This design comes from an exercise in tuning for small area on the open sky130 flow, not from production work.
Where RTL was checked, it was by simulation tests only, not by an equivalence proof against the original.
The series may have gaps, and a smaller design here may also do less where the tests do not look.
The RTL of run 2 was laid out without a check of its function.
In runs 11 and 12 the design's own scripts or RTL, not TritonCTS, make the clock network.
The clock port is modelled as an ideal driver, which makes a skipped or thinned clock tree look cheaper than it is; a real chip needs a root buffer or a tree.
Power is estimated from default activity; no workload was simulated.

--- design/flow/config.mk ---
export PLATFORM = sky130hd
export DESIGN_NAME = DisplayModule
export DESIGN_NICKNAME = DisplayModule
export VERILOG_FILES = /design/flow/design.v
export SDC_FILE = /design/flow/constraint.sdc
export NUM_CORES = 4
export LEC_CHECK = 0
export CAP_MARGIN = 20
export CORE_MARGIN = 2
export CORE_UTILIZATION = 40
export SLEW_MARGIN = 20
--- design/flow/constraint.sdc ---
create_clock -name core_clock -period 10.0 [get_ports {clk}]
set_input_delay 2.0000 -clock core_clock [delete_from_list [all_inputs] [get_ports {clk}]]
set_output_delay 2.0000 -clock core_clock [all_outputs]
set_load 0.01 [all_outputs]
--- design/flow/design.v ---
`timescale 1ns / 1ps
module DisplayModule(
    input clk,
    input rst,
    input buttonU,
    input buttonL,
    input buttonR,
    input buttonD,
    input sw0,
    input sw1,
    output [3:0] an,
    output [6:0] sev_seg,
    output dp
    );
    reg p2, m3a, m3b;
    always @(posedge clk) begin
        p2  <= ~(rst | p2);
        m3a <= ~(rst | m3a | m3b);
        m3b <= ~rst & m3a;
    end
    reg [4:0] m23;
    wire m23_ph22 = ((m23 & 5'h16) == 5'h14);
    always @(posedge clk)
        if (rst | m23_ph22) m23 <= 5'h0;
        else m23 <= {~m23[3:0], m23[4] ^ m23[1]};
    reg [9:0] m547;
    wire m547_ph546 = ((m547 & 10'h37a) == 10'h368);
    wire m547_ph2 = ((m547 & 10'h26d) == 10'h228);
    always @(posedge clk)
        if (rst | m547_ph546) m547 <= 10'h2ee;
        else m547 <= {~m547[8:0], ~m547[9] ^ m547[6]};
    reg [11:0] m2731;
    wire m2731_ph2730 = ((m2731 & 12'hd9b) == 12'h513);
    always @(posedge clk)
        if (rst | m2731_ph2730) m2731 <= 12'h4b;
        else m2731 <= {~m2731[10:0], m2731[11] ^ m2731[10]};
    reg [14:0] sec;
    wire sec_low = (sec[13:0] == 14'h1555);
    wire sec_zero = sec_low & sec[14];
    always @(posedge clk)
        if (rst) sec <= 15'h5555;
        else sec <= {~sec[13:0], sec[14] ^ sec[13] ^ sec_low};
    wire k2mod6 = m3b & ~p2;
    wire e240 = k2mod6 & m23_ph22;
    wire e30  = ~p2 & m547_ph546;
    wire p30  = p2 & m547_ph2;
    wire e2   = k2mod6 & m2731_ph2730;
    wire div0 = sec_zero;
    wire [3:0] b = {buttonU, buttonL, buttonR, buttonD};
    reg [3:0] s0, s1, ed;
    always @(posedge clk) begin
        if (rst) begin
            s0 <= 4'b0; s1 <= 4'b0; ed <= 4'b0;
        end else if (e30) begin
            s0 <= b; s1 <= s0; ed <= s0 & ~s1;
        end
    end
    wire [3:0] pulse = p30 ? ed : 4'b0;
    reg [1:0] swd;
    always @(posedge clk) begin
        if (rst) swd <= 2'b0;
        else swd <= {swd[0], sw0 | sw1};
    end
    wire load = (|pulse) | swd[1];
    reg [15:0] Q;
    reg [7:0] X;    
    always @(*) begin
        case (pulse)
            4'b1000: X = 8'h01;
            4'b0100: X = 8'h18;
            4'b0010: X = 8'h20;
            4'b0001: X = 8'h55;
            default: X = 8'h00;
        endcase
    end
    wire [4:0] a1 = Q[7:4] + X[3:0];
    wire c1 = (a1 > 5'd9);
    wire [3:0] z1 = c1 ? a1[3:0] + 4'd6 : a1[3:0];
    wire [4:0] a2 = Q[11:8] + X[7:4] + c1;
    wire c2 = (a2 > 5'd9);
    wire [3:0] z2 = c2 ? a2[3:0] + 4'd6 : a2[3:0];
    wire c3 = c2 & (Q[15:12] == 4'd9);
    wire [3:0] z3 = Q[15:12] + c2;
    wire [15:0] sum = c3 ? 16'h9999 : {z3, z2, z1, Q[3:0]};
    wire [15:0] ldv = (sw0 | sw1) ? ((sw0 & sw1) ? 16'h0000 : sw0 ? 16'h0010 : 16'h0205) : sum;
    wire q0z = (Q[3:0] == 4'd0), q1z = (Q[7:4] == 4'd0), q2z = (Q[11:8] == 4'd0), q3z = (Q[15:12] == 4'd0);
    wire qz = q0z & q1z & q2z & q3z;
    wire dec = div0 & ~qz & ~load;
    wire [3:0] d0 = q0z ? 4'd9 : Q[3:0] - 1'b1;
    wire [3:0] d1 = q0z ? (q1z ? 4'd9 : Q[7:4] - 1'b1) : Q[7:4];
    wire [3:0] d2 = (q0z & q1z) ? (q2z ? 4'd9 : Q[11:8] - 1'b1) : Q[11:8];
    wire [3:0] d3 = (q0z & q1z & q2z) ? Q[15:12] - 1'b1 : Q[15:12];
    always @(posedge clk) begin
        if (rst) Q <= 16'h0000;
        else if (load) Q <= ldv;
        else if (dec) Q <= {d3, d2, d1, d0};
    end
    reg started;
    reg [1:0] g;
    reg [3:0] dig;
    reg [3:0] ndig;
    always @(*) begin
        case (g)
            2'b10: ndig = Q[3:0];
            2'b00: ndig = Q[7:4];
            2'b01: ndig = Q[11:8];
            default: ndig = Q[15:12];
        endcase
    end
    always @(posedge clk) begin
        if (rst) begin
            started <= 1'b0; g <= 2'b10; dig <= 4'd8;
        end else if (e240) begin
            started <= 1'b1; g <= {g[0], ~g[1]}; dig <= ndig;
        end
    end
    assign dp = started;
    assign an[0] = started & (g[1] | g[0]);
    assign an[1] = started & (g[1] | ~g[0]);
    assign an[2] = started & ~(g[1] & g[0]);
    assign an[3] = started & ~(g[1] & ~g[0]);
    wire [3:0] d = dig;
    wire [6:0] hx;
    assign hx[6] = (d[0] & ~d[1] & ~d[2] & ~d[3]) | (d[2] & ~d[1] & ~d[0]);
    assign hx[5] = d[2] & (d[0] ^ d[1]);
    assign hx[4] = d[1] & ~d[0] & ~d[2];
    assign hx[3] = (d[0] & ~d[1] & ~d[2]) | (d[2] & ~d[1] & ~d[0]) | (d[0] & d[1] & d[2]);
    assign hx[2] = d[0] | (d[2] & ~d[1]);
    assign hx[1] = (d[1] & ~d[2]) | (d[0] & d[1]) | (d[0] & ~d[2] & ~d[3]);
    assign hx[0] = (~d[3] & ~d[2] & ~d[1]) | (d[0] & d[1] & d[2]);
    reg blink;
    always @(posedge clk) begin
        if (rst) blink <= 1'b0;
        else if (e2) blink <= qz & ~blink;
    end
    wire flash = Q[0] & ~|Q[15:9] & ~load;
    assign sev_seg = hx | {7{flash | blink}};
endmodule
--- design/flow/run.sh ---
#!/bin/bash
# synth_recipe.tcl (not shown) runs the flow's synth.tcl, then flattens the netlist and writes it again
# the make line also repeats each setting of config.mk as NAME=value (left out here)
make -C /OpenROAD-flow-scripts/flow DESIGN_CONFIG=/design/flow/config.mk WORK_HOME=/design/flow/orfs CLKGATE_MAP_FILE= SYNTH_SCRIPT=/design/flow/synth_recipe.tcl finish
Run 1, layout detail:
Region (6, 6) to (46, 46) um. Cells in grey, sequential cells in the stronger grey; small squares are vias.
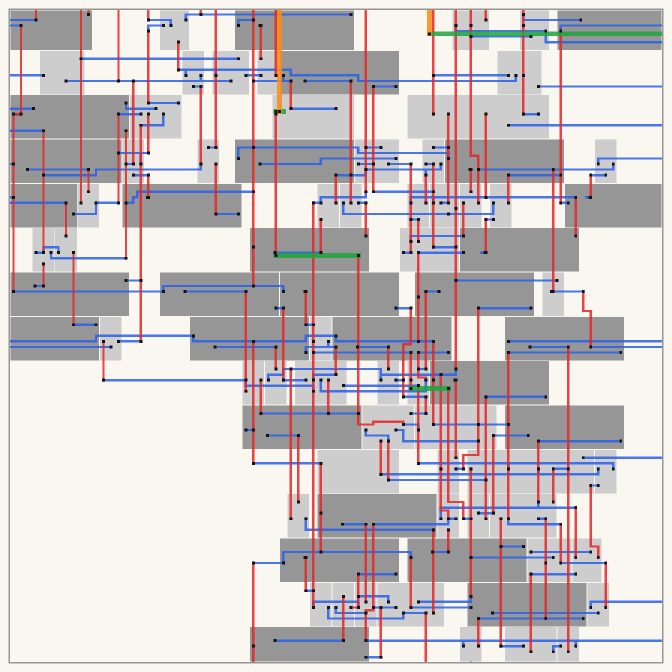
legend:
  blue:
    layer: metal 1
  orange:
    layer: metal 4
  green:
    layer: metal 3
  red:
    layer: metal 2
cells with their middle in the window: 83
sequential cells in the window: 29
most frequent: dfxtp_1 (29), nor2_1 (19), nand2_1 (12)
netlist names of flops here include: sec (14), m2731 (8), m23 (5)

Run 1, selected gate families:
(4 px per um)
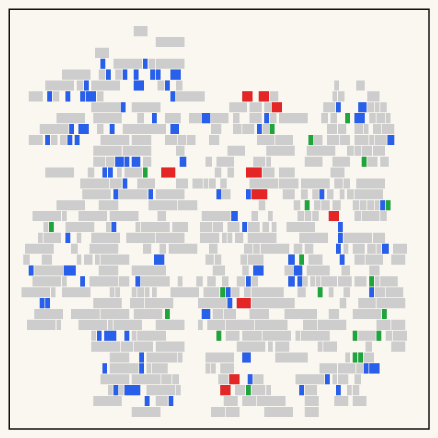
legend:
  red:
    family: AND-OR and OR-AND gates
    cells: 10
  blue:
    family: NAND gates
    cells: 88
    where: spread over the die
  green:
    family: inverters
    cells: 20
most common cell after layout, fill and taps aside: dfxtp_1
Final Non-Filler Cells: 619
multi-input combinational area share: 0.488

Run 1, path with the least slack:
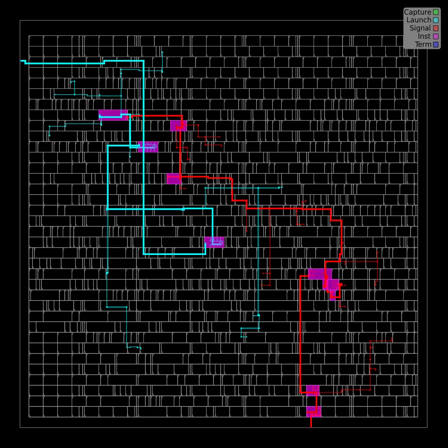
post-layout util: 0.468
Sum Neg Setup Slack: 0 ns

==> results_dict.tcl, run 1 <==
set metrics [dict create \
    htreeDepth 3 \
    setup_ws_ns 4.62 \
    grt_pass1_vias 3073 \
    cts_num_sinks 83 \
    p_clk_frac 0.310 \
    diodes 0 \
    insertion_delay_ns 0.36 \
    hold_end "m547[2]$_SDFF_PP1_" \
    yosys.area_share.xor_xnor 0.0217 \
    ys_warn_count 1 \
    seq_cells 83 \
    fin_crit_sh 0.538 \
    skew_ns 0.0130 \
    synthMuxAreaShare 0.0473 \
    taps 133 \
    cts.reportedPaths.clkPinSlew_ns 0.09 \
    nClkBuffers 10 \
    switching_share 0.327 \
    syn_area_sq_um 4050 \
    p_seq_uw 400 \
    p_leak_nw 1.76 \
    core_area_sq_um 9770 \
    use_met2 0.261 \
    dr_wl_met3_um 312 \
    synth-edff-count 0 \
    placedCellCount 603 \
    synth_common_cells "dfxtp_1, nand2_1, nor2_1" \
    wl_per_cell_um 14.0 \
    final_cell_mix "dfxtp_1, nand2_1, nor2_1" \
    largest_reg_flops 16 \
    synthSimpleGateAreaFrac 0.256 \
    vias_per_cell 5.41 \
    hold_start "m547[1]$_SDFF_PP1_" \
    gp_congestion 0.840 \
    cp_cell_sequence "or4_4 > a41o_1 > or4_4 > nor2_1 > a41oi_2 > o311ai_1 > clkdlybuf4s50_1" \
    synth_largest_area_cell "dfxtp_1" \
    powerDensity_nw_per_um2 202 \
    finalPower_uw 924 \
    cp_data_arrival_time_ns 3.38 \
    cp-end-kind "output pin" \
    ys_ff_latch 83 \
    synth_fa_ha_area_frac 0.0687 \
    seq_area_sq_um 1660 \
    hold_ws_ns 0.374 \
    multi_input_gates 346 \
    startpoint "ed[0]$_SDFFE_PP0P_" \
    num_rows 36 \
    path_common_cell "or4_4" \
    ys_seq_area_frac 0.411 \
    outcome "no timing/DRC/antenna violations" \
    cts_hold_buf 0 \
    rsz0062_at_grt "no" \
    syn2layout_area_growth_pct 13.1 \
    met2_length_um 4000 \
    crit_end "sev_seg[0]" \
    cp.required_ns 8.00 \
    top_layer_used "met4" \
    hold_violations 0 \
    pwr-share-comb 0.257 \
    top_area_cell_class "multi-input combinational cells" \
    grt_max_degree 54 \
    ant_nets 0 \
    m1WireLength_um 4200 \
    numCtsBuffers 9 \
    fmax_ghz 0.186 \
    nNonClkInverters 20 \
    ios 20 \
    fin_crit_ns 5.38 \
    cts_setup_buffers 0 \
    drive_gt1_frac 0.0844 \
    vias 3347 \
    dpl_cell_area_sq_um 4330 \
    drtIter0Drc 123 \
    r2r_slack_ns 4.65 \
    grt_pass1_wl_um 14600 \
    crit_type "flip-flop to output pin" \
    crit_fanout 15 \
    fillers 963 \
    synth_top_family_by_area "simple AND/OR/NAND/NOR gates" \
    nets 510 \
    seqPwrFrac 0.433 \
    overflow 0 \
    drt-total-wl_um 8650 \
    num-nonclk-buffers 21 \
    clk-power_uw 287 \
    dpl.hpwl_um 6060 \
    io_buffer_count 19 \
    synth_top_area_frac 0.411 \
    netlist_instances 470 \
    top_register "Q" \
    cts.path.max_buffers 2 \
    hold_depth 1 \
    die_w_um 105 \
    cp_top_family "simple AND/OR/NAND/NOR gates" \
    switching_power_uw 302 \
    comb_power_uw 237 \
    hp-class "flip-flop to flip-flop" \
    p_int_uw 622 \
    r2r_cells 22 \
    drcViolationCount 0 \
    gr-usage-met3 0.0318 \
    buffer_area_frac 0.0438 \
    clock_area_frac 0.0525 \
    irDropWorstVdd_mv 0.0896 \
    drv_cap 0 \
    cts_root_buffer "clkbuf_8" \
    grtUsageTotal 0.163 \
    dr.pass1.iters 6 \
    seq_share 0.363 \
    synthDistinctLibCells 61 \
    ys.flop_type "dfxtp_1" \
    slew_violations 0 \
    synth_area_per_cell_sq_um 8.61 \
    initial_utilization 0.414 \
    slew_headroom 0.444 \
    tightest_slew_ns 0.833 \
    cts_resized 0 \
    cpPeakStageDelay_ns 0.58 \
    setup_viol 0 \
    top_usage_layer "met2" \
    multi_input_area_sq_um 2230 \
    reg2reg_to "Q[14]$_SDFFE_PP0P_" \
    synth_most_common_cell "dfxtp_1" \
    die_h_um 105 \
    gr-usage-met1 0.218 \
    r2r-start "m547[6]$_SDFF_PP1_" \
    die-area_sq_um 10900 \
    tritoncts "done" \
    cp_slowest_cell "clkdlybuf4s50_1" \
    start_kind "flip-flop" \
    reg_top3 "Q x16, sec x15, m2731 x12" \
    async_flop_share 0 \
    path_buf_inv 1 \
    synthTopCellsByArea "dfxtp_1, ha_1, nand2_1" \
    syn_nets 499 \
    place_worst_setup_slack_ns 4.71 \
    power-top-group "sequential cells" \
    cp.depth 7 \
    synth_compound_area_frac 0.156 \
    fin_area_sq_um 4570 \
    grt_antenna_before_repair 0 \
]
==> run 2: a larger rewrite; changed files in full <==
==> design/flow/design.v <==
`timescale 1ns / 1ps
module DisplayModule(
    input clk,
    input rst,
    input buttonU,
    input buttonL,
    input buttonR,
    input buttonD,
    input sw0,
    input sw1,
    output [3:0] an,
    output [6:0] sev_seg,
    output dp
    );
    reg p2, m3a, m3b;
    always @(posedge clk) begin
        p2  <= ~(rst | p2);
        m3a <= ~(rst | m3a | m3b);
        m3b <= ~rst & m3a;
    end
    reg [4:0] m23;
    wire m23_ph22 = ((m23 & 5'h16) == 5'h14);
    always @(posedge clk)
        if (rst | m23_ph22) m23 <= 5'h0;
        else m23 <= {~m23[3:0], m23[4] ^ m23[1]};
    reg [9:0] m547;
    wire m547_ph546 = ((m547 & 10'h37a) == 10'h368);
    wire m547_ph2 = ((m547 & 10'h26d) == 10'h228);
    always @(posedge clk)
        if (rst | m547_ph546) m547 <= 10'h2ee;
        else m547 <= {~m547[8:0], ~m547[9] ^ m547[6]};
    reg [11:0] m2731;
    wire m2731_ph2730 = ((m2731 & 12'hd9b) == 12'h513);
    always @(posedge clk)
        if (rst | m2731_ph2730) m2731 <= 12'h4b;
        else m2731 <= {~m2731[10:0], m2731[11] ^ m2731[10]};
    reg [14:0] sec;
    wire sec_low = (sec[13:0] == 14'h1555);
    wire sec_zero = sec_low & sec[14];
    always @(posedge clk)
        if (rst) sec <= 15'h5555;
        else sec <= {~sec[13:0], sec[14] ^ sec[13] ^ sec_low};
    wire k2mod6 = m3b & ~p2;
    wire e240 = k2mod6 & m23_ph22;
    wire e30  = ~p2 & m547_ph546;
    wire p30  = p2 & m547_ph2;
    wire e2   = k2mod6 & m2731_ph2730;
    wire div0 = sec_zero;
    wire [3:0] b = {buttonU, buttonL, buttonR, buttonD};
    reg [3:0] s0, s1, ed;
    always @(posedge clk) begin
        if (rst) begin
            s0 <= 4'b0; s1 <= 4'b0; ed <= 4'b0;
        end else if (e30) begin
            s0 <= b; s1 <= s0; ed <= s0 & ~s1;
        end
    end
    wire [3:0] pulse = p30 ? ed : 4'b0;
    reg [1:0] swd;
    always @(posedge clk) begin
        if (rst) swd <= 2'b0;
        else swd <= {swd[0], sw0 | sw1};
    end
    wire load = (|pulse) | swd[1];
    function [4:0] fwd(input [4:0] j); fwd = {j[3:0], ~j[4]}; endfunction
    function [4:0] bwd(input [4:0] j); bwd = {~j[0], j[4:1]}; endfunction
    reg [4:0] j0, j1, j2, j3;    
    wire z0 = ~j0[4] & ~j0[0], z1 = ~j1[4] & ~j1[0], z2 = ~j2[4] & ~j2[0], z3 = ~j3[4] & ~j3[0];
    wire qz = z0 & z1 & z2 & z3;
    wire any = |pulse;
    wire swr = sw0 | sw1;
    wire K = rst | (load & swr);
    wire A = load & ~swr;
    wire sU = pulse[3] & ~pulse[2] & ~pulse[1] & ~pulse[0];
    wire sL = ~pulse[3] & pulse[2] & ~pulse[1] & ~pulse[0];
    wire sR = ~pulse[3] & ~pulse[2] & pulse[1] & ~pulse[0];
    wire sD = ~pulse[3] & ~pulse[2] & ~pulse[1] & pulse[0];
    wire t9 = j1[4] & ~j1[3], t_ge2 = j1[1] | j1[4], t_ge5 = j1[4];
    wire c1 = (sU & t9) | (sL & t_ge2) | (sD & t_ge5);
    wire h9 = j2[4] & ~j2[3], h8 = j2[3] & ~j2[2], h_ge8 = j2[4] & ~j2[2], h_ge5 = j2[4], h4 = j2[3] & ~j2[4];
    wire c2 = (sU & c1 & h9) | (sL & (h9 | (h8 & c1))) | (sR & h_ge8) | (sD & (h_ge5 | (h4 & c1)));
    wire sat = c2 & j3[4] & ~j3[3];
    wire As = A & ~sat;
    wire N = A & sat;
    wire M0 = div0 & ~qz & ~load;
    wire M1 = M0 & z0, M2 = M1 & z1, M3 = M2 & z2;
    wire U1 = As & sU, L1 = As & sL, D1 = As & sD;
    wire H1 = As & ((sU & c1) | (sL & ~c1)), H2 = As & ((sL & c1) | sR);
    wire H5 = As & sD & ~c1, H6 = As & sD & c1;
    wire T1 = As & c2;
    wire K5 = load & sw1 & ~sw0, K1 = load & sw0 & ~sw1;
    always @(posedge clk) begin
        if (rst) begin
            j0 <= 5'b0; j1 <= 5'b0; j2 <= 5'b0; j3 <= 5'b0;
        end else if (K) begin
            j0 <= {5{K5}};
            j1 <= {4'b0, K1};
            j2 <= {3'b0, K5, K5};
            j3 <= 5'b0;
        end else begin
            j0 <= N ? 5'b10000 : M0 ? bwd(j0) : j0;
            j1 <= N ? 5'b10000 : M1 ? bwd(j1) : U1 ? fwd(j1) : L1 ? bwd(bwd(j1)) : D1 ? ~j1 : j1;
            j2 <= N ? 5'b10000 : M2 ? bwd(j2) : H1 ? fwd(j2) : H2 ? fwd(fwd(j2)) : H5 ? ~j2 : H6 ? fwd(~j2) : j2;
            j3 <= M3 ? bwd(j3) : T1 ? fwd(j3) : j3;
        end
    end
    reg started;
    reg [1:0] g;
    reg [4:0] dig;
    reg [4:0] ndig;
    always @(*) begin
        case (g)
            2'b10: ndig = j0;
            2'b00: ndig = j1;
            2'b01: ndig = j2;
            default: ndig = j3;
        endcase
    end
    always @(posedge clk) begin
        if (rst) begin
            started <= 1'b0; g <= 2'b10; dig <= 5'b11000;
        end else if (e240) begin
            started <= 1'b1; g <= {g[0], ~g[1]}; dig <= ndig;
        end
    end
    assign dp = started;
    assign an[0] = started & (g[1] | g[0]);
    assign an[1] = started & (g[1] | ~g[0]);
    assign an[2] = started & ~(g[1] & g[0]);
    assign an[3] = started & ~(g[1] & ~g[0]);
    wire [4:0] j = dig;
    wire [6:0] hx;
    assign hx[0] = (~j[1] & j[2]) | (~j[1] & ~j[4]);
    assign hx[1] = (~j[1] & j[2]) | (j[0] & ~j[3]);
    assign hx[2] = (~j[3] & j[4]) | (j[0] & ~j[1]) | (~j[1] & j[2]) | (j[0] & j[2]);
    assign hx[3] = (~j[3] & j[4]) | (j[0] & ~j[1]) | (~j[1] & j[2]) | (j[3] & ~j[4]);
    assign hx[4] = j[1] & ~j[2];
    assign hx[5] = j[1] & j[4];
    assign hx[6] = (j[0] & ~j[1]) | (j[3] & ~j[4]);
    reg blink;
    always @(posedge clk) begin
        if (rst) blink <= 1'b0;
        else if (e2) blink <= qz & ~blink;
    end
    wire odd0 = (~j0[3] & j0[4]) | (j0[0] & ~j0[1]) | (~j0[1] & j0[2]) | (j0[0] & j0[4]) | (j0[2] & ~j0[3]);
    wire flash = odd0 & ~j2[1] & ~j2[4] & z3 & ~load;
    assign sev_seg = hx | {7{flash | blink}};
endmodule
==> design/flow/config.mk <==
export PLATFORM = sky130hd
export DESIGN_NAME = DisplayModule
export DESIGN_NICKNAME = DisplayModule
export VERILOG_FILES = /design/flow/design.v
export SDC_FILE = /design/flow/constraint.sdc
export NUM_CORES = 4
export LEC_CHECK = 0
export CAP_MARGIN = 20
export CORE_MARGIN = 2
export CORE_UTILIZATION = 40
export CTS_CLUSTER_DIAMETER = 100
export CTS_CLUSTER_SIZE = 40
export SLEW_MARGIN = 20
Run 2, selected gate families:
(4 px per um)
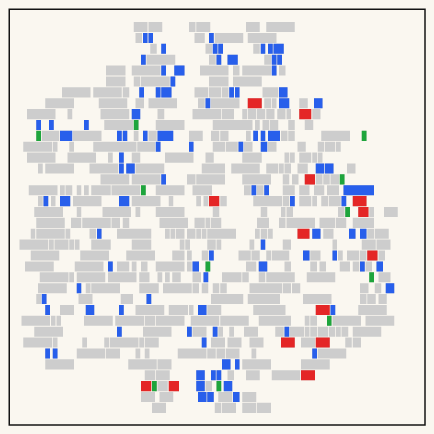
legend:
  green:
    family: inverters
    cells: 11
  blue:
    family: NAND gates
    cells: 98
  red:
    family: AND-OR and OR-AND gates
    cells: 14
multi-input combinational area share: 0.469
Final Non-Filler Cells: 614

Run 2, cell area per tile:
(4 px per um) 10 x 10 tiles, from dark blue (low) to red (high), 0 to 100% covered.
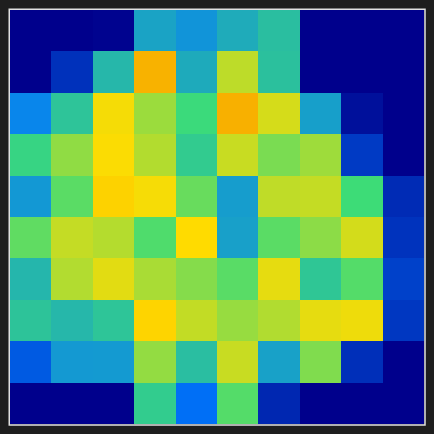
emptiest ninth of the die: top right
tiles over 75% full: 5.0%
nearly empty tiles: 19%
mean over tiles: 40%
fullest tile: 80%

Run 2, routed clock nets over the placement:
(6 px per um)
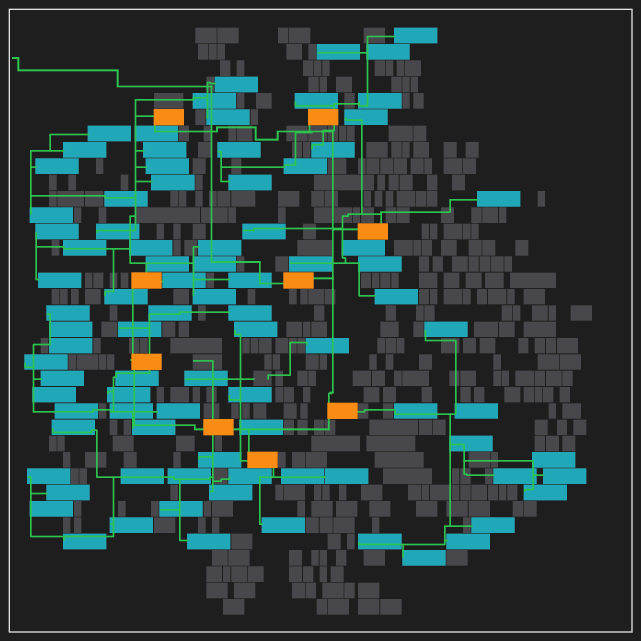
legend:
  orange:
    item: clock drivers
    count: 9
  green:
    item: clock wires
    length: 993 um
  cyan:
    item: flip-flops
    count: 88
routed clock nets: 10

Run 2, path with the least slack:
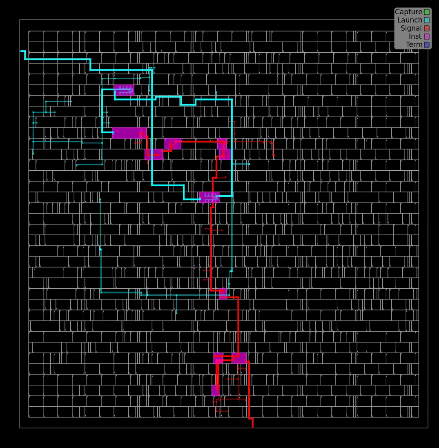
post-layout util: 0.461
Final Critical Period: 4.77 ns
worst setup margin: 5.23 ns

==> run 2 against run 1 <==
Non-clock buffer count fell by 1. Largest power group unchanged. Critical path type unchanged. Setup slack improved by 0.61 ns. Clock power is about 10% lower. Sequential cell count grew 5.
==> results_dict.tcl, run 2 <==
set metrics [dict create \
    crit_type "flip-flop to output pin" \
    p_clk_frac 0.293 \
    cts_num_sinks 88 \
    synthMuxAreaShare 0.0679 \
    totalNegativeSetupSlack_ns 0 \
    numCtsBuffers 9 \
    final_cell_mix "dfxtp_1, nor2_1, nand2_1" \
    cp.depth 9 \
    multi_input_area_sq_um 2090 \
    place_worst_setup_slack_ns 5.59 \
    cts.reportedPaths.clkPinSlew_ns 0.08 \
    rsz0062_at_grt "no" \
    seqPwrFrac 0.485 \
    synth-edff-count 0 \
    r2r_cells 11 \
    drive_gt1_frac 0.0748 \
    cts_setup_buffers 0 \
    hp-class "flip-flop to flip-flop" \
    nClkBuffers 11 \
    syn2layout_area_growth_pct 12.8 \
    multi_input_gates 346 \
    fin_crit_sh 0.477 \
    seq_area_sq_um 1760 \
    taps 133 \
    ys_ff_latch 88 \
    synth_area_per_cell_sq_um 8.52 \
    initial_utilization 0.409 \
    io_buffer_count 19 \
    cp_slowest_cell "clkdlybuf4s50_1" \
    largest_reg_flops 15 \
    dpl.hpwl_um 6320 \
    synth_largest_area_cell "dfxtp_1" \
    powerDensity_nw_per_um2 196 \
    nNonClkInverters 11 \
    path_buf_inv 2 \
    reg_top3 "sec x15, m2731 x12, m547 x10" \
    overflow 0 \
    diodes 0 \
    p_seq_uw 424 \
    htreeDepth 3 \
    finalPower_uw 875 \
    ys_warn_count 1 \
    synth_common_cells "dfxtp_1, nor2_1, nand2_1" \
    irDropWorstVdd_mv 0.115 \
    hold_ws_ns 0.374 \
    synth_top_family_by_area "simple AND/OR/NAND/NOR gates" \
    synth_fa_ha_area_frac 0.00631 \
    ios 20 \
    synthSimpleGateAreaFrac 0.272 \
    setup_viol 0 \
    num-nonclk-buffers 20 \
    switching_share 0.316 \
    buffer_area_frac 0.0431 \
    r2r_slack_ns 7.18 \
    power-top-group "sequential cells" \
    seq_share 0.394 \
    drcViolationCount 0 \
    clock_area_frac 0.0476 \
    gp_congestion 0.857 \
    final_common_cell "dfxtp_1" \
    pwr-share-comb 0.222 \
    grt_pass1_wl_um 14800 \
    cp_cell_sequence "inv_1 > ha_1 > nand4bb_1 > nor2_2 > a21oi_2 > a21oi_1 > nor2b_1 > o21ai_0 > clkdlybuf4s50_1" \
    cts_root_buffer "clkbuf_8" \
    crit_end "sev_seg[1]" \
    grt_max_degree 51 \
    fillers 948 \
    vias 3302 \
    synth_compound_area_frac 0.174 \
    grt_antenna_before_repair 0 \
    yosys.area_share.xor_xnor 0.00442 \
    synthTopCellsByArea "dfxtp_1, nor2_1, nand2_1" \
    fmax_ghz 0.210 \
    grt_pass1_vias 3050 \
    dr_wl_met3_um 307 \
    clk-power_uw 257 \
    insertion_delay_ns 0.35 \
    r2r-start "m547[6]$_SDFF_PP1_" \
    p_int_uw 598 \
    drtIter0Drc 175 \
    p_leak_nw 1.66 \
    slew_headroom 0.436 \
    top_usage_layer "met2" \
    top_layer_used "met4" \
    outcome "no timing/DRC/antenna violations" \
    synth_most_common_cell "dfxtp_1" \
    hold_end "m2731[3]$_SDFF_PP1_" \
    cts_hold_buf 0 \
    synthDistinctLibCells 62 \
    tritoncts "done" \
    crit_fanout 8 \
    hold_violations 0 \
    tightest_slew_ns 0.844 \
    cp_top_family "compound AO/OA/AOI/OAI gates" \
    cts_resized 0 \
    vias_per_cell 5.38 \
    start_kind "flip-flop" \
    switching_power_uw 276 \
    hold_start "m2731[2]$_SDFF_PP0_" \
    drt-total-wl_um 8800 \
    met2_length_um 4040 \
    use_met2 0.263 \
]
==> run 3: a larger rewrite; changed files in full <==
==> design/flow/design.v <==
`timescale 1ns / 1ps
module DisplayModule(
    input clk,
    input rst,
    input buttonU,
    input buttonL,
    input buttonR,
    input buttonD,
    input sw0,
    input sw1,
    output [3:0] an,
    output [6:0] sev_seg,
    output dp
    );
    reg p2, m3a, m3b;
    always @(posedge clk) begin
        p2  <= ~(rst | p2);
        m3a <= ~(rst | m3a | m3b);
        m3b <= ~rst & m3a;
    end
    reg [4:0] m23;
    wire m23_ph22 = ((m23 & 5'h16) == 5'h14);
    always @(posedge clk)
        if (rst | m23_ph22) m23 <= 5'h0;
        else m23 <= {~m23[3:0], m23[4] ^ m23[1]};
    reg [9:0] m547;
    wire m547_ph546 = ((m547 & 10'h37a) == 10'h368);
    wire m547_ph2 = ((m547 & 10'h26d) == 10'h228);
    always @(posedge clk)
        if (rst | m547_ph546) m547 <= 10'h2ee;
        else m547 <= {~m547[8:0], ~m547[9] ^ m547[6]};
    reg [11:0] m2731;
    wire m2731_ph2730 = ((m2731 & 12'hd9b) == 12'h513);
    always @(posedge clk)
        if (rst | m2731_ph2730) m2731 <= 12'h4b;
        else m2731 <= {~m2731[10:0], m2731[11] ^ m2731[10]};
    reg [14:0] sec;
    wire sec_low = (sec[13:0] == 14'h1555);
    wire sec_zero = sec_low & sec[14];
    always @(posedge clk)
        if (rst) sec <= 15'h5555;
        else sec <= {~sec[13:0], sec[14] ^ sec[13] ^ sec_low};
    wire k2mod6 = m3b & ~p2;
    wire e240 = k2mod6 & m23_ph22;
    wire e30  = ~p2 & m547_ph546;
    wire p30  = p2 & m547_ph2;
    wire e2   = k2mod6 & m2731_ph2730;
    wire div0 = sec_zero;
    wire [3:0] b = {buttonU, buttonL, buttonR, buttonD};
    reg [3:0] s0, s1, ed;
    always @(posedge clk) begin
        if (rst) s0 <= 4'b0;
        else if (e30) s0 <= b;
    end
    always @(posedge clk) begin
        if (e30) begin
            s1 <= s0; ed <= s0 & ~s1;
        end
    end
    wire [3:0] pulse = p30 ? ed : 4'b0;
    reg [1:0] swd;
    always @(posedge clk) begin
        if (rst) swd <= 2'b0;
        else swd <= {swd[0], sw0 | sw1};
    end
    wire load = (|pulse) | swd[1];
    function [4:0] fwd(input [4:0] j); fwd = {j[3:0], ~j[4]}; endfunction
    function [4:0] bwd(input [4:0] j); bwd = {~j[0], j[4:1]}; endfunction
    reg [4:0] j0, j1, j2, j3;    
    wire z0 = ~j0[4] & ~j0[0], z1 = ~j1[4] & ~j1[0], z2 = ~j2[4] & ~j2[0], z3 = ~j3[4] & ~j3[0];
    wire qz = z0 & z1 & z2 & z3;
    wire swr = sw0 | sw1;
    wire K = rst | (load & swr);               
    wire A = load & ~swr & ~rst;               
    wire sU = pulse[3] & ~pulse[2] & ~pulse[1] & ~pulse[0];
    wire sL = ~pulse[3] & pulse[2] & ~pulse[1] & ~pulse[0];
    wire sR = ~pulse[3] & ~pulse[2] & pulse[1] & ~pulse[0];
    wire sD = ~pulse[3] & ~pulse[2] & ~pulse[1] & pulse[0];
    wire t9 = j1[4] & ~j1[3], t_ge2 = j1[1] | j1[4], t_ge5 = j1[4];
    wire c1 = (sU & t9) | (sL & t_ge2) | (sD & t_ge5);
    wire h9 = j2[4] & ~j2[3], h8 = j2[3] & ~j2[2], h_ge8 = j2[4] & ~j2[2], h_ge5 = j2[4], h4 = j2[3] & ~j2[4];
    wire c2 = (sU & c1 & h9) | (sL & (h9 | (h8 & c1))) | (sR & h_ge8) | (sD & (h_ge5 | (h4 & c1)));
    wire sat = c2 & j3[4] & ~j3[3];
    wire As = A & ~sat;
    wire N = A & sat;                          
    wire M0 = div0 & ~qz & ~load & ~rst;       
    wire M1 = M0 & z0, M2 = M1 & z1, M3 = M2 & z2;
    wire U1 = As & sU, L1 = As & sL, D1 = As & sD;
    wire H1 = As & ((sU & c1) | (sL & ~c1)), H2 = As & ((sL & c1) | sR);
    wire H5 = As & sD & ~c1, H6 = As & sD & c1;
    wire T1 = As & c2;
    wire K5 = load & sw1 & ~sw0 & ~rst, K1 = load & sw0 & ~sw1 & ~rst;
    wire k0 = ~(K | N | M0);
    wire k1 = ~(K | N | M1 | U1 | L1 | D1);
    wire k2 = ~(K | N | M2 | H1 | H2 | H5 | H6);
    wire k3 = ~(K | M3 | T1);
    wire [4:0] nine = 5'b10000;
    always @(posedge clk) begin
        j0 <= ({5{k0}} & j0) | ({5{N}} & nine) | ({5{M0}} & bwd(j0)) | {5{K5}};
        j1 <= ({5{k1}} & j1) | ({5{N}} & nine) | ({5{M1}} & bwd(j1)) | ({5{U1}} & fwd(j1))
            | ({5{L1}} & bwd(bwd(j1))) | ({5{D1}} & ~j1) | {4'b0, K1};
        j2 <= ({5{k2}} & j2) | ({5{N}} & nine) | ({5{M2}} & bwd(j2)) | ({5{H1}} & fwd(j2))
            | ({5{H2}} & fwd(fwd(j2))) | ({5{H5}} & ~j2) | ({5{H6}} & fwd(~j2)) | {3'b0, K5, K5};
        j3 <= ({5{k3}} & j3) | ({5{M3}} & bwd(j3)) | ({5{T1}} & fwd(j3));
    end
    reg started;
    reg [1:0] g;
    reg [4:0] dig;
    wire sel0 = e240 & g[1] & ~g[0], sel1 = e240 & ~g[1] & ~g[0];
    wire sel2 = e240 & ~g[1] & g[0],  sel3 = e240 & g[1] & g[0];
    wire keep = ~e240 & ~rst;
    always @(posedge clk) begin
        if (rst) begin
            started <= 1'b0; g <= 2'b10;
        end else if (e240) begin
            started <= 1'b1; g <= {g[0], ~g[1]};
        end
        dig <= ({5{sel0 & ~rst}} & j0) | ({5{sel1 & ~rst}} & j1) | ({5{sel2 & ~rst}} & j2)
             | ({5{sel3 & ~rst}} & j3) | ({5{keep}} & dig) | {rst, rst, 3'b0};
    end
    assign dp = started;
    assign an[0] = started & (g[1] | g[0]);
    assign an[1] = started & (g[1] | ~g[0]);
    assign an[2] = started & ~(g[1] & g[0]);
    assign an[3] = started & ~(g[1] & ~g[0]);
    wire [4:0] j = dig;
    wire [6:0] hx;
    assign hx[0] = (~j[1] & j[2]) | (~j[1] & ~j[4]);
    assign hx[1] = (~j[1] & j[2]) | (j[0] & ~j[3]);
    assign hx[2] = (~j[3] & j[4]) | (j[0] & ~j[1]) | (~j[1] & j[2]) | (j[0] & j[2]);
    assign hx[3] = (~j[3] & j[4]) | (j[0] & ~j[1]) | (~j[1] & j[2]) | (j[3] & ~j[4]);
    assign hx[4] = j[1] & ~j[2];
    assign hx[5] = j[1] & j[4];
    assign hx[6] = (j[0] & ~j[1]) | (j[3] & ~j[4]);
    reg blink;
    always @(posedge clk) begin
        if (rst) blink <= 1'b0;
        else if (e2) blink <= qz & ~blink;
    end
    wire odd0 = (~j0[3] & j0[4]) | (j0[0] & ~j0[1]) | (~j0[1] & j0[2]) | (j0[0] & j0[4]) | (j0[2] & ~j0[3]);
    wire flash = odd0 & ~j2[1] & ~j2[4] & z3 & ~load;
    assign sev_seg = hx | {7{flash | blink}};
endmodule
Run 3, layout detail:
Region (6, 6) to (46, 46) um. Cells in grey, sequential cells in the stronger grey; small squares are vias.
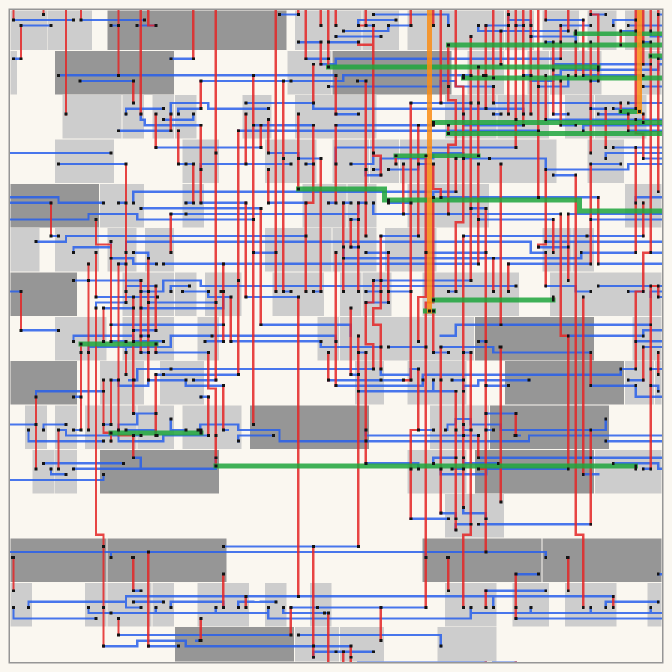
legend:
  blue:
    layer: metal 1
  green:
    layer: metal 3
  red:
    layer: metal 2
  orange:
    layer: metal 4
netlist names of flops here include: j0 (5), j3 (5), dig (2)
most frequent: dfxtp_1 (16), nor2_1 (11), a21oi_1 (6)
cells with their middle in the window: 105
sequential cells in the window: 17

Run 3, path with the least slack:
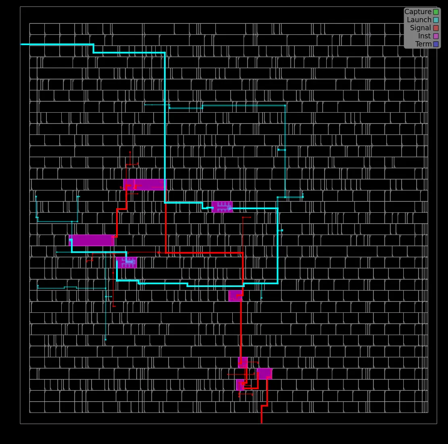
Final Critical Period: 4.94 ns
Final Non-Filler Cells: 556
worst setup margin: 5.06 ns

Run 3, routed clock nets over the placement:
(6 px per um)
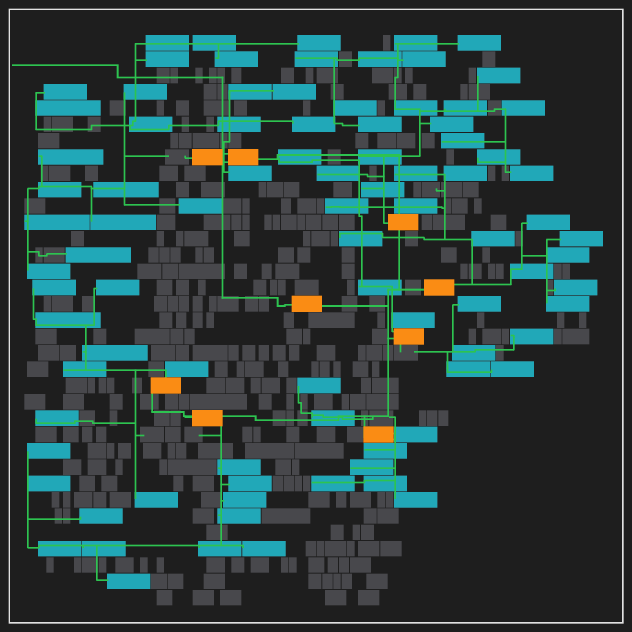
legend:
  cyan:
    item: flip-flops
    count: 88
  orange:
    item: clock drivers
    count: 9
  green:
    item: clock wires
    length: 1080 um
routed clock nets: 10
flops lie: spread over the die
Clk power: 242 uW
clock network fraction of total power: 0.298

Run 3, selected gate families:
(4 px per um)
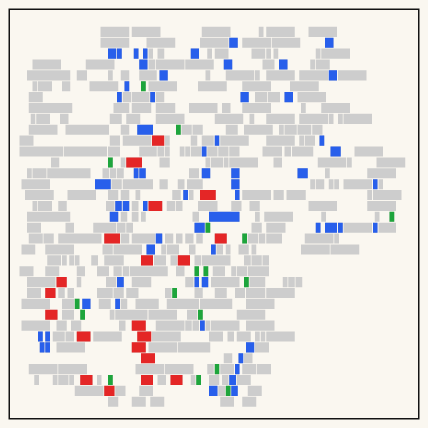
legend:
  blue:
    family: NAND gates
    cells: 61
  red:
    family: AND-OR and OR-AND gates
    cells: 20
  green:
    family: inverters
    cells: 17
multi-input combinational area share: 0.433

==> run 3 against run 2 <==
Critical path type unchanged. Total power is 7.3% lower. Critical endpoint unchanged. Largest cell class unchanged. Worst hold slack got worse by 0.0027 ns. Die area decreased by 2.9%.
==> results_dict.tcl, run 3 <==
set metrics [dict create \
    fin_area_sq_um 4370 \
    synthMuxAreaShare 0.0511 \
    drcViolationCount 0 \
    die_w_um 102 \
    grt_pass1_vias 2828 \
    place_worst_setup_slack_ns 5.46 \
    wl_per_cell_um 15.6 \
    slew_violations 0 \
    initial_utilization 0.414 \
    pwr-share-comb 0.197 \
    skew_ns 0.0169 \
    num_rows 35 \
    hold_start "m2731[5]$_SDFF_PP0_" \
    multi_input_gates 283 \
    final_cell_mix "dfxtp_1, nor2_1, nand2_1" \
    reg2reg_to "j0[1]$_DFF_P_" \
    tritoncts "done" \
    cts_num_sinks 88 \
    multi_input_area_sq_um 1890 \
    synthSimpleGateAreaFrac 0.257 \
    drtIter0Drc 146 \
    io_buffer_count 19 \
    synth_common_cells "dfxtp_1, nor2_1, nand2_1" \
    vias_per_cell 5.48 \
    dr_wl_met3_um 451 \
    final_common_cell "dfxtp_1" \
    clock_area_frac 0.0441 \
    syn_nets 410 \
    fin_util 0.471 \
    m1WireLength_um 4080 \
    cp.required_ns 8.00 \
    p_int_uw 546 \
    seq_cells 88 \
    nNonClkInverters 17 \
    cp_slowest_cell "or4_1" \
    grtUsageTotal 0.176 \
    hold_ws_ns 0.371 \
    hold_violations 0 \
    fin_crit_sh 0.494 \
    fillers 906 \
    syn2layout_area_growth_pct 13.7 \
    top_area_cell_class "multi-input combinational cells" \
    cts.reportedPaths.clkPinSlew_ns 0.10 \
    slew_headroom 0.349 \
    seqPwrFrac 0.505 \
    cts_hold_buf 0 \
    path_buf_inv 1 \
    comb_power_uw 160 \
    gr-usage-met1 0.243 \
    startpoint "ed[0]$_DFFE_PP_" \
    htreeDepth 3 \
    ios 20 \
    outcome "no timing/DRC/antenna violations" \
    largest_reg_flops 15 \
    seq_share 0.421 \
    dpl.hpwl_um 6180 \
    core_area_sq_um 9280 \
    cts_resized 0 \
    die-area_sq_um 10400 \
    drive_gt1_frac 0.101 \
    yosys.area_share.xor_xnor 0.00456 \
    synth_top_family_by_area "simple AND/OR/NAND/NOR gates" \
    totalNegativeSetupSlack_ns 0 \
    reg_top3 "sec x15, m2731 x12, m547 x10" \
    top_layer_used "met4" \
    cts.path.max_buffers 2 \
    overflow 0 \
    synth_fa_ha_area_frac 0.00651 \
]
--- run 4 (diff from run 3) ---
==> design/flow/flow/run.sh (new file) <==
#!/bin/bash
# Own layout flow: the standard flow (standard.sh), with two changes:
#  - the combinational logic is mapped with an area-oriented ABC script
#    (flow/area.script) instead of ORFS's speed script; the flip-flops come
#    from the unchanged standard synthesis steps (dfflibmap runs before abc);
#  - the port buffers are the smallest buffer cell.
# Each tool's output goes to a log file in this folder.
set -euo pipefail
W=$(pwd)
# synthesis script: synth_recipe.tcl with abc's -script replaced
{
  head -n 1 synth_recipe.tcl
  echo "proc abc {args} { set i [lsearch \$args -script]; set args [lreplace \$args [expr {\$i+1}] [expr {\$i+1}] $W/flow/area.script]; yosys abc {*}\$args }"
  tail -n +2 synth_recipe.tcl
} > own_synth.tcl
sed -e "s#SYNTH_SCRIPT=[^ ]*#SYNTH_SCRIPT=$W/own_synth.tcl#" \
    -e "s#CLKGATE_MAP_FILE= #CLKGATE_MAP_FILE= 'BUFFER_PORTS_ARGS=-buffer_cell sky130_fd_sc_hd__buf_1' #" \
    standard.sh > own_standard.sh
bash own_standard.sh > flow_make.log 2>&1
==> design/flow/flow/area.script (new file) <==
strash
dch -f
amap
topo
dnsize -c
==> design/flow/standard.sh (new file) <==
#!/bin/bash
# synth_recipe.tcl (not shown) runs the flow's synth.tcl, then flattens the netlist and writes it again
# the make line also repeats each setting of config.mk as NAME=value (left out here)
make -C /OpenROAD-flow-scripts/flow DESIGN_CONFIG=/design/flow/config.mk WORK_HOME=/design/flow/orfs CLKGATE_MAP_FILE= SYNTH_SCRIPT=/design/flow/synth_recipe.tcl "${@:-finish}"
removed: design/flow/run.sh
Run 4, routed clock nets over the placement:
(6 px per um)
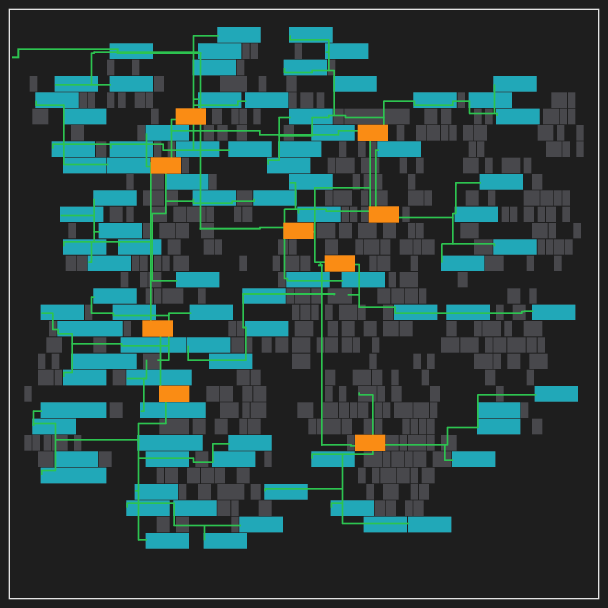
legend:
  orange:
    item: clock drivers
    count: 9
  cyan:
    item: flip-flops
    count: 88
  green:
    item: clock wires
    length: 1000 um
flops lie: spread over the die

Run 4, selected gate families:
(4 px per um)
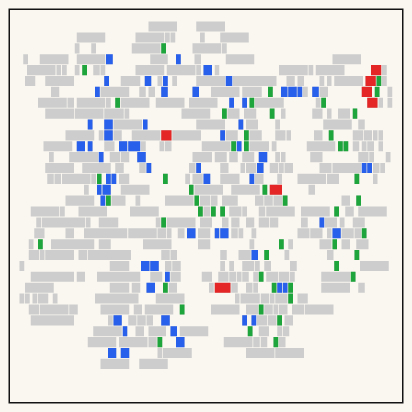
legend:
  red:
    family: AND-OR and OR-AND gates
    cells: 7
  green:
    family: inverters
    cells: 50
  blue:
    family: NAND gates
    cells: 63

Run 4, layout detail:
Region (4, 4) to (44, 44) um. Cells in grey, sequential cells in the stronger grey; small squares are vias.
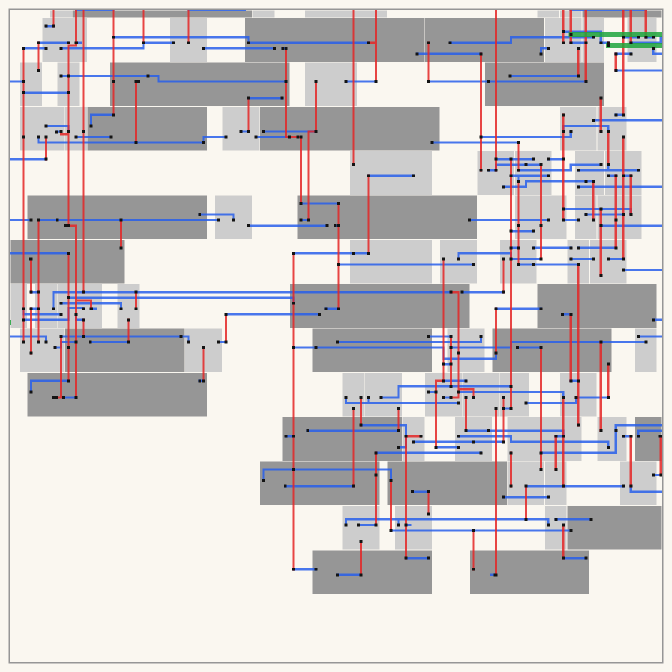
legend:
  red:
    layer: metal 2
  blue:
    layer: metal 1
  green:
    layer: metal 3
most frequent: dfxtp_1 (14), nor2b_1 (7), edfxtp_1 (7)
netlist names of flops here include: m547 (9), ed (4), s0 (3)
sequential cells in the window: 21
cells with their middle in the window: 72

Run 4, cell area per tile:
(4 px per um) 10 x 10 tiles, from dark blue (low) to red (high), 0 to 100% covered.
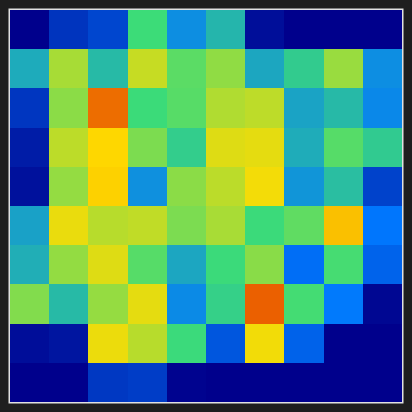
densest ninth of the die: middle
nearly empty tiles: 15%
fullest tile: 89%
mean over tiles: 40%
emptiest ninth of the die: bottom right
tiles over 75% full: 5.0%
core footprint: 8640 sq um
Starting Density: 0.409
post-layout util: 0.459

==> run 4 against run 3 <==
Sequential share of layout area is 4.4 points higher. Count of clock-buffer cells in the layout rose by 1. Critical path depth grew 3. Worst hold slack gained 0.016 ns. Final area shrank 9.4%. Sequential cell count stayed put. Core utilization fell by 1.2 points. Critical endpoint is now sev_seg[3]. Largest power group unchanged.
==> results_dict.tcl, run 4 <==
set metrics [dict create \
    slew_violations 0 \
    cts.reportedPaths.clkPinSlew_ns 0.09 \
    wl_per_cell_um 13.7 \
    async_flop_share 0 \
    hold_end "m547[8]$_SDFF_PP0_" \
    die-area_sq_um 9600 \
    top_layer_used "met4" \
    ios 20 \
    fmax_ghz 0.206 \
    comb_power_uw 135 \
    top_area_cell_class "flip-flops and latches" \
    switching_share 0.305 \
    synth_top_area_frac 0.453 \
    cts_hold_buf 0 \
    top_register "sec" \
    grt_antenna_before_repair 0 \
    seqPwrFrac 0.498 \
    reg2reg_to "j2[1]$_DFF_P_" \
    powerDensity_nw_per_um2 199 \
    cp_data_arrival_time_ns 2.86 \
    cts_resized 0 \
    die_h_um 98.0 \
    cts_root_buffer "clkbuf_8" \
    ys_warn_count 1 \
    fin_crit_sh 0.486 \
    totalNegativeSetupSlack_ns 0 \
    synth_common_cells "dfxtp_1, nor2_1, clkinv_1" \
    ant_nets 0 \
    dpl_cell_area_sq_um 3750 \
    drive_gt1_frac 0.0383 \
    slew_headroom 0.303 \
    cpPeakStageDelay_ns 0.54 \
    drcViolationCount 0 \
    final_common_cell "dfxtp_1" \
    fillers 858 \
    synth_most_common_cell "dfxtp_1" \
    seq_share 0.465 \
    grt_pass1_vias 2756 \
    num-nonclk-buffers 20 \
    synthSimpleGateAreaFrac 0.249 \
    fin_crit_ns 4.86 \
    synth_fa_ha_area_frac 0.00708 \
    tightest_slew_ns 1.04 \
    yosys.area_share.xor_xnor 0 \
    final_cell_mix "dfxtp_1, nor2_1, clkinv_1" \
    drt-total-wl_um 7550 \
    cp_top_family "simple AND/OR/NAND/NOR gates" \
    start_kind "flip-flop" \
    p_seq_uw 392 \
    grt_max_degree 30 \
    synth_compound_area_frac 0.170 \
    startpoint "m547[3]$_SDFF_PP1_" \
    num_rows 34 \
    hold_ws_ns 0.387 \
    dpl.hpwl_um 5520 \
    multi_input_gates 270 \
    hold_violations 0 \
    met2_length_um 3250 \
    fin_area_sq_um 3960 \
    netlist_instances 408 \
    drv_cap 0 \
    hold_depth 1 \
    syn_area_sq_um 3530 \
    ys_seq_area_frac 0.521 \
    clock_area_frac 0.0537 \
    setup_ws_ns 5.14 \
    nNonClkInverters 50 \
    cp.depth 9 \
    synth_largest_area_cell "dfxtp_1" \
    dr.pass1.iters 4 \
    synth_top_family_by_area "simple AND/OR/NAND/NOR gates" \
    tritoncts "done" \
    place_worst_setup_slack_ns 5.32 \
    m1WireLength_um 3840 \
    cts.path.max_buffers 2 \
    dr_wl_met3_um 383 \
    vias 2971 \
    diodes 0 \
    taps 108 \
    fin_cells 552 \
    vias_per_cell 5.38 \
    numCtsBuffers 9 \
    synthMuxAreaShare 0 \
    path_buf_inv 1 \
    use_met2 0.251 \
    gr-usage-met1 0.234 \
    p_leak_nw 1.44 \
    synthTopCellsByArea "dfxtp_1, nor2_1, edfxtp_1" \
    syn2layout_area_growth_pct 12.1 \
    irDropWorstVdd_mv 0.0790 \
    gp_congestion 0.929 \
    io_buffer_count 19 \
    outcome "no timing/DRC/antenna violations" \
    top_usage_layer "met2" \
    multi_input_area_sq_um 1500 \
    crit_end "sev_seg[3]" \
]
--- run 5 (diff from run 4) ---
--- a/design/flow/flow/run.sh
+++ b/design/flow/flow/run.sh
@@ -3,7 +3,8 @@
 #  - the combinational logic is mapped with an area-oriented ABC script
 #    (flow/area.script) instead of ORFS's speed script; the flip-flops come
 #    from the unchanged standard synthesis steps (dfflibmap runs before abc);
-#  - the port buffers are the smallest buffer cell.
+#  - the port buffers are the smallest buffer cell;
+#  - clock tree synthesis takes the options in flow/cts_args (no dummy loads).
 # Each tool's output goes to a log file in this folder.
 set -euo pipefail
 W=$(pwd)
@@ -15,5 +16,6 @@
 } > own_synth.tcl
 sed -e "s#SYNTH_SCRIPT=[^ ]*#SYNTH_SCRIPT=$W/own_synth.tcl#" \
     -e "s#CLKGATE_MAP_FILE= #CLKGATE_MAP_FILE= 'BUFFER_PORTS_ARGS=-buffer_cell sky130_fd_sc_hd__buf_1' #" \
+    -e "s#CLKGATE_MAP_FILE= #CLKGATE_MAP_FILE= 'CTS_ARGS=$(cat flow/cts_args)' #" \
     standard.sh > own_standard.sh
 bash own_standard.sh > flow_make.log 2>&1
==> design/flow/flow/cts_args (new file) <==
-sink_clustering_enable -repair_clock_nets -dont_use_dummy_load -sink_clustering_size 40 -sink_clustering_max_diameter 100
--- a/design/flow/config.mk
+++ b/design/flow/config.mk
@@ -7,7 +7,5 @@
 export LEC_CHECK = 0
 export CAP_MARGIN = 20
 export CORE_MARGIN = 2
-export CORE_UTILIZATION = 40
-export CTS_CLUSTER_DIAMETER = 100
-export CTS_CLUSTER_SIZE = 40
+export CORE_UTILIZATION = 60
 export SLEW_MARGIN = 20
Run 5, routed clock nets over the placement:
(8 px per um)
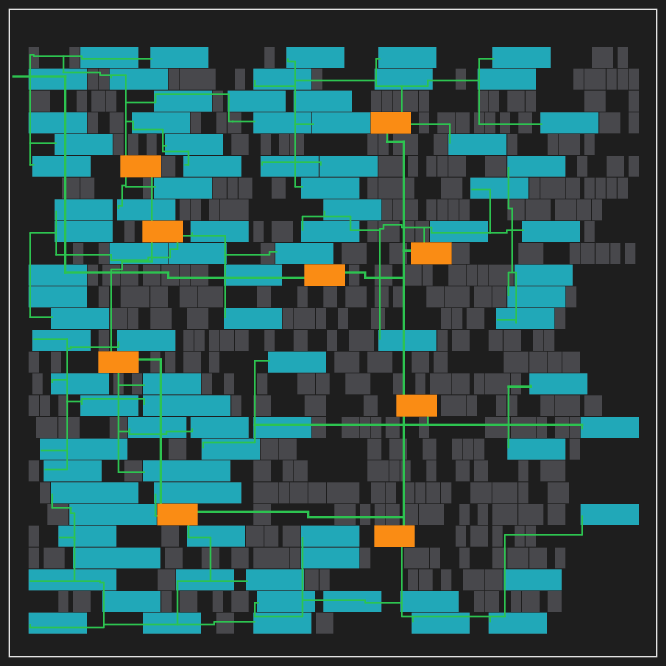
legend:
  green:
    item: clock wires
    length: 904 um
  cyan:
    item: flip-flops
    count: 88
  orange:
    item: clock drivers
    count: 9
routed clock nets: 10
clock network fraction of total power: 0.261
clock latency (worst-skew pair): 0.36 ns
Final Skew: 0.0240 ns

Run 5, layout detail:
Region (0, 0) to (40, 40) um. Cells in grey, sequential cells in the stronger grey; small squares are vias.
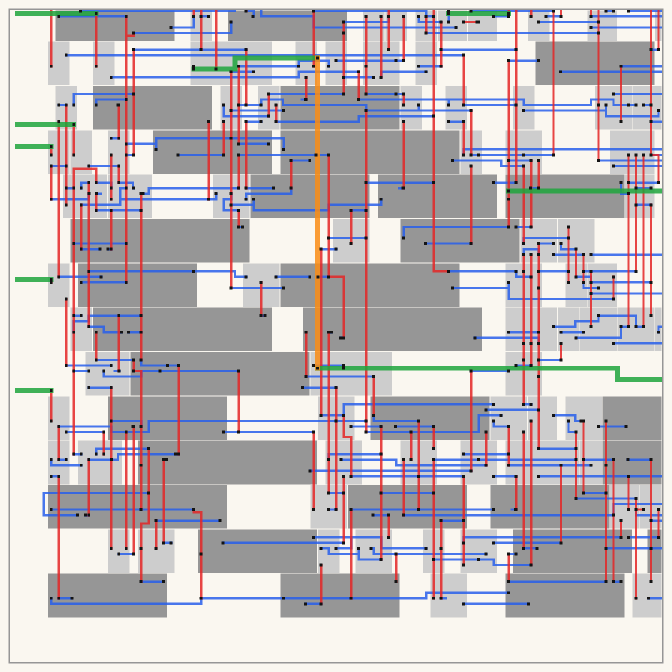
legend:
  green:
    layer: metal 3
  orange:
    layer: metal 4
  red:
    layer: metal 2
  blue:
    layer: metal 1
netlist names of flops here include: m547 (7), sec (5), ed (4)
sequential cells in the window: 28
most frequent: dfxtp_1 (20), nor2_1 (12), edfxtp_1 (8)
cells with their middle in the window: 100

Run 5, cell area per tile:
(4 px per um) 8 x 8 tiles, from dark blue (low) to red (high), 0 to 100% covered.
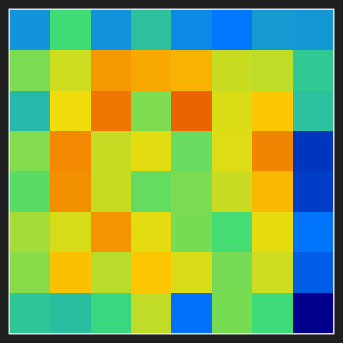
nearly empty tiles: 1.6%
fullest tile: 89%
emptiest ninth of the die: bottom right
mean over tiles: 57%

Run 5, selected gate families:
(4 px per um)
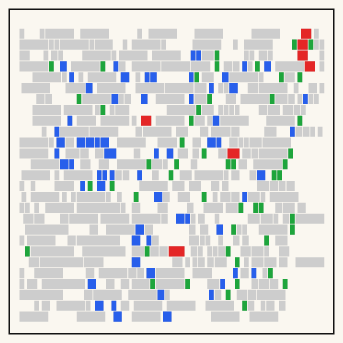
legend:
  red:
    family: AND-OR and OR-AND gates
    cells: 7
  green:
    family: inverters
    cells: 50
  blue:
    family: NAND gates
    cells: 63

==> run 5 against run 4 <==
Fmax rose by 0.74%. Synthesized cell count unchanged. Sequential power about the same. Area after synthesis stayed put. Setup slack better by 0.036 ns. Register-to-register slack gained 0.06 ns. Still clean on timing, DRC and antenna. Final cell count shrank 7.8%. Clock power fell by 29%.
==> results_dict.tcl, run 5 <==
set metrics [dict create \
    clock_area_frac 0.0323 \
    hold_depth 1 \
    multi_input_gates 270 \
    fmax_ghz 0.207 \
    placedCellCount 500 \
    fin_crit_sh 0.482 \
    met2_length_um 3270 \
    crit_type "flip-flop to output pin" \
    slew_headroom 0.385 \
    powerDensity_nw_per_um2 186 \
    nClkBuffers 9 \
    synth_most_common_cell "dfxtp_1" \
    ys.flop_type "dfxtp_1" \
    initial_utilization 0.630 \
    seqPwrFrac 0.550 \
    syn2layout_area_growth_pct 8.43 \
    finalPower_uw 714 \
    pwr-share-comb 0.189 \
    fin_util 0.683 \
    grt_max_degree 30 \
    cts_hold_buf 0 \
    cp.required_ns 8.00 \
    multi_input_area_sq_um 1510 \
    dpl.hpwl_um 5280 \
    p_int_uw 502 \
    async_flop_share 0 \
    fillers 487 \
    synth_largest_area_cell "dfxtp_1" \
    drtIter0Drc 204 \
    cts.path.max_buffers 2 \
    synthMuxAreaShare 0 \
    startpoint "m547[3]$_SDFF_PP1_" \
    vias 3080 \
    synthSimpleGateAreaFrac 0.249 \
    cp_top_family "simple AND/OR/NAND/NOR gates" \
    path_buf_inv 1 \
    ys_seq_area_frac 0.521 \
    fin_cells 509 \
    ant_nets 0 \
    gr-usage-met1 0.336 \
    largest_reg_flops 15 \
    ios 20 \
    ys_ff_latch 88 \
    ys_warn_count 1 \
    hold_ws_ns 0.383 \
    top_layer_used "met4" \
    cts.reportedPaths.clkPinSlew_ns 0.09 \
    num-nonclk-buffers 20 \
    multi_input_area_share 0.394 \
    syn_area_sq_um 3530 \
    outcome "no timing/DRC/antenna violations" \
    r2r-start "m547[6]$_SDFF_PP1_" \
    buffer_area_frac 0.0206 \
    power-top-group "sequential cells" \
    clk-power_uw 186 \
    slew_violations 0 \
    hp-class "flip-flop to flip-flop" \
    synth_top_family_by_area "simple AND/OR/NAND/NOR gates" \
    drcViolationCount 0 \
    fin_crit_ns 4.82 \
    cts_resized 0 \
    hold_end "sec[6]$_SDFF_PP1_" \
    htreeDepth 3 \
    final_common_cell "dfxtp_1" \
    core_area_sq_um 5610 \
    hold_violations 0 \
    yosys.area_share.xor_xnor 0 \
    gr-usage-met3 0.0444 \
]
--- run 6 (diff from run 5) ---
--- a/design/flow/config.mk
+++ b/design/flow/config.mk
@@ -7,5 +7,5 @@
 export LEC_CHECK = 0
 export CAP_MARGIN = 20
 export CORE_MARGIN = 2
-export CORE_UTILIZATION = 60
+export CORE_UTILIZATION = 40
 export SLEW_MARGIN = 20
Run 6, routed clock nets over the placement:
(6 px per um)
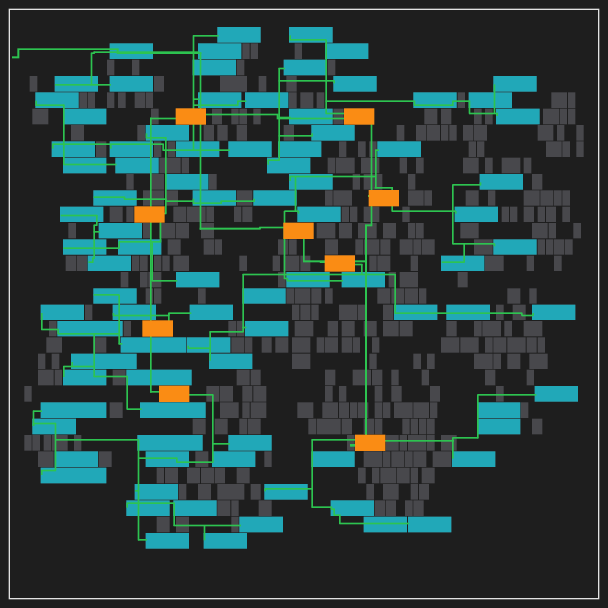
legend:
  cyan:
    item: flip-flops
    count: 88
  orange:
    item: clock drivers
    count: 9
  green:
    item: clock wires
    length: 1010 um
routed clock nets: 10
clock network fraction of total power: 0.265
Final Skew: 0.0256 ns

Run 6, path with the least slack:
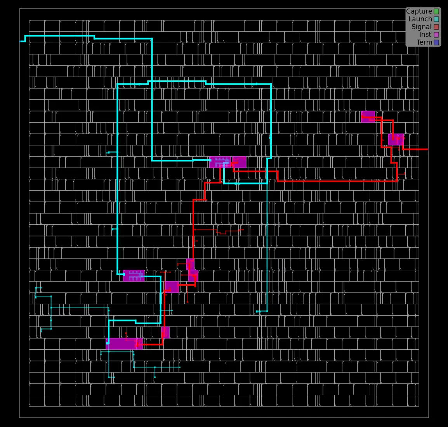
Final Critical Period: 4.89 ns
worst setup margin: 5.11 ns
post-layout util: 0.448
Final Non-Filler Cells: 545

Run 6, cell area per tile:
(4 px per um) 10 x 10 tiles, from dark blue (low) to red (high), 0 to 100% covered.
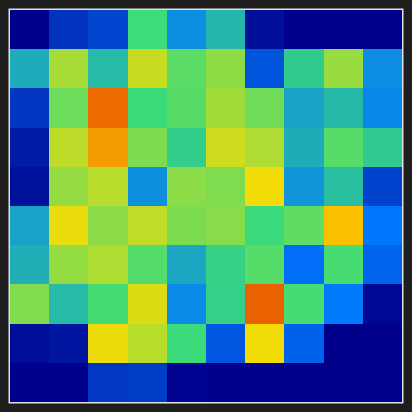
emptiest ninth of the die: bottom right
fullest tile: 89%
densest ninth of the die: middle
tiles over 75% full: 4.0%

Run 6, selected gate families:
(4 px per um)
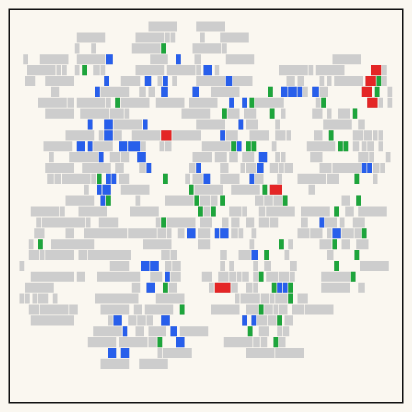
legend:
  green:
    family: inverters
    cells: 50
  red:
    family: AND-OR and OR-AND gates
    cells: 7
  blue:
    family: NAND gates
    cells: 63

==> run 6 against run 5 <==
Sequential power about the same. Clock power up 2%. Highest routed layer unchanged. Area after synthesis unchanged. Still clean on timing, DRC and antenna. Sequential share of layout area down 0.50 points. Worst hold slack better by 0.0034 ns. Sequential cell count unchanged. Critical path depth unchanged. Register-to-register slack worse by 0.07 ns. Final area up 1.0%.
==> results_dict.tcl, run 6 <==
set metrics [dict create \
    grt_antenna_before_repair 0 \
    hold_ws_ns 0.386 \
    synthMuxAreaShare 0 \
    dr.pass1.iters 4 \
    synth_compound_area_frac 0.170 \
    crit_fanout 6 \
    rsz0062_at_grt "no" \
    p_seq_uw 392 \
    synthDistinctLibCells 34 \
    overflow 0 \
    ys_ff_latch 88 \
    start_kind "flip-flop" \
    top_area_cell_class "flip-flops and latches" \
    outcome "no timing/DRC/antenna violations" \
    drtIter0Drc 192 \
    nets 449 \
    hold_violations 0 \
    totalNegativeSetupSlack_ns 0 \
    cp.required_ns 8.00 \
    num_rows 34 \
    fmax_ghz 0.204 \
    synth-edff-count 8 \
    cts.reportedPaths.clkPinSlew_ns 0.08 \
    cp_data_arrival_time_ns 2.89 \
    htreeDepth 3 \
    path_buf_inv 1 \
    diodes 0 \
    crit_type "flip-flop to output pin" \
    final_common_cell "dfxtp_1" \
    drcViolationCount 0 \
    cp-end-kind "output pin" \
    synth_area_per_cell_sq_um 8.66 \
    yosys.area_share.xor_xnor 0 \
    hp-class "flip-flop to flip-flop" \
    drt-total-wl_um 7480 \
    tritoncts "done" \
    cts.path.max_buffers 2 \
    gp_congestion 0.929 \
    ios 20 \
    m1WireLength_um 3860 \
    syn_nets 418 \
    irDropWorstVdd_mv 0.0825 \
    multi_input_area_share 0.388 \
    die_h_um 98.0 \
    cp_top_family "simple AND/OR/NAND/NOR gates" \
    cts_root_buffer "clkbuf_8" \
    synth_most_common_cell "dfxtp_1" \
    r2r_cells 19 \
    fin_crit_sh 0.489 \
    syn_area_sq_um 3530 \
    top_register "sec" \
    crit_end "sev_seg[3]" \
    netlist_instances 408 \
    hold_depth 1 \
    cts_num_sinks 88 \
    cts_resized 0 \
    p_int_uw 502 \
    power-top-group "sequential cells" \
    cp_cell_sequence "nand2_1 > nor3_1 > and4_1 > or2_0 > nor3_1 > a41oi_1 > o221ai_1 > or2_0 > buf_1" \
    fillers 867 \
    cp_slowest_cell "a41oi_1" \
    synth_top_family_by_area "simple AND/OR/NAND/NOR gates" \
    synth_largest_area_cell "dfxtp_1" \
    initial_utilization 0.409 \
    drive_gt1_frac 0.0229 \
    largest_reg_flops 15 \
    finalPower_uw 718 \
    setup_viol 0 \
    die-area_sq_um 9600 \
    seq_cells 88 \
    grt_pass1_vias 2758 \
    reg2reg_to "j2[1]$_DFF_P_" \
    gr-usage-met1 0.231 \
    synth_fa_ha_area_frac 0.00708 \
    multi_input_area_sq_um 1500 \
    reg_top3 "sec x15, m2731 x12, m547 x10" \
    die_w_um 98.0 \
    dr_wl_met3_um 376 \
    vias_per_cell 5.39 \
    synth_top_area_frac 0.453 \
    cts_hold_buf 0 \
    synth_common_cells "dfxtp_1, nor2_1, clkinv_1" \
    r2r_slack_ns 5.50 \
    ys.flop_type "dfxtp_1" \
    ant_nets 0 \
    wl_per_cell_um 13.7 \
    grtUsageTotal 0.164 \
    syn2layout_area_growth_pct 9.56 \
    grt_pass1_wl_um 12800 \
    switching_power_uw 216 \
    nClkBuffers 9 \
    ys_seq_area_frac 0.521 \
    synthTopCellsByArea "dfxtp_1, nor2_1, edfxtp_1" \
    async_flop_share 0 \
    cpPeakStageDelay_ns 0.57 \
    grt_max_degree 30 \
    slew_headroom 0.305 \
    hold_end "m547[8]$_SDFF_PP0_" \
    clock_area_frac 0.0320 \
    pwr-share-comb 0.189 \
    nNonClkInverters 50 \
    switching_share 0.300 \
    ys_warn_count 1 \
    use_met2 0.247 \
    startpoint "m547[3]$_SDFF_PP1_" \
    slew_violations 0 \
    r2r-start "m547[6]$_SDFF_PP1_" \
    vias 2937 \
    seq_area_sq_um 1840 \
    final_cell_mix "dfxtp_1, nor2_1, clkinv_1" \
]
--- run 7 (diff from run 6) ---
==> design/flow/flow/cts_args (replaced) <==
-sink_clustering_enable -repair_clock_nets -dont_use_dummy_load -sink_clustering_size 30 -buf_list sky130_fd_sc_hd__clkbuf_8
Run 7, layout detail:
Region (4, 4) to (44, 44) um. Cells in grey, sequential cells in the stronger grey; small squares are vias.
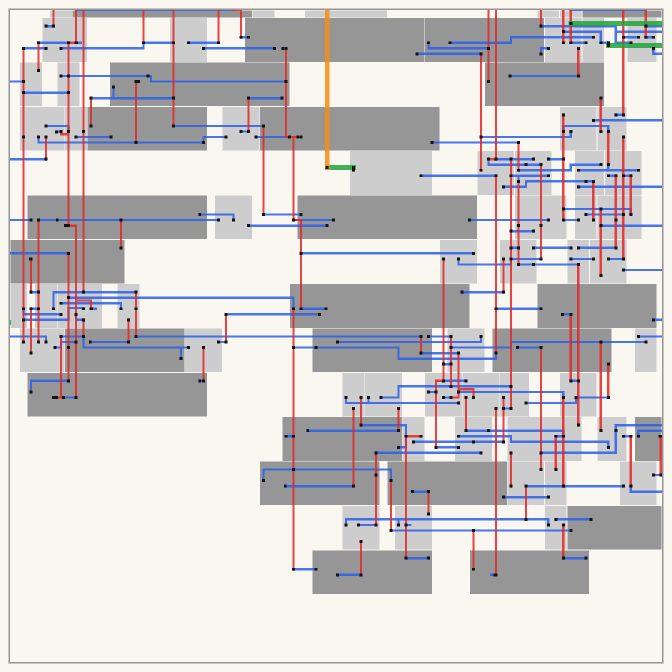
legend:
  orange:
    layer: metal 4
  green:
    layer: metal 3
  blue:
    layer: metal 1
  red:
    layer: metal 2
sequential cells in the window: 21
cells with their middle in the window: 70
most frequent: dfxtp_1 (14), nor2b_1 (7), edfxtp_1 (7)
netlist names of flops here include: m547 (9), ed (4), s0 (3)

==> run 7 against run 6 <==
Still clean on timing, DRC and antenna. Sequential share of layout area stayed put. Clock skew stayed put. Fmax unchanged. Die area unchanged. First-iteration DRC count stayed put. Area after synthesis unchanged. Sequential cell count unchanged. Highest routed layer unchanged.
==> results_dict.tcl, run 7 <==
set metrics [dict create \
    outcome "no timing/DRC/antenna violations" \
    cp_data_arrival_time_ns 2.89 \
    final_common_cell "dfxtp_1" \
    startpoint "m547[3]$_SDFF_PP1_" \
    overflow 0 \
    cp.required_ns 8.00 \
    ant_nets 0 \
    switching_power_uw 216 \
    reg2reg_to "j2[1]$_DFF_P_" \
    cts.path.max_buffers 2 \
    grtUsageTotal 0.164 \
    fin_crit_ns 4.89 \
    r2r_slack_ns 5.50 \
    synth_largest_area_cell "dfxtp_1" \
    drive_gt1_frac 0.0229 \
    cts_resized 0 \
    drt-total-wl_um 7480 \
    hold_depth 1 \
    tightest_slew_ns 1.03 \
    comb_power_uw 136 \
    finalPower_uw 718 \
    top_area_cell_class "flip-flops and latches" \
    nNonClkInverters 50 \
    core_area_sq_um 8640 \
    dr_wl_met3_um 376 \
    p_clk_frac 0.265 \
    synth_top_area_frac 0.453 \
    num-nonclk-buffers 20 \
    ys_ff_latch 88 \
    yosys.area_share.xor_xnor 0 \
    grt_max_degree 30 \
    seq_share 0.476 \
    gr-usage-met3 0.0279 \
    nClkBuffers 9 \
    vias_per_cell 5.39 \
    io_buffer_count 19 \
    grt_pass1_wl_um 12800 \
    fillers 867 \
    nets 449 \
    numCtsBuffers 9 \
    cpPeakStageDelay_ns 0.57 \
    setup_ws_ns 5.11 \
    synth_area_per_cell_sq_um 8.66 \
    multi_input_area_share 0.388 \
    cts_root_buffer "clkbuf_8" \
    totalNegativeSetupSlack_ns 0 \
    multi_input_gates 270 \
    buffer_area_frac 0.0204 \
    cts_hold_buf 0 \
    cp.depth 9 \
    cp_cell_sequence "nand2_1 > nor3_1 > and4_1 > or2_0 > nor3_1 > a41oi_1 > o221ai_1 > or2_0 > buf_1" \
    hold_end "m547[8]$_SDFF_PP0_" \
    powerDensity_nw_per_um2 185 \
    cp_slowest_cell "a41oi_1" \
    m1WireLength_um 3860 \
    largest_reg_flops 15 \
    reg_top3 "sec x15, m2731 x12, m547 x10" \
    hold_violations 0 \
    drcViolationCount 0 \
    syn2layout_area_growth_pct 9.56 \
    cp-end-kind "output pin" \
    ys_seq_area_frac 0.521 \
    seq_area_sq_um 1840 \
    p_seq_uw 392 \
    p_leak_nw 1.40 \
    synth_top_family_by_area "simple AND/OR/NAND/NOR gates" \
    seq_cells 88 \
    fin_util 0.448 \
    top_register "sec" \
    fin_area_sq_um 3870 \
    r2r_cells 19 \
    crit_fanout 6 \
    place_worst_setup_slack_ns 5.32 \
    rsz0062_at_grt "no" \
    cts_setup_buffers 0 \
    synth-edff-count 8 \
    hp-class "flip-flop to flip-flop" \
    synthMuxAreaShare 0 \
    drtIter0Drc 192 \
    top_usage_layer "met2" \
    diodes 0 \
    crit_end "sev_seg[3]" \
    grt_pass1_vias 2758 \
    crit_type "flip-flop to output pin" \
    met2_length_um 3100 \
    synth_fa_ha_area_frac 0.00708 \
    p_int_uw 502 \
    power-top-group "sequential cells" \
    synthDistinctLibCells 34 \
    final_cell_mix "dfxtp_1, nor2_1, clkinv_1" \
    drv_cap 0 \
    insertion_delay_ns 0.36 \
    grt_antenna_before_repair 0 \
    top_layer_used "met4" \
    initial_utilization 0.409 \
    fin_crit_sh 0.489 \
    cts_num_sinks 88 \
    synthTopCellsByArea "dfxtp_1, nor2_1, edfxtp_1" \
    irDropWorstVdd_mv 0.0825 \
    setup_viol 0 \
    dr.pass1.iters 4 \
    syn_area_sq_um 3530 \
    use_met2 0.247 \
    dpl_cell_area_sq_um 3750 \
    gr-usage-met1 0.231 \
    placedCellCount 536 \
    fmax_ghz 0.204 \
    vias 2937 \
    synth_common_cells "dfxtp_1, nor2_1, clkinv_1" \
    synthSimpleGateAreaFrac 0.249 \
    r2r-start "m547[6]$_SDFF_PP1_" \
    ys.flop_type "dfxtp_1" \
    wl_per_cell_um 13.7 \
    skew_ns 0.0256 \
    hold_ws_ns 0.386 \
    fin_cells 545 \
    hold_start "m547[7]$_SDFF_PP1_" \
    cp_top_family "simple AND/OR/NAND/NOR gates" \
    netlist_instances 408 \
    dpl.hpwl_um 5520 \
    clk-power_uw 190 \
    cts.reportedPaths.clkPinSlew_ns 0.08 \
    htreeDepth 3 \
    slew_headroom 0.305 \
    syn_nets 418 \
    path_buf_inv 1 \
    synth_most_common_cell "dfxtp_1" \
    ios 20 \
    start_kind "flip-flop" \
    ys_warn_count 1 \
    multi_input_area_sq_um 1500 \
    taps 108 \
    synth_compound_area_frac 0.170 \
    die-area_sq_um 9600 \
    switching_share 0.300 \
]
--- run 8 (diff from run 7) ---
==> design/flow/flow/cts_args (replaced) <==
-sink_clustering_enable -repair_clock_nets -dont_use_dummy_load -sink_clustering_size 30 -buf_list sky130_fd_sc_hd__clkbuf_16
Run 8, selected gate families:
(4 px per um)
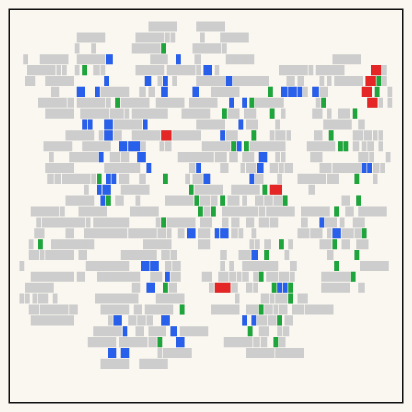
legend:
  green:
    family: inverters
    cells: 50
  red:
    family: AND-OR and OR-AND gates
    cells: 7
  blue:
    family: NAND gates
    cells: 63

Run 8, layout detail:
Region (4, 4) to (44, 44) um. Cells in grey, sequential cells in the stronger grey; small squares are vias.
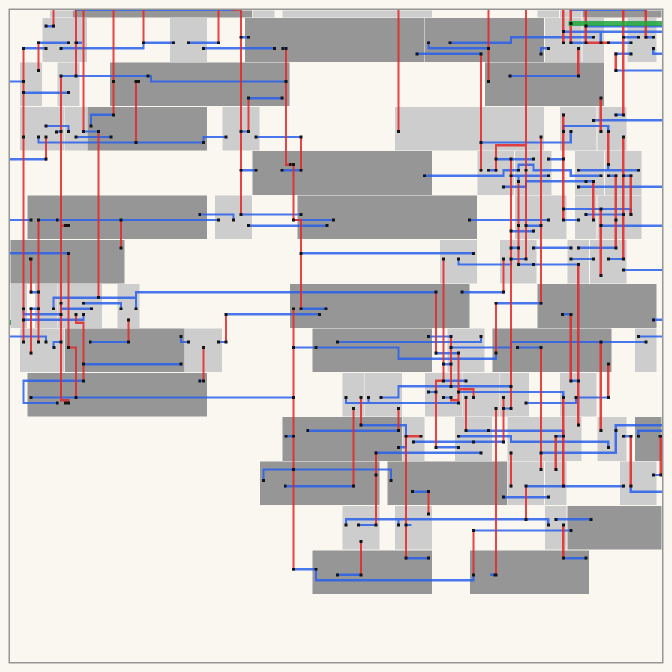
legend:
  blue:
    layer: metal 1
  red:
    layer: metal 2
  green:
    layer: metal 3
cells with their middle in the window: 70
most frequent: dfxtp_1 (14), nor2b_1 (7), edfxtp_1 (7)
sequential cells in the window: 21
netlist names of flops here include: m547 (9), ed (4), s0 (3)

Run 8, cell area per tile:
(4 px per um) 10 x 10 tiles, from dark blue (low) to red (high), 0 to 100% covered.
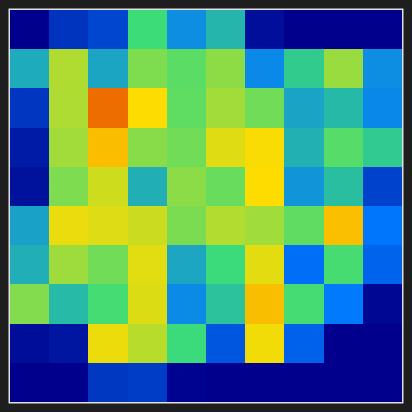
emptiest ninth of the die: bottom right
mean over tiles: 40%
fullest tile: 88%
nearly empty tiles: 15%
post-layout util: 0.460

Run 8, path with the least slack:
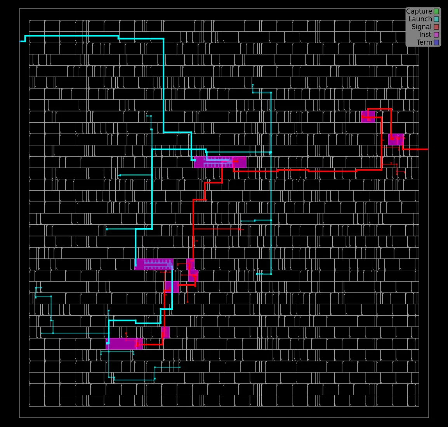
Final Critical Period: 4.83 ns
worst setup margin: 5.17 ns

==> run 8 against run 7 <==
Non-clock buffer count is the same. Final area is 2.6% higher. Wire length is 0.61% higher. Critical endpoint unchanged. Clock power grew 44%. Core utilization increased by 1.2 points. Critical path depth unchanged. Still clean on timing, DRC and antenna. Critical path type unchanged. Worst hold slack lost 0.0036 ns. Highest routed layer unchanged. Largest cell class unchanged. Fmax rose by 1.3%.
==> results_dict.tcl, run 8 <==
set metrics [dict create \
    outcome "no timing/DRC/antenna violations" \
    m1WireLength_um 3740 \
    hold_start "m547[7]$_SDFF_PP1_" \
    r2r-start "m547[6]$_SDFF_PP1_" \
    r2r_slack_ns 5.44 \
    met2_length_um 3280 \
    seq_cells 88 \
    hp-class "flip-flop to flip-flop" \
    cpPeakStageDelay_ns 0.54 \
    synthDistinctLibCells 34 \
    top_layer_used "met4" \
    largest_reg_flops 15 \
    p_clk_frac 0.342 \
    gr-usage-met1 0.229 \
    async_flop_share 0 \
    vias 2957 \
    nets 449 \
    dr_wl_met3_um 390 \
    dpl_cell_area_sq_um 3750 \
    overflow 0 \
    drive_gt1_frac 0.0229 \
    synth_area_per_cell_sq_um 8.66 \
    skew_ns 0.0165 \
    cts.path.max_buffers 2 \
    grt_antenna_before_repair 0 \
    fin_crit_sh 0.483 \
    fin_cells 545 \
    multi_input_area_sq_um 1500 \
    num-nonclk-buffers 20 \
    cts_num_sinks 88 \
    synth_top_area_frac 0.453 \
    cp.required_ns 8.00 \
    syn2layout_area_growth_pct 12.4 \
    hold_depth 1 \
    r2r_cells 19 \
    ys.flop_type "dfxtp_1" \
    crit_fanout 6 \
    synth_common_cells "dfxtp_1, nor2_1, clkinv_1" \
    yosys.area_share.xor_xnor 0 \
    ios 20 \
    netlist_instances 408 \
    num_rows 34 \
    seqPwrFrac 0.490 \
    ant_nets 0 \
    startpoint "m547[3]$_SDFF_PP1_" \
    p_leak_nw 1.44 \
    synth-edff-count 8 \
    rsz0062_at_grt "no" \
    crit_end "sev_seg[3]" \
    top_register "sec" \
    switching_power_uw 222 \
    synth_fa_ha_area_frac 0.00708 \
    start_kind "flip-flop" \
    tritoncts "done" \
    synth_top_family_by_area "simple AND/OR/NAND/NOR gates" \
    grtUsageTotal 0.165 \
    synth_compound_area_frac 0.170 \
    reg2reg_to "j2[1]$_DFF_P_" \
    cp-end-kind "output pin" \
    finalPower_uw 803 \
    place_worst_setup_slack_ns 5.32 \
    vias_per_cell 5.43 \
    htreeDepth 3 \
    numCtsBuffers 9 \
    final_cell_mix "dfxtp_1, nor2_1, clkinv_1" \
    clock_area_frac 0.0567 \
    fin_area_sq_um 3970 \
    use_met2 0.255 \
    totalNegativeSetupSlack_ns 0 \
    ys_warn_count 1 \
    cts_setup_buffers 0 \
    grt_pass1_vias 2810 \
    multi_input_area_share 0.379 \
    dpl.hpwl_um 5520 \
    synth_largest_area_cell "dfxtp_1" \
    die-area_sq_um 9600 \
    seq_share 0.464 \
    final_common_cell "dfxtp_1" \
    fillers 858 \
    insertion_delay_ns 0.33 \
    cp.depth 9 \
    synth_most_common_cell "dfxtp_1" \
    reg_top3 "sec x15, m2731 x12, m547 x10" \
    gr-usage-met3 0.0308 \
    comb_power_uw 135 \
    die_h_um 98.0 \
    grt_max_degree 30 \
    gp_congestion 0.929 \
    setup_viol 0 \
    slew_headroom 0.307 \
    taps 108 \
    nNonClkInverters 50 \
    powerDensity_nw_per_um2 202 \
    hold_ws_ns 0.383 \
    top_usage_layer "met2" \
    hold_end "m547[8]$_SDFF_PP0_" \
    fmax_ghz 0.207 \
    synthSimpleGateAreaFrac 0.249 \
    placedCellCount 536 \
    synthTopCellsByArea "dfxtp_1, nor2_1, edfxtp_1" \
    cts_hold_buf 0 \
    ys_ff_latch 88 \
    pwr-share-comb 0.168 \
    synthMuxAreaShare 0 \
    crit_type "flip-flop to output pin" \
    top_area_cell_class "flip-flops and latches" \
    cts_root_buffer "clkbuf_16" \
    wl_per_cell_um 13.8 \
    path_buf_inv 1 \
    core_area_sq_um 8640 \
    syn_nets 418 \
    cp_slowest_cell "a41oi_1" \
    initial_utilization 0.409 \
    switching_share 0.277 \
    slew_violations 0 \
    seq_area_sq_um 1840 \
    diodes 0 \
    power-top-group "sequential cells" \
    cts.reportedPaths.clkPinSlew_ns 0.06 \
    dr.pass1.iters 4 \
    ys_seq_area_frac 0.521 \
    buffer_area_frac 0.0198 \
    die_w_um 98.0 \
    io_buffer_count 19 \
    clk-power_uw 274 \
    syn_area_sq_um 3530 \
    irDropWorstVdd_mv 0.106 \
    hold_violations 0 \
    cp_cell_sequence "nand2_1 > nor3_1 > and4_1 > or2_0 > nor3_1 > a41oi_1 > o221ai_1 > or2_0 > buf_1" \
    drt-total-wl_um 7530 \
    drtIter0Drc 183 \
    nClkBuffers 9 \
    tightest_slew_ns 1.03 \
    drcViolationCount 0 \
    p_int_uw 580 \
    drv_cap 0 \
    p_seq_uw 393 \
    cts_resized 0 \
    multi_input_gates 270 \
    cp_data_arrival_time_ns 2.83 \
    grt_pass1_wl_um 13000 \
    cp_top_family "simple AND/OR/NAND/NOR gates" \
]
--- run 9 (diff from run 8) ---
==> design/flow/flow/cts_args (replaced) <==
-repair_clock_nets -dont_use_dummy_load -buf_list sky130_fd_sc_hd__clkbuf_16
--- a/design/flow/config.mk
+++ b/design/flow/config.mk
@@ -7,5 +7,5 @@
 export LEC_CHECK = 0
 export CAP_MARGIN = 20
 export CORE_MARGIN = 2
-export CORE_UTILIZATION = 40
+export CORE_UTILIZATION = 60
 export SLEW_MARGIN = 20
Run 9, routed clock nets over the placement:
(8 px per um)
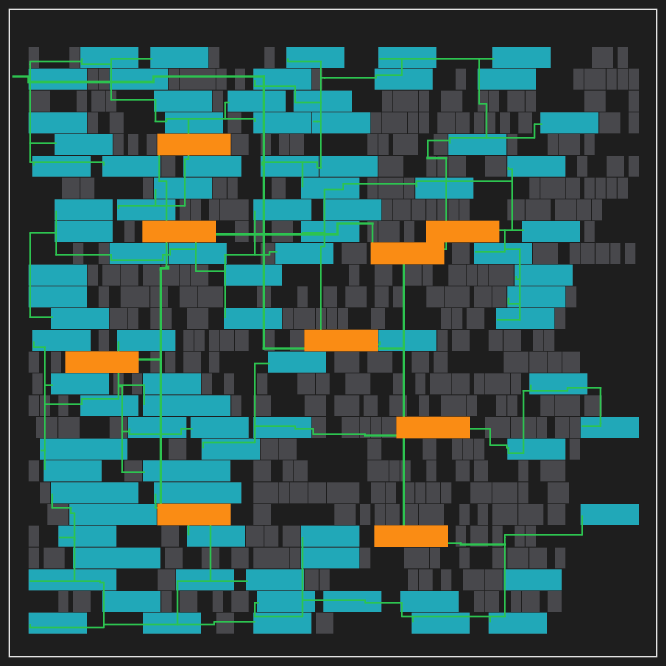
legend:
  orange:
    item: clock drivers
    count: 9
  green:
    item: clock wires
    length: 916 um
  cyan:
    item: flip-flops
    count: 88
flops lie: spread over the die
routed clock nets: 10

Run 9, cell area per tile:
(4 px per um) 8 x 8 tiles, from dark blue (low) to red (high), 0 to 100% covered.
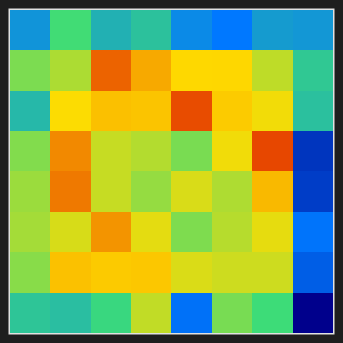
emptiest ninth of the die: bottom right
fullest tile: 92%
tiles over 75% full: 25%
mean over tiles: 59%

Run 9, selected gate families:
(4 px per um)
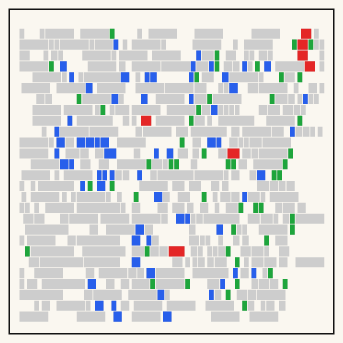
legend:
  red:
    family: AND-OR and OR-AND gates
    cells: 7
  green:
    family: inverters
    cells: 50
  blue:
    family: NAND gates
    cells: 63

Run 9, layout detail:
Region (0, 0) to (40, 40) um. Cells in grey, sequential cells in the stronger grey; small squares are vias.
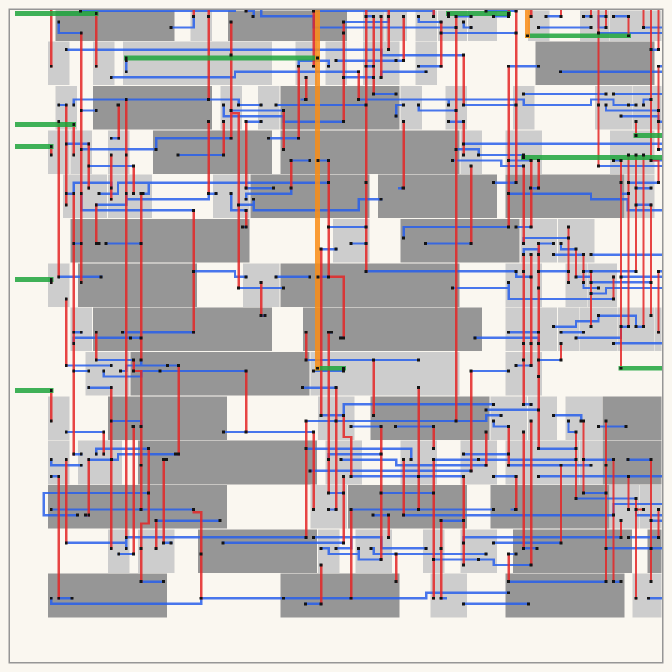
legend:
  orange:
    layer: metal 4
  red:
    layer: metal 2
  blue:
    layer: metal 1
  green:
    layer: metal 3
most frequent: dfxtp_1 (20), nor2_1 (12), edfxtp_1 (8)
netlist names of flops here include: m547 (7), sec (5), ed (4)
sequential cells in the window: 28
cells with their middle in the window: 100

==> run 9 against run 8 <==
Critical path type unchanged. Non-clock buffer count did not move. Wire length fell by 1.3%. Die area fell by 32%. Still clean on timing, DRC and antenna. Setup slack improved by 0.018 ns. Core utilization rose by 24 points. Sequential share of layout area rose by 0.47 points. Global-route usage rose by 8.3 points. Register-to-register slack improved by 0.14 ns. Count of clock-buffer cells in the layout did not move. First-iteration DRC count rose by 13%.
==> results_dict.tcl, run 9 <==
set metrics [dict create \
    synth-edff-count 8 \
    dpl.hpwl_um 5280 \
    tritoncts "done" \
    cp_slowest_cell "a41oi_1" \
    cp.required_ns 8.00 \
    yosys.area_share.xor_xnor 0 \
    diodes 0 \
    synthDistinctLibCells 34 \
    nClkBuffers 9 \
    drv_cap 0 \
    synth_largest_area_cell "dfxtp_1" \
    tightest_slew_ns 0.917 \
    seq_cells 88 \
    synth_most_common_cell "dfxtp_1" \
    cts_resized 0 \
    cpPeakStageDelay_ns 0.54 \
    synthMuxAreaShare 0 \
    fin_area_sq_um 3930 \
    r2r_cells 19 \
    comb_power_uw 136 \
    drcViolationCount 0 \
    setup_viol 0 \
    initial_utilization 0.630 \
    hold_start "m2731[2]$_SDFF_PP0_" \
    slew_violations 0 \
    num-nonclk-buffers 20 \
    ys_ff_latch 88 \
    async_flop_share 0 \
    cp-end-kind "output pin" \
    hold_ws_ns 0.382 \
    totalNegativeSetupSlack_ns 0 \
    m1WireLength_um 3520 \
    numCtsBuffers 9 \
    multi_input_area_sq_um 1510 \
    reg2reg_to "j2[1]$_DFF_P_" \
    final_common_cell "dfxtp_1" \
    cp_cell_sequence "nand2_1 > nor3_1 > and4_1 > or2_0 > nor3_1 > a41oi_1 > o221ai_1 > or2_0 > buf_1" \
    top_layer_used "met4" \
    ios 20 \
    synth_compound_area_frac 0.170 \
    crit_fanout 6 \
    synth_common_cells "dfxtp_1, nor2_1, clkinv_1" \
    grt_pass1_wl_um 12400 \
    cp_top_family "simple AND/OR/NAND/NOR gates" \
    drt-total-wl_um 7430 \
    place_worst_setup_slack_ns 5.44 \
    cts_root_buffer "clkbuf_16" \
    startpoint "m547[3]$_SDFF_PP1_" \
    synthTopCellsByArea "dfxtp_1, nor2_1, edfxtp_1" \
    vias 3055 \
    cp_data_arrival_time_ns 2.81 \
    switching_power_uw 223 \
    irDropWorstVdd_mv 0.176 \
    syn2layout_area_growth_pct 11.3 \
    seq_share 0.468 \
    setup_ws_ns 5.19 \
    powerDensity_nw_per_um2 204 \
    start_kind "flip-flop" \
    num_rows 27 \
    ys.flop_type "dfxtp_1" \
    grt_antenna_before_repair 0 \
    top_register "sec" \
    drive_gt1_frac 0.0252 \
    grt_pass1_vias 2722 \
    die-area_sq_um 6520 \
    top_area_cell_class "flip-flops and latches" \
    cts.path.max_buffers 2 \
    hp-class "flip-flop to flip-flop" \
    top_usage_layer "met2" \
    pwr-share-comb 0.170 \
    gp_congestion 0.982 \
    synth_area_per_cell_sq_um 8.66 \
    cts_setup_buffers 0 \
    buffer_area_frac 0.0200 \
    die_h_um 80.7 \
    clk-power_uw 274 \
    dr.pass1.iters 5 \
    gr-usage-met1 0.339 \
    grtUsageTotal 0.248 \
    outcome "no timing/DRC/antenna violations" \
    dpl_cell_area_sq_um 3700 \
    skew_ns 0.0160 \
    met2_length_um 3330 \
    cts_num_sinks 88 \
    path_buf_inv 1 \
]
--- run 10 (diff from run 9) ---
==> design/flow/flow/cts_args (replaced) <==
-sink_clustering_enable -repair_clock_nets -dont_use_dummy_load -sink_clustering_size 50 -sink_clustering_max_diameter 200 -distance_between_buffers 500 -buf_list sky130_fd_sc_hd__clkbuf_16
==> run 10 against run 9 <==
Still clean. Final cell count stayed put. Count of clock-buffer cells in the layout stayed put. Synthesized cell count stayed put. Core utilization stayed put. Largest cell class unchanged.
==> results_dict.tcl, run 10 <==
set metrics [dict create \
    cts.reportedPaths.clkPinSlew_ns 0.06 \
    comb_power_uw 136 \
    path_buf_inv 1 \
    skew_ns 0.0160 \
    synth_fa_ha_area_frac 0.00708 \
    seq_area_sq_um 1840 \
    die_h_um 80.7 \
    synth_compound_area_frac 0.170 \
    seq_cells 88 \
    multi_input_area_sq_um 1510 \
    top_layer_used "met4" \
    synth_top_area_frac 0.453 \
    synth_area_per_cell_sq_um 8.66 \
    top_area_cell_class "flip-flops and latches" \
    die-area_sq_um 6520 \
    hp-class "flip-flop to flip-flop" \
    fin_area_sq_um 3930 \
    reg2reg_to "j2[1]$_DFF_P_" \
    finalPower_uw 803 \
    nNonClkInverters 50 \
    p_int_uw 580 \
    p_seq_uw 394 \
    r2r-start "m547[6]$_SDFF_PP1_" \
    hold_violations 0 \
    fin_cells 509 \
    overflow 0 \
    grt_antenna_before_repair 0 \
    cp_cell_sequence "nand2_1 > nor3_1 > and4_1 > or2_0 > nor3_1 > a41oi_1 > o221ai_1 > or2_0 > buf_1" \
    async_flop_share 0 \
    cts_num_sinks 88 \
    synth_largest_area_cell "dfxtp_1" \
    gp_congestion 0.982 \
    synth_top_family_by_area "simple AND/OR/NAND/NOR gates" \
    grtUsageTotal 0.248 \
    yosys.area_share.xor_xnor 0 \
    tightest_slew_ns 0.917 \
    cts.path.max_buffers 2 \
    drv_cap 0 \
    irDropWorstVdd_mv 0.176 \
    syn2layout_area_growth_pct 11.3 \
    rsz0062_at_grt "no" \
    dpl.hpwl_um 5280 \
    startpoint "m547[3]$_SDFF_PP1_" \
    htreeDepth 3 \
    cpPeakStageDelay_ns 0.54 \
    num-nonclk-buffers 20 \
    die_w_um 80.7 \
    synth-edff-count 8 \
    vias 3055 \
    drt-total-wl_um 7430 \
    cp_data_arrival_time_ns 2.81 \
    hold_end "m2731[3]$_SDFF_PP1_" \
    synthMuxAreaShare 0 \
    ys_warn_count 1 \
    netlist_instances 408 \
    dr.pass1.iters 5 \
    syn_nets 418 \
    power-top-group "sequential cells" \
    cp_slowest_cell "a41oi_1" \
    ys_seq_area_frac 0.521 \
    nClkBuffers 9 \
    setup_ws_ns 5.19 \
    powerDensity_nw_per_um2 204 \
    multi_input_gates 270 \
    tritoncts "done" \
    crit_end "sev_seg[3]" \
    slew_violations 0 \
    fillers 466 \
    final_common_cell "dfxtp_1" \
    cts_root_buffer "clkbuf_16" \
    drive_gt1_frac 0.0252 \
    fin_crit_ns 4.81 \
    placedCellCount 500 \
    reg_top3 "sec x15, m2731 x12, m547 x10" \
    ys.flop_type "dfxtp_1" \
    io_buffer_count 19 \
    p_clk_frac 0.340 \
    ios 20 \
    final_cell_mix "dfxtp_1, nor2_1, clkinv_1" \
    crit_type "flip-flop to output pin" \
    gr-usage-met1 0.339 \
    multi_input_area_share 0.384 \
    totalNegativeSetupSlack_ns 0 \
    clock_area_frac 0.0573 \
    met2_length_um 3330 \
    cp_top_family "simple AND/OR/NAND/NOR gates" \
    wl_per_cell_um 14.6 \
    slew_headroom 0.387 \
    syn_area_sq_um 3530 \
    numCtsBuffers 9 \
    synth_most_common_cell "dfxtp_1" \
    top_register "sec" \
    hold_ws_ns 0.382 \
    num_rows 27 \
    cp.required_ns 8.00 \
    synthTopCellsByArea "dfxtp_1, nor2_1, edfxtp_1" \
    start_kind "flip-flop" \
    diodes 0 \
    r2r_cells 19 \
    p_leak_nw 1.44 \
    synthSimpleGateAreaFrac 0.249 \
    crit_fanout 6 \
    hold_start "m2731[2]$_SDFF_PP0_" \
    top_usage_layer "met2" \
    ant_nets 0 \
    cp-end-kind "output pin" \
    vias_per_cell 6.00 \
    grt_pass1_vias 2722 \
    grt_pass1_wl_um 12400 \
    dr_wl_met3_um 364 \
    synth_common_cells "dfxtp_1, nor2_1, clkinv_1" \
    insertion_delay_ns 0.33 \
    grt_max_degree 30 \
    seqPwrFrac 0.490 \
    cts_hold_buf 0 \
    switching_power_uw 223 \
    drtIter0Drc 206 \
    nets 449 \
    hold_depth 1 \
    initial_utilization 0.630 \
    core_area_sq_um 5610 \
    cts_setup_buffers 0 \
    ys_ff_latch 88 \
    taps 72 \
    setup_viol 0 \
    dpl_cell_area_sq_um 3700 \
    seq_share 0.468 \
    drcViolationCount 0 \
    fin_crit_sh 0.481 \
    switching_share 0.278 \
    clk-power_uw 274 \
    cts_resized 0 \
    m1WireLength_um 3520 \
    fin_util 0.701 \
    r2r_slack_ns 5.58 \
    place_worst_setup_slack_ns 5.44 \
    buffer_area_frac 0.0200 \
    gr-usage-met3 0.0411 \
    outcome "no timing/DRC/antenna violations" \
    pwr-share-comb 0.170 \
    largest_reg_flops 15 \
    use_met2 0.388 \
    synthDistinctLibCells 34 \
    fmax_ghz 0.208 \
    cp.depth 9 \
]
--- run 11 (diff from run 10) ---
==> design/flow/flow/run.sh (replaced) <==
#!/bin/bash
# Own layout flow: the standard flow (standard.sh), with these changes:
#  - the combinational logic is mapped with an area-oriented ABC script
#    (flow/area.script) instead of ORFS's speed script; the flip-flops come
#    from the unchanged standard synthesis steps (dfflibmap runs before abc);
#  - the port buffers are the smallest buffer cell;
#  - the clock is buffered by flow/pre_cts.tcl (a few clock buffers, each
#    driving the flip-flops of one region) in place of TritonCTS.
# Each tool's output goes to a log file in this folder.
set -euo pipefail
W=$(pwd)
# synthesis script: synth_recipe.tcl with abc's -script replaced
{
  head -n 1 synth_recipe.tcl
  echo "proc abc {args} { set i [lsearch \$args -script]; set args [lreplace \$args [expr {\$i+1}] [expr {\$i+1}] $W/flow/area.script]; yosys abc {*}\$args }"
  tail -n +2 synth_recipe.tcl
} > own_synth.tcl
sed -e "s#SYNTH_SCRIPT=[^ ]*#SYNTH_SCRIPT=$W/own_synth.tcl#" \
    -e "s#CLKGATE_MAP_FILE= #CLKGATE_MAP_FILE= 'BUFFER_PORTS_ARGS=-buffer_cell sky130_fd_sc_hd__buf_1' PRE_CTS_TCL=$W/flow/pre_cts.tcl #" \
    standard.sh > own_standard.sh
bash own_standard.sh > flow_make.log 2>&1
==> design/flow/flow/pre_cts.tcl (new file) <==
# Clock buffering in place of TritonCTS: the flip-flops' clock pins are split
# by position into GROUPS regions (stripes or quadrants), each driven by one
# clock buffer (BUF) that the clock port drives.
rename clock_tree_synthesis __cts_orig
proc clock_tree_synthesis {args} {
  set GROUPS 4
  set BUF sky130_fd_sc_hd__clkbuf_16
  set block [ord::get_db_block]
  set dbu [$block getDbUnitsPerMicron]
  set sinks {}
  foreach pin [get_pins -of_objects [get_nets clk]] {
    set iterm [sta::sta_to_db_pin $pin]
    if {$iterm == "NULL" || $iterm == ""} continue
    set bbox [[$iterm getInst] getBBox]
    lappend sinks [list [expr {([$bbox xMin] + [$bbox xMax]) / 2}] [expr {([$bbox yMin] + [$bbox yMax]) / 2}] $pin]
  }
  set n [llength $sinks]
  # GROUPS = 4: quadrants (split at the median x, then each half at its
  # median y); otherwise GROUPS stripes of equal sink count along x
  set byx [lsort -integer -index 0 $sinks]
  set glist {}
  if {$GROUPS == 4} {
    set h [expr {$n / 2}]
    foreach half [list [lrange $byx 0 [expr {$h - 1}]] [lrange $byx $h end]] {
      set byy [lsort -integer -index 1 $half]
      set q [expr {[llength $byy] / 2}]
      lappend glist [lrange $byy 0 [expr {$q - 1}]] [lrange $byy $q end]
    }
  } else {
    for {set g 0} {$g < $GROUPS} {incr g} {
      lappend glist [lrange $byx [expr {$g * $n / $GROUPS}] [expr {($g + 1) * $n / $GROUPS - 1}]]
    }
  }
  set groups [llength $glist]
  puts "manual clock buffering: $n sinks in $groups groups"
  for {set g 0} {$g < $groups} {incr g} {
    set grp [lindex $glist $g]
    if {[llength $grp] == 0} continue
    set sx 0; set sy 0; set pins {}
    foreach s $grp {
      set sx [expr {$sx + [lindex $s 0]}]; set sy [expr {$sy + [lindex $s 1]}]
      lappend pins [lindex $s 2]
    }
    set cx [expr {double($sx) / [llength $grp] / $dbu}]
    set cy [expr {double($sy) / [llength $grp] / $dbu}]
    puts "  group $g: [llength $grp] sinks, buffer at $cx $cy"
    insert_buffer -buffer_cell $BUF -net clk -load_pins $pins \
      -location [list $cx $cy] -buffer_name clkbuf_m$g -net_name clknet_m$g
  }
  global_connect
  foreach nn [$block getNets] {
    if {[string match clknet_m* [$nn getName]] || [$nn getName] == "clk"} { $nn setSigType CLOCK }
  }
}
--- a/design/flow/config.mk
+++ b/design/flow/config.mk
@@ -7,5 +7,5 @@
 export LEC_CHECK = 0
 export CAP_MARGIN = 20
 export CORE_MARGIN = 2
-export CORE_UTILIZATION = 60
+export CORE_UTILIZATION = 40
 export SLEW_MARGIN = 20
removed: design/flow/flow/cts_args
Run 11, selected gate families:
(4 px per um)
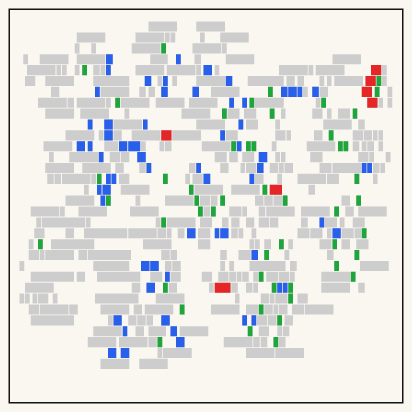
legend:
  green:
    family: inverters
    cells: 50
  red:
    family: AND-OR and OR-AND gates
    cells: 7
  blue:
    family: NAND gates
    cells: 63

Run 11, cell area per tile:
(4 px per um) 10 x 10 tiles, from dark blue (low) to red (high), 0 to 100% covered.
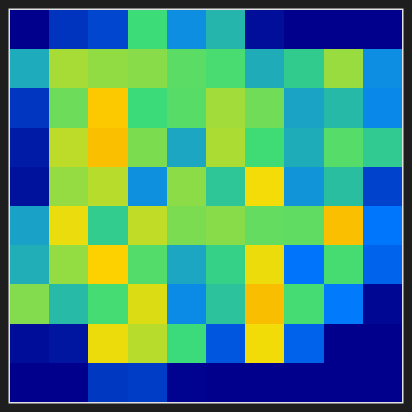
mean over tiles: 39%
emptiest ninth of the die: bottom right
tiles over 75% full: 5.0%
fullest tile: 78%
nearly empty tiles: 15%
post-layout util: 0.446

Run 11, path with the least slack:
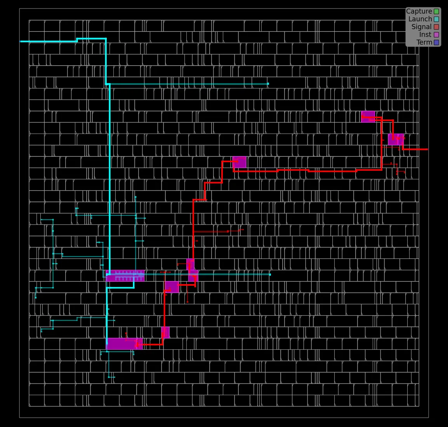
worst setup margin: 5.35 ns
Final Critical Period: 4.65 ns
Final Non-Filler Cells: 540

Run 11, layout detail:
Region (4, 4) to (44, 44) um. Cells in grey, sequential cells in the stronger grey; small squares are vias.
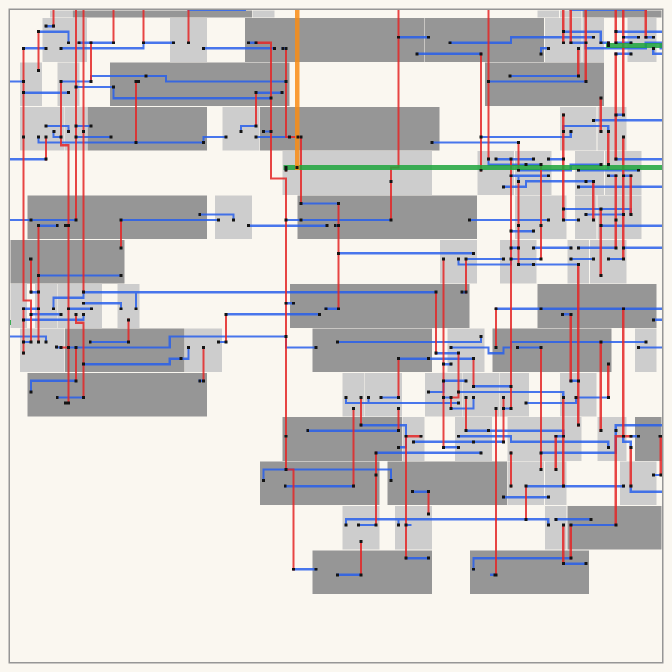
legend:
  red:
    layer: metal 2
  orange:
    layer: metal 4
  blue:
    layer: metal 1
  green:
    layer: metal 3
sequential cells in the window: 21
cells with their middle in the window: 70
most frequent: dfxtp_1 (14), nor2b_1 (7), edfxtp_1 (7)
netlist names of flops here include: m547 (9), ed (4), s0 (3)

==> run 11 against run 10 <==
Still clean. First-iteration DRC count is 16% lower. Via count is 3.7% lower. Die area up 47%. Core utilization decreased by 26 points. Area after synthesis unchanged. Critical endpoint unchanged. Highest routed layer unchanged.
==> results_dict.tcl, run 11 <==
set metrics [dict create \
    outcome "no timing/DRC/antenna violations" \
    finalPower_uw 688 \
    cp_top_family "simple AND/OR/NAND/NOR gates" \
    top_area_cell_class "flip-flops and latches" \
    cp.depth 9 \
    ys_ff_latch 88 \
    r2r-start "m547[6]$_SDFF_PP1_" \
    gr-usage-met3 0.0115 \
    clk-power_uw 160 \
    rsz0062_at_grt "no" \
    dr_wl_met3_um 368 \
    dpl_cell_area_sq_um 3750 \
    syn2layout_area_growth_pct 8.89 \
    start_kind "flip-flop" \
    die_w_um 98.0 \
    m1WireLength_um 3730 \
    cts.reportedPaths.clkPinSlew_ns 0.08 \
    synth-edff-count 8 \
    grt_pass1_vias 2742 \
    seq_share 0.479 \
    largest_reg_flops 15 \
    totalNegativeSetupSlack_ns 0 \
    p_seq_uw 392 \
    hold_violations 0 \
    multi_input_area_sq_um 1500 \
    ios 20 \
    crit_end "sev_seg[3]" \
    vias_per_cell 5.45 \
    synthSimpleGateAreaFrac 0.249 \
    final_cell_mix "dfxtp_1, nor2_1, clkinv_1" \
    irDropWorstVdd_mv 0.118 \
    yosys.area_share.xor_xnor 0 \
    top_usage_layer "met2" \
    slew_headroom 0.301 \
    r2r_cells 19 \
    syn_area_sq_um 3530 \
    cp_cell_sequence "nand2_1 > nor3_1 > and4_1 > or2_0 > nor3_1 > a41oi_1 > o221ai_1 > or2_0 > buf_1" \
    crit_fanout 6 \
    synth_top_family_by_area "simple AND/OR/NAND/NOR gates" \
    cpPeakStageDelay_ns 0.55 \
    placedCellCount 536 \
    drive_gt1_frac 0.0116 \
    netlist_instances 408 \
    hold_end "m23[1]$_SDFF_PP0_" \
    ant_nets 0 \
    hold_ws_ns 0.388 \
    reg2reg_to "j2[1]$_DFF_P_" \
    grt_max_degree 30 \
    p_leak_nw 1.38 \
    tightest_slew_ns 1.04 \
    syn_nets 418 \
    grt_pass1_wl_um 12700 \
    fmax_ghz 0.215 \
    r2r_slack_ns 5.50 \
    fin_crit_sh 0.465 \
    switching_power_uw 193 \
    cp.required_ns 8.00 \
    crit_type "flip-flop to output pin" \
    grt_antenna_before_repair 0 \
    overflow 0 \
    synthTopCellsByArea "dfxtp_1, nor2_1, edfxtp_1" \
    comb_power_uw 135 \
    top_register "sec" \
    seqPwrFrac 0.570 \
    hp-class "flip-flop to flip-flop" \
    use_met2 0.250 \
    synth_most_common_cell "dfxtp_1" \
    seq_cells 88 \
    drcViolationCount 0 \
    die-area_sq_um 9600 \
    die_h_um 98.0 \
    diodes 0 \
    skew_ns 0.0150 \
    multi_input_area_share 0.391 \
    cp-end-kind "output pin" \
    ys_seq_area_frac 0.521 \
    path_buf_inv 1 \
    gr-usage-met1 0.225 \
    drtIter0Drc 174 \
    synthMuxAreaShare 0 \
    cp_slowest_cell "a41oi_1" \
    gp_congestion 0.929 \
    setup_viol 0 \
    ys_warn_count 1 \
    top_layer_used "met4" \
    synthDistinctLibCells 34 \
    fillers 861 \
    reg_top3 "sec x15, m2731 x12, m547 x10" \
    wl_per_cell_um 13.7 \
    synth_fa_ha_area_frac 0.00708 \
    io_buffer_count 19 \
]
--- run 12 (diff from run 11) ---
--- a/design/flow/flow/pre_cts.tcl
+++ b/design/flow/flow/pre_cts.tcl
@@ -3,7 +3,7 @@
 # clock buffer (BUF) that the clock port drives.
 rename clock_tree_synthesis __cts_orig
 proc clock_tree_synthesis {args} {
-  set GROUPS 4
+  set GROUPS 3
   set BUF sky130_fd_sc_hd__clkbuf_16
   set block [ord::get_db_block]
   set dbu [$block getDbUnitsPerMicron]
Run 12, path with the least slack:
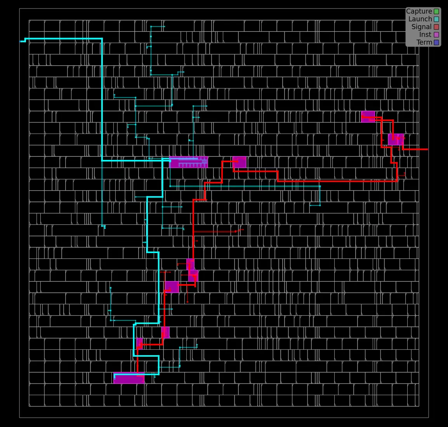
Final Critical Period: 4.72 ns
post-layout util: 0.443
Final Non-Filler Cells: 539

Run 12, layout detail:
Region (4, 4) to (44, 44) um. Cells in grey, sequential cells in the stronger grey; small squares are vias.
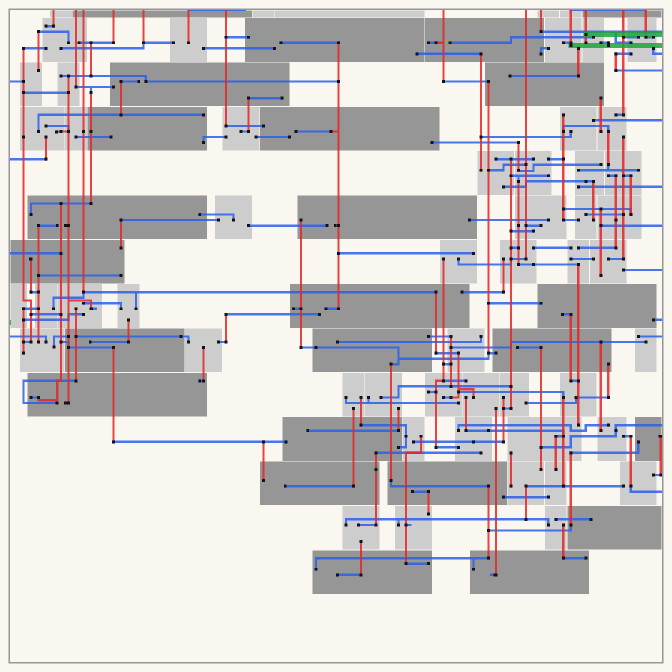
legend:
  green:
    layer: metal 3
  blue:
    layer: metal 1
  red:
    layer: metal 2
cells with their middle in the window: 69
sequential cells in the window: 21
netlist names of flops here include: m547 (9), ed (4), s0 (3)
most frequent: dfxtp_1 (14), nor2b_1 (7), edfxtp_1 (7)

Run 12, cell area per tile:
(4 px per um) 10 x 10 tiles, from dark blue (low) to red (high), 0 to 100% covered.
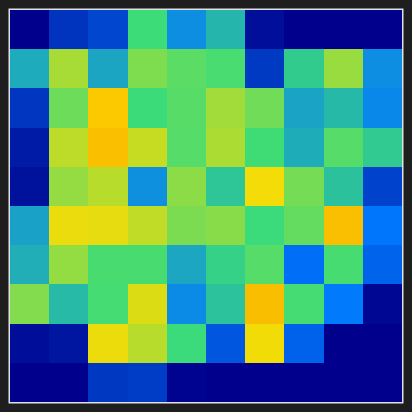
emptiest ninth of the die: bottom right
nearly empty tiles: 15%
fullest tile: 78%
tiles over 75% full: 4.0%
mean over tiles: 38%

Run 12, routed clock nets over the placement:
(6 px per um)
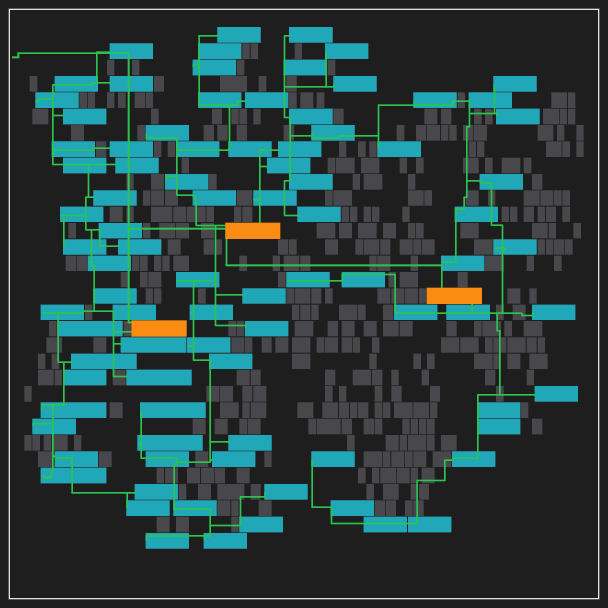
legend:
  green:
    item: clock wires
    length: 859 um
  cyan:
    item: flip-flops
    count: 88
  orange:
    item: clock drivers
    count: 3
routed clock nets: 4

==> run 12 against run 11 <==
Critical path depth is the same. Still clean on timing, DRC and antenna. Largest cell class unchanged. Wire length down 1.2%. First-iteration DRC count rose by 14%.
==> results_dict.tcl, run 12 <==
set metrics [dict create \
    synthMuxAreaShare 0 \
    start_kind "flip-flop" \
    synth_fa_ha_area_frac 0.00708 \
    drive_gt1_frac 0.00928 \
    cts_hold_buf 0 \
    setup_ws_ns 5.28 \
    taps 108 \
    top_layer_used "met4" \
    dpl_cell_area_sq_um 3750 \
    reg_top3 "sec x15, m2731 x12, m547 x10" \
    gp_congestion 0.929 \
    totalNegativeSetupSlack_ns 0 \
    vias 2943 \
    pwr-share-comb 0.202 \
    r2r_slack_ns 5.50 \
    switching_share 0.286 \
    startpoint "m547[5]$_SDFF_PP1_" \
    p_seq_uw 392 \
    final_cell_mix "dfxtp_1, nor2_1, clkinv_1" \
    gr-usage-met1 0.223 \
    drcViolationCount 0 \
    vias_per_cell 5.46 \
    outcome "no timing/DRC/antenna violations" \
    ys_seq_area_frac 0.521 \
    overflow 0 \
    seqPwrFrac 0.586 \
    crit_type "flip-flop to output pin" \
    synthDistinctLibCells 34 \
    largest_reg_flops 15 \
    grt_pass1_vias 2732 \
    cp-end-kind "output pin" \
    initial_utilization 0.409 \
    finalPower_uw 669 \
    cp_top_family "simple AND/OR/NAND/NOR gates" \
    nNonClkInverters 50 \
    cp.required_ns 8.00 \
    synth_common_cells "dfxtp_1, nor2_1, clkinv_1" \
    irDropWorstVdd_mv 0.110 \
    multi_input_gates 270 \
    seq_area_sq_um 1840 \
    insertion_delay_ns 0.18 \
    fillers 869 \
    multi_input_area_sq_um 1500 \
    power-top-group "sequential cells" \
    seq_share 0.482 \
    hold_violations 0 \
    nets 443 \
    dr_wl_met3_um 334 \
    r2r_cells 19 \
    ys.flop_type "dfxtp_1" \
    ys_warn_count 1 \
    syn_nets 418 \
    seq_cells 88 \
    hold_end "m547[8]$_SDFF_PP0_" \
    async_flop_share 0 \
    skew_ns 0.0196 \
    fin_area_sq_um 3820 \
    yosys.area_share.xor_xnor 0 \
    clk-power_uw 142 \
    synth_area_per_cell_sq_um 8.66 \
    synth_largest_area_cell "dfxtp_1" \
    gr-usage-met3 0.00931 \
    p_leak_nw 1.37 \
    slew_violations 0 \
    cp_slowest_cell "a41oi_1" \
    dpl.hpwl_um 5520 \
    cp_cell_sequence "nand2_1 > nor3_1 > and4_1 > or2_0 > nor3_1 > a41oi_1 > o221ai_1 > or2_0 > buf_1" \
    cp.depth 9 \
    drtIter0Drc 198 \
    powerDensity_nw_per_um2 175 \
    ios 20 \
    hold_start "m547[7]$_SDFF_PP1_" \
    die-area_sq_um 9600 \
    cts_setup_buffers 0 \
    drt-total-wl_um 7300 \
    use_met2 0.250 \
    die_h_um 98.0 \
    path_buf_inv 1 \
    grt_pass1_wl_um 12600 \
    synthSimpleGateAreaFrac 0.249 \
    top_usage_layer "met2" \
    top_register "sec" \
    slew_headroom 0.307 \
    setup_viol 0 \
    placedCellCount 536 \
    rsz0062_at_grt "no" \
    tightest_slew_ns 1.03 \
    switching_power_uw 191 \
    multi_input_area_share 0.393 \
    p_int_uw 477 \
    num_rows 34 \
    grt_antenna_before_repair 0 \
    m1WireLength_um 3680 \
    synthTopCellsByArea "dfxtp_1, nor2_1, edfxtp_1" \
    r2r-start "m547[6]$_SDFF_PP1_" \
    cts.reportedPaths.clkPinSlew_ns 0.10 \
    grtUsageTotal 0.151 \
    diodes 0 \
    top_area_cell_class "flip-flops and latches" \
    hp-class "flip-flop to flip-flop" \
    cpPeakStageDelay_ns 0.58 \
    synth_top_family_by_area "simple AND/OR/NAND/NOR gates" \
    cts_resized 0 \
    dr.pass1.iters 5 \
    wl_per_cell_um 13.5 \
    ys_ff_latch 88 \
    synth_compound_area_frac 0.170 \
    fin_crit_sh 0.472 \
    p_clk_frac 0.212 \
    grt_max_degree 31 \
    drv_cap 0 \
    netlist_instances 408 \
    final_common_cell "dfxtp_1" \
    synth-edff-count 8 \
    crit_end "sev_seg[3]" \
    place_worst_setup_slack_ns 5.32 \
    met2_length_um 3170 \
    cp_data_arrival_time_ns 2.72 \
    crit_fanout 6 \
    die_w_um 98.0 \
    syn2layout_area_growth_pct 8.18 \
    reg2reg_to "j2[1]$_DFF_P_" \
    ant_nets 0 \
    synth_most_common_cell "dfxtp_1" \
    fmax_ghz 0.212 \
    comb_power_uw 135 \
    synth_top_area_frac 0.453 \
    hold_ws_ns 0.389 \
    io_buffer_count 19 \
    hold_depth 1 \
    syn_area_sq_um 3530 \
    core_area_sq_um 8640 \
]

==> screenshots <==
Routed clock nets over the placement.
(6 px per um)
picture 1
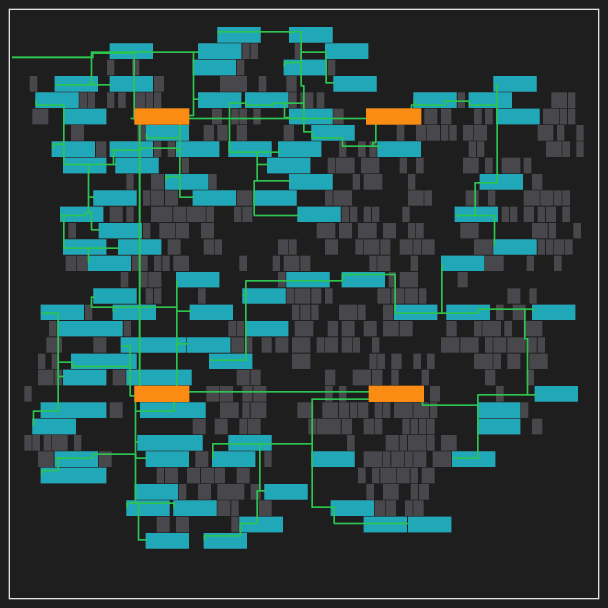
picture 2
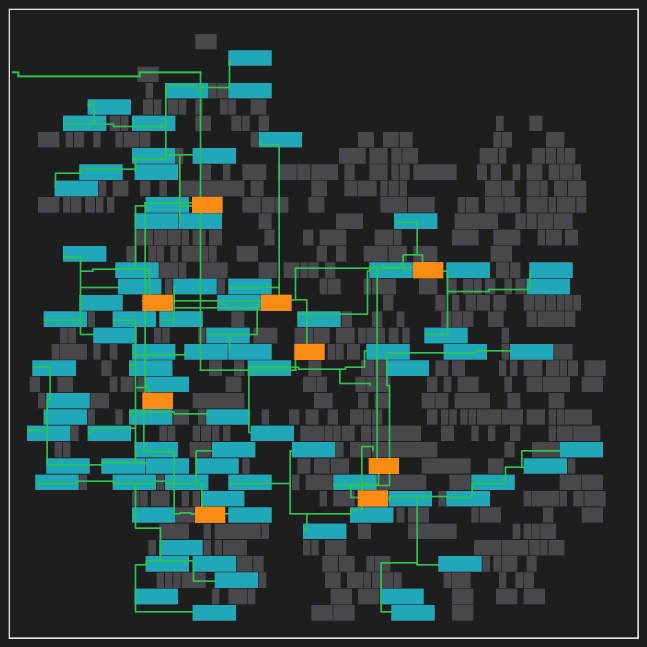
- run 11 = picture 1
- run 1 = picture 2

Key to picture 1:
legend:
  cyan:
    item: flip-flops
    count: 88
  orange:
    item: clock drivers
    count: 4
  green:
    item: clock wires
    length: 878 um
flops lie: spread over the die
routed clock nets: 5

## static timing again, ports no longer ideal
Ports are ideal in the flow. The routed layouts listed here were re-timed in OpenROAD.
Step 1 sets driving cells, clkbuf_16 on the clock port and buf_2 on the other inputs (assumed; they add their load-dependent delay and slew).
Step 2 also shifts input and output timing later by t, the mid clock arrival at the registers, as if the neighbouring blocks saw the same clock.
Three values: no drivers, after step 1, after step 2; two values: the first two.
run	shift t [ns]	setup slack, ns	worst slew at a driven data input, ns	cell pins on the clock port's net
run 1	0.389	4.618 / 4.584 / 4.654	0.03	1
run 2	0.376	5.228 / 5.198 / 5.574	0.04	1
run 3	0.389	5.063 / 5.030 / 5.419	0.04	1
run 4	0.381	5.141 / 5.112 / 5.292	0.04	1
run 5	0.371	5.177 / 5.150 / 5.395	0.03	1
run 6	0.376	5.110 / 5.081 / 5.291	0.04	1
run 7	0.376	5.110 / 5.081 / 5.291	0.04	1
run 8	0.356	5.172 / 5.139 / 5.276	0.04	1
run 9	0.360	5.190 / 5.155 / 5.402	0.03	1
run 10	0.360	5.190 / 5.155 / 5.402	0.03	1
run 11	0.224	5.347 / 5.272 / 5.324	0.04	4
run 12	0.228	5.279 / 5.216 / 5.303	0.04	3
After both steps setup and hold are still met in every run listed. For run 11, which loses most, drivers alone change the setup slack by -0.075 ns; drivers and shift together by -0.023 ns.
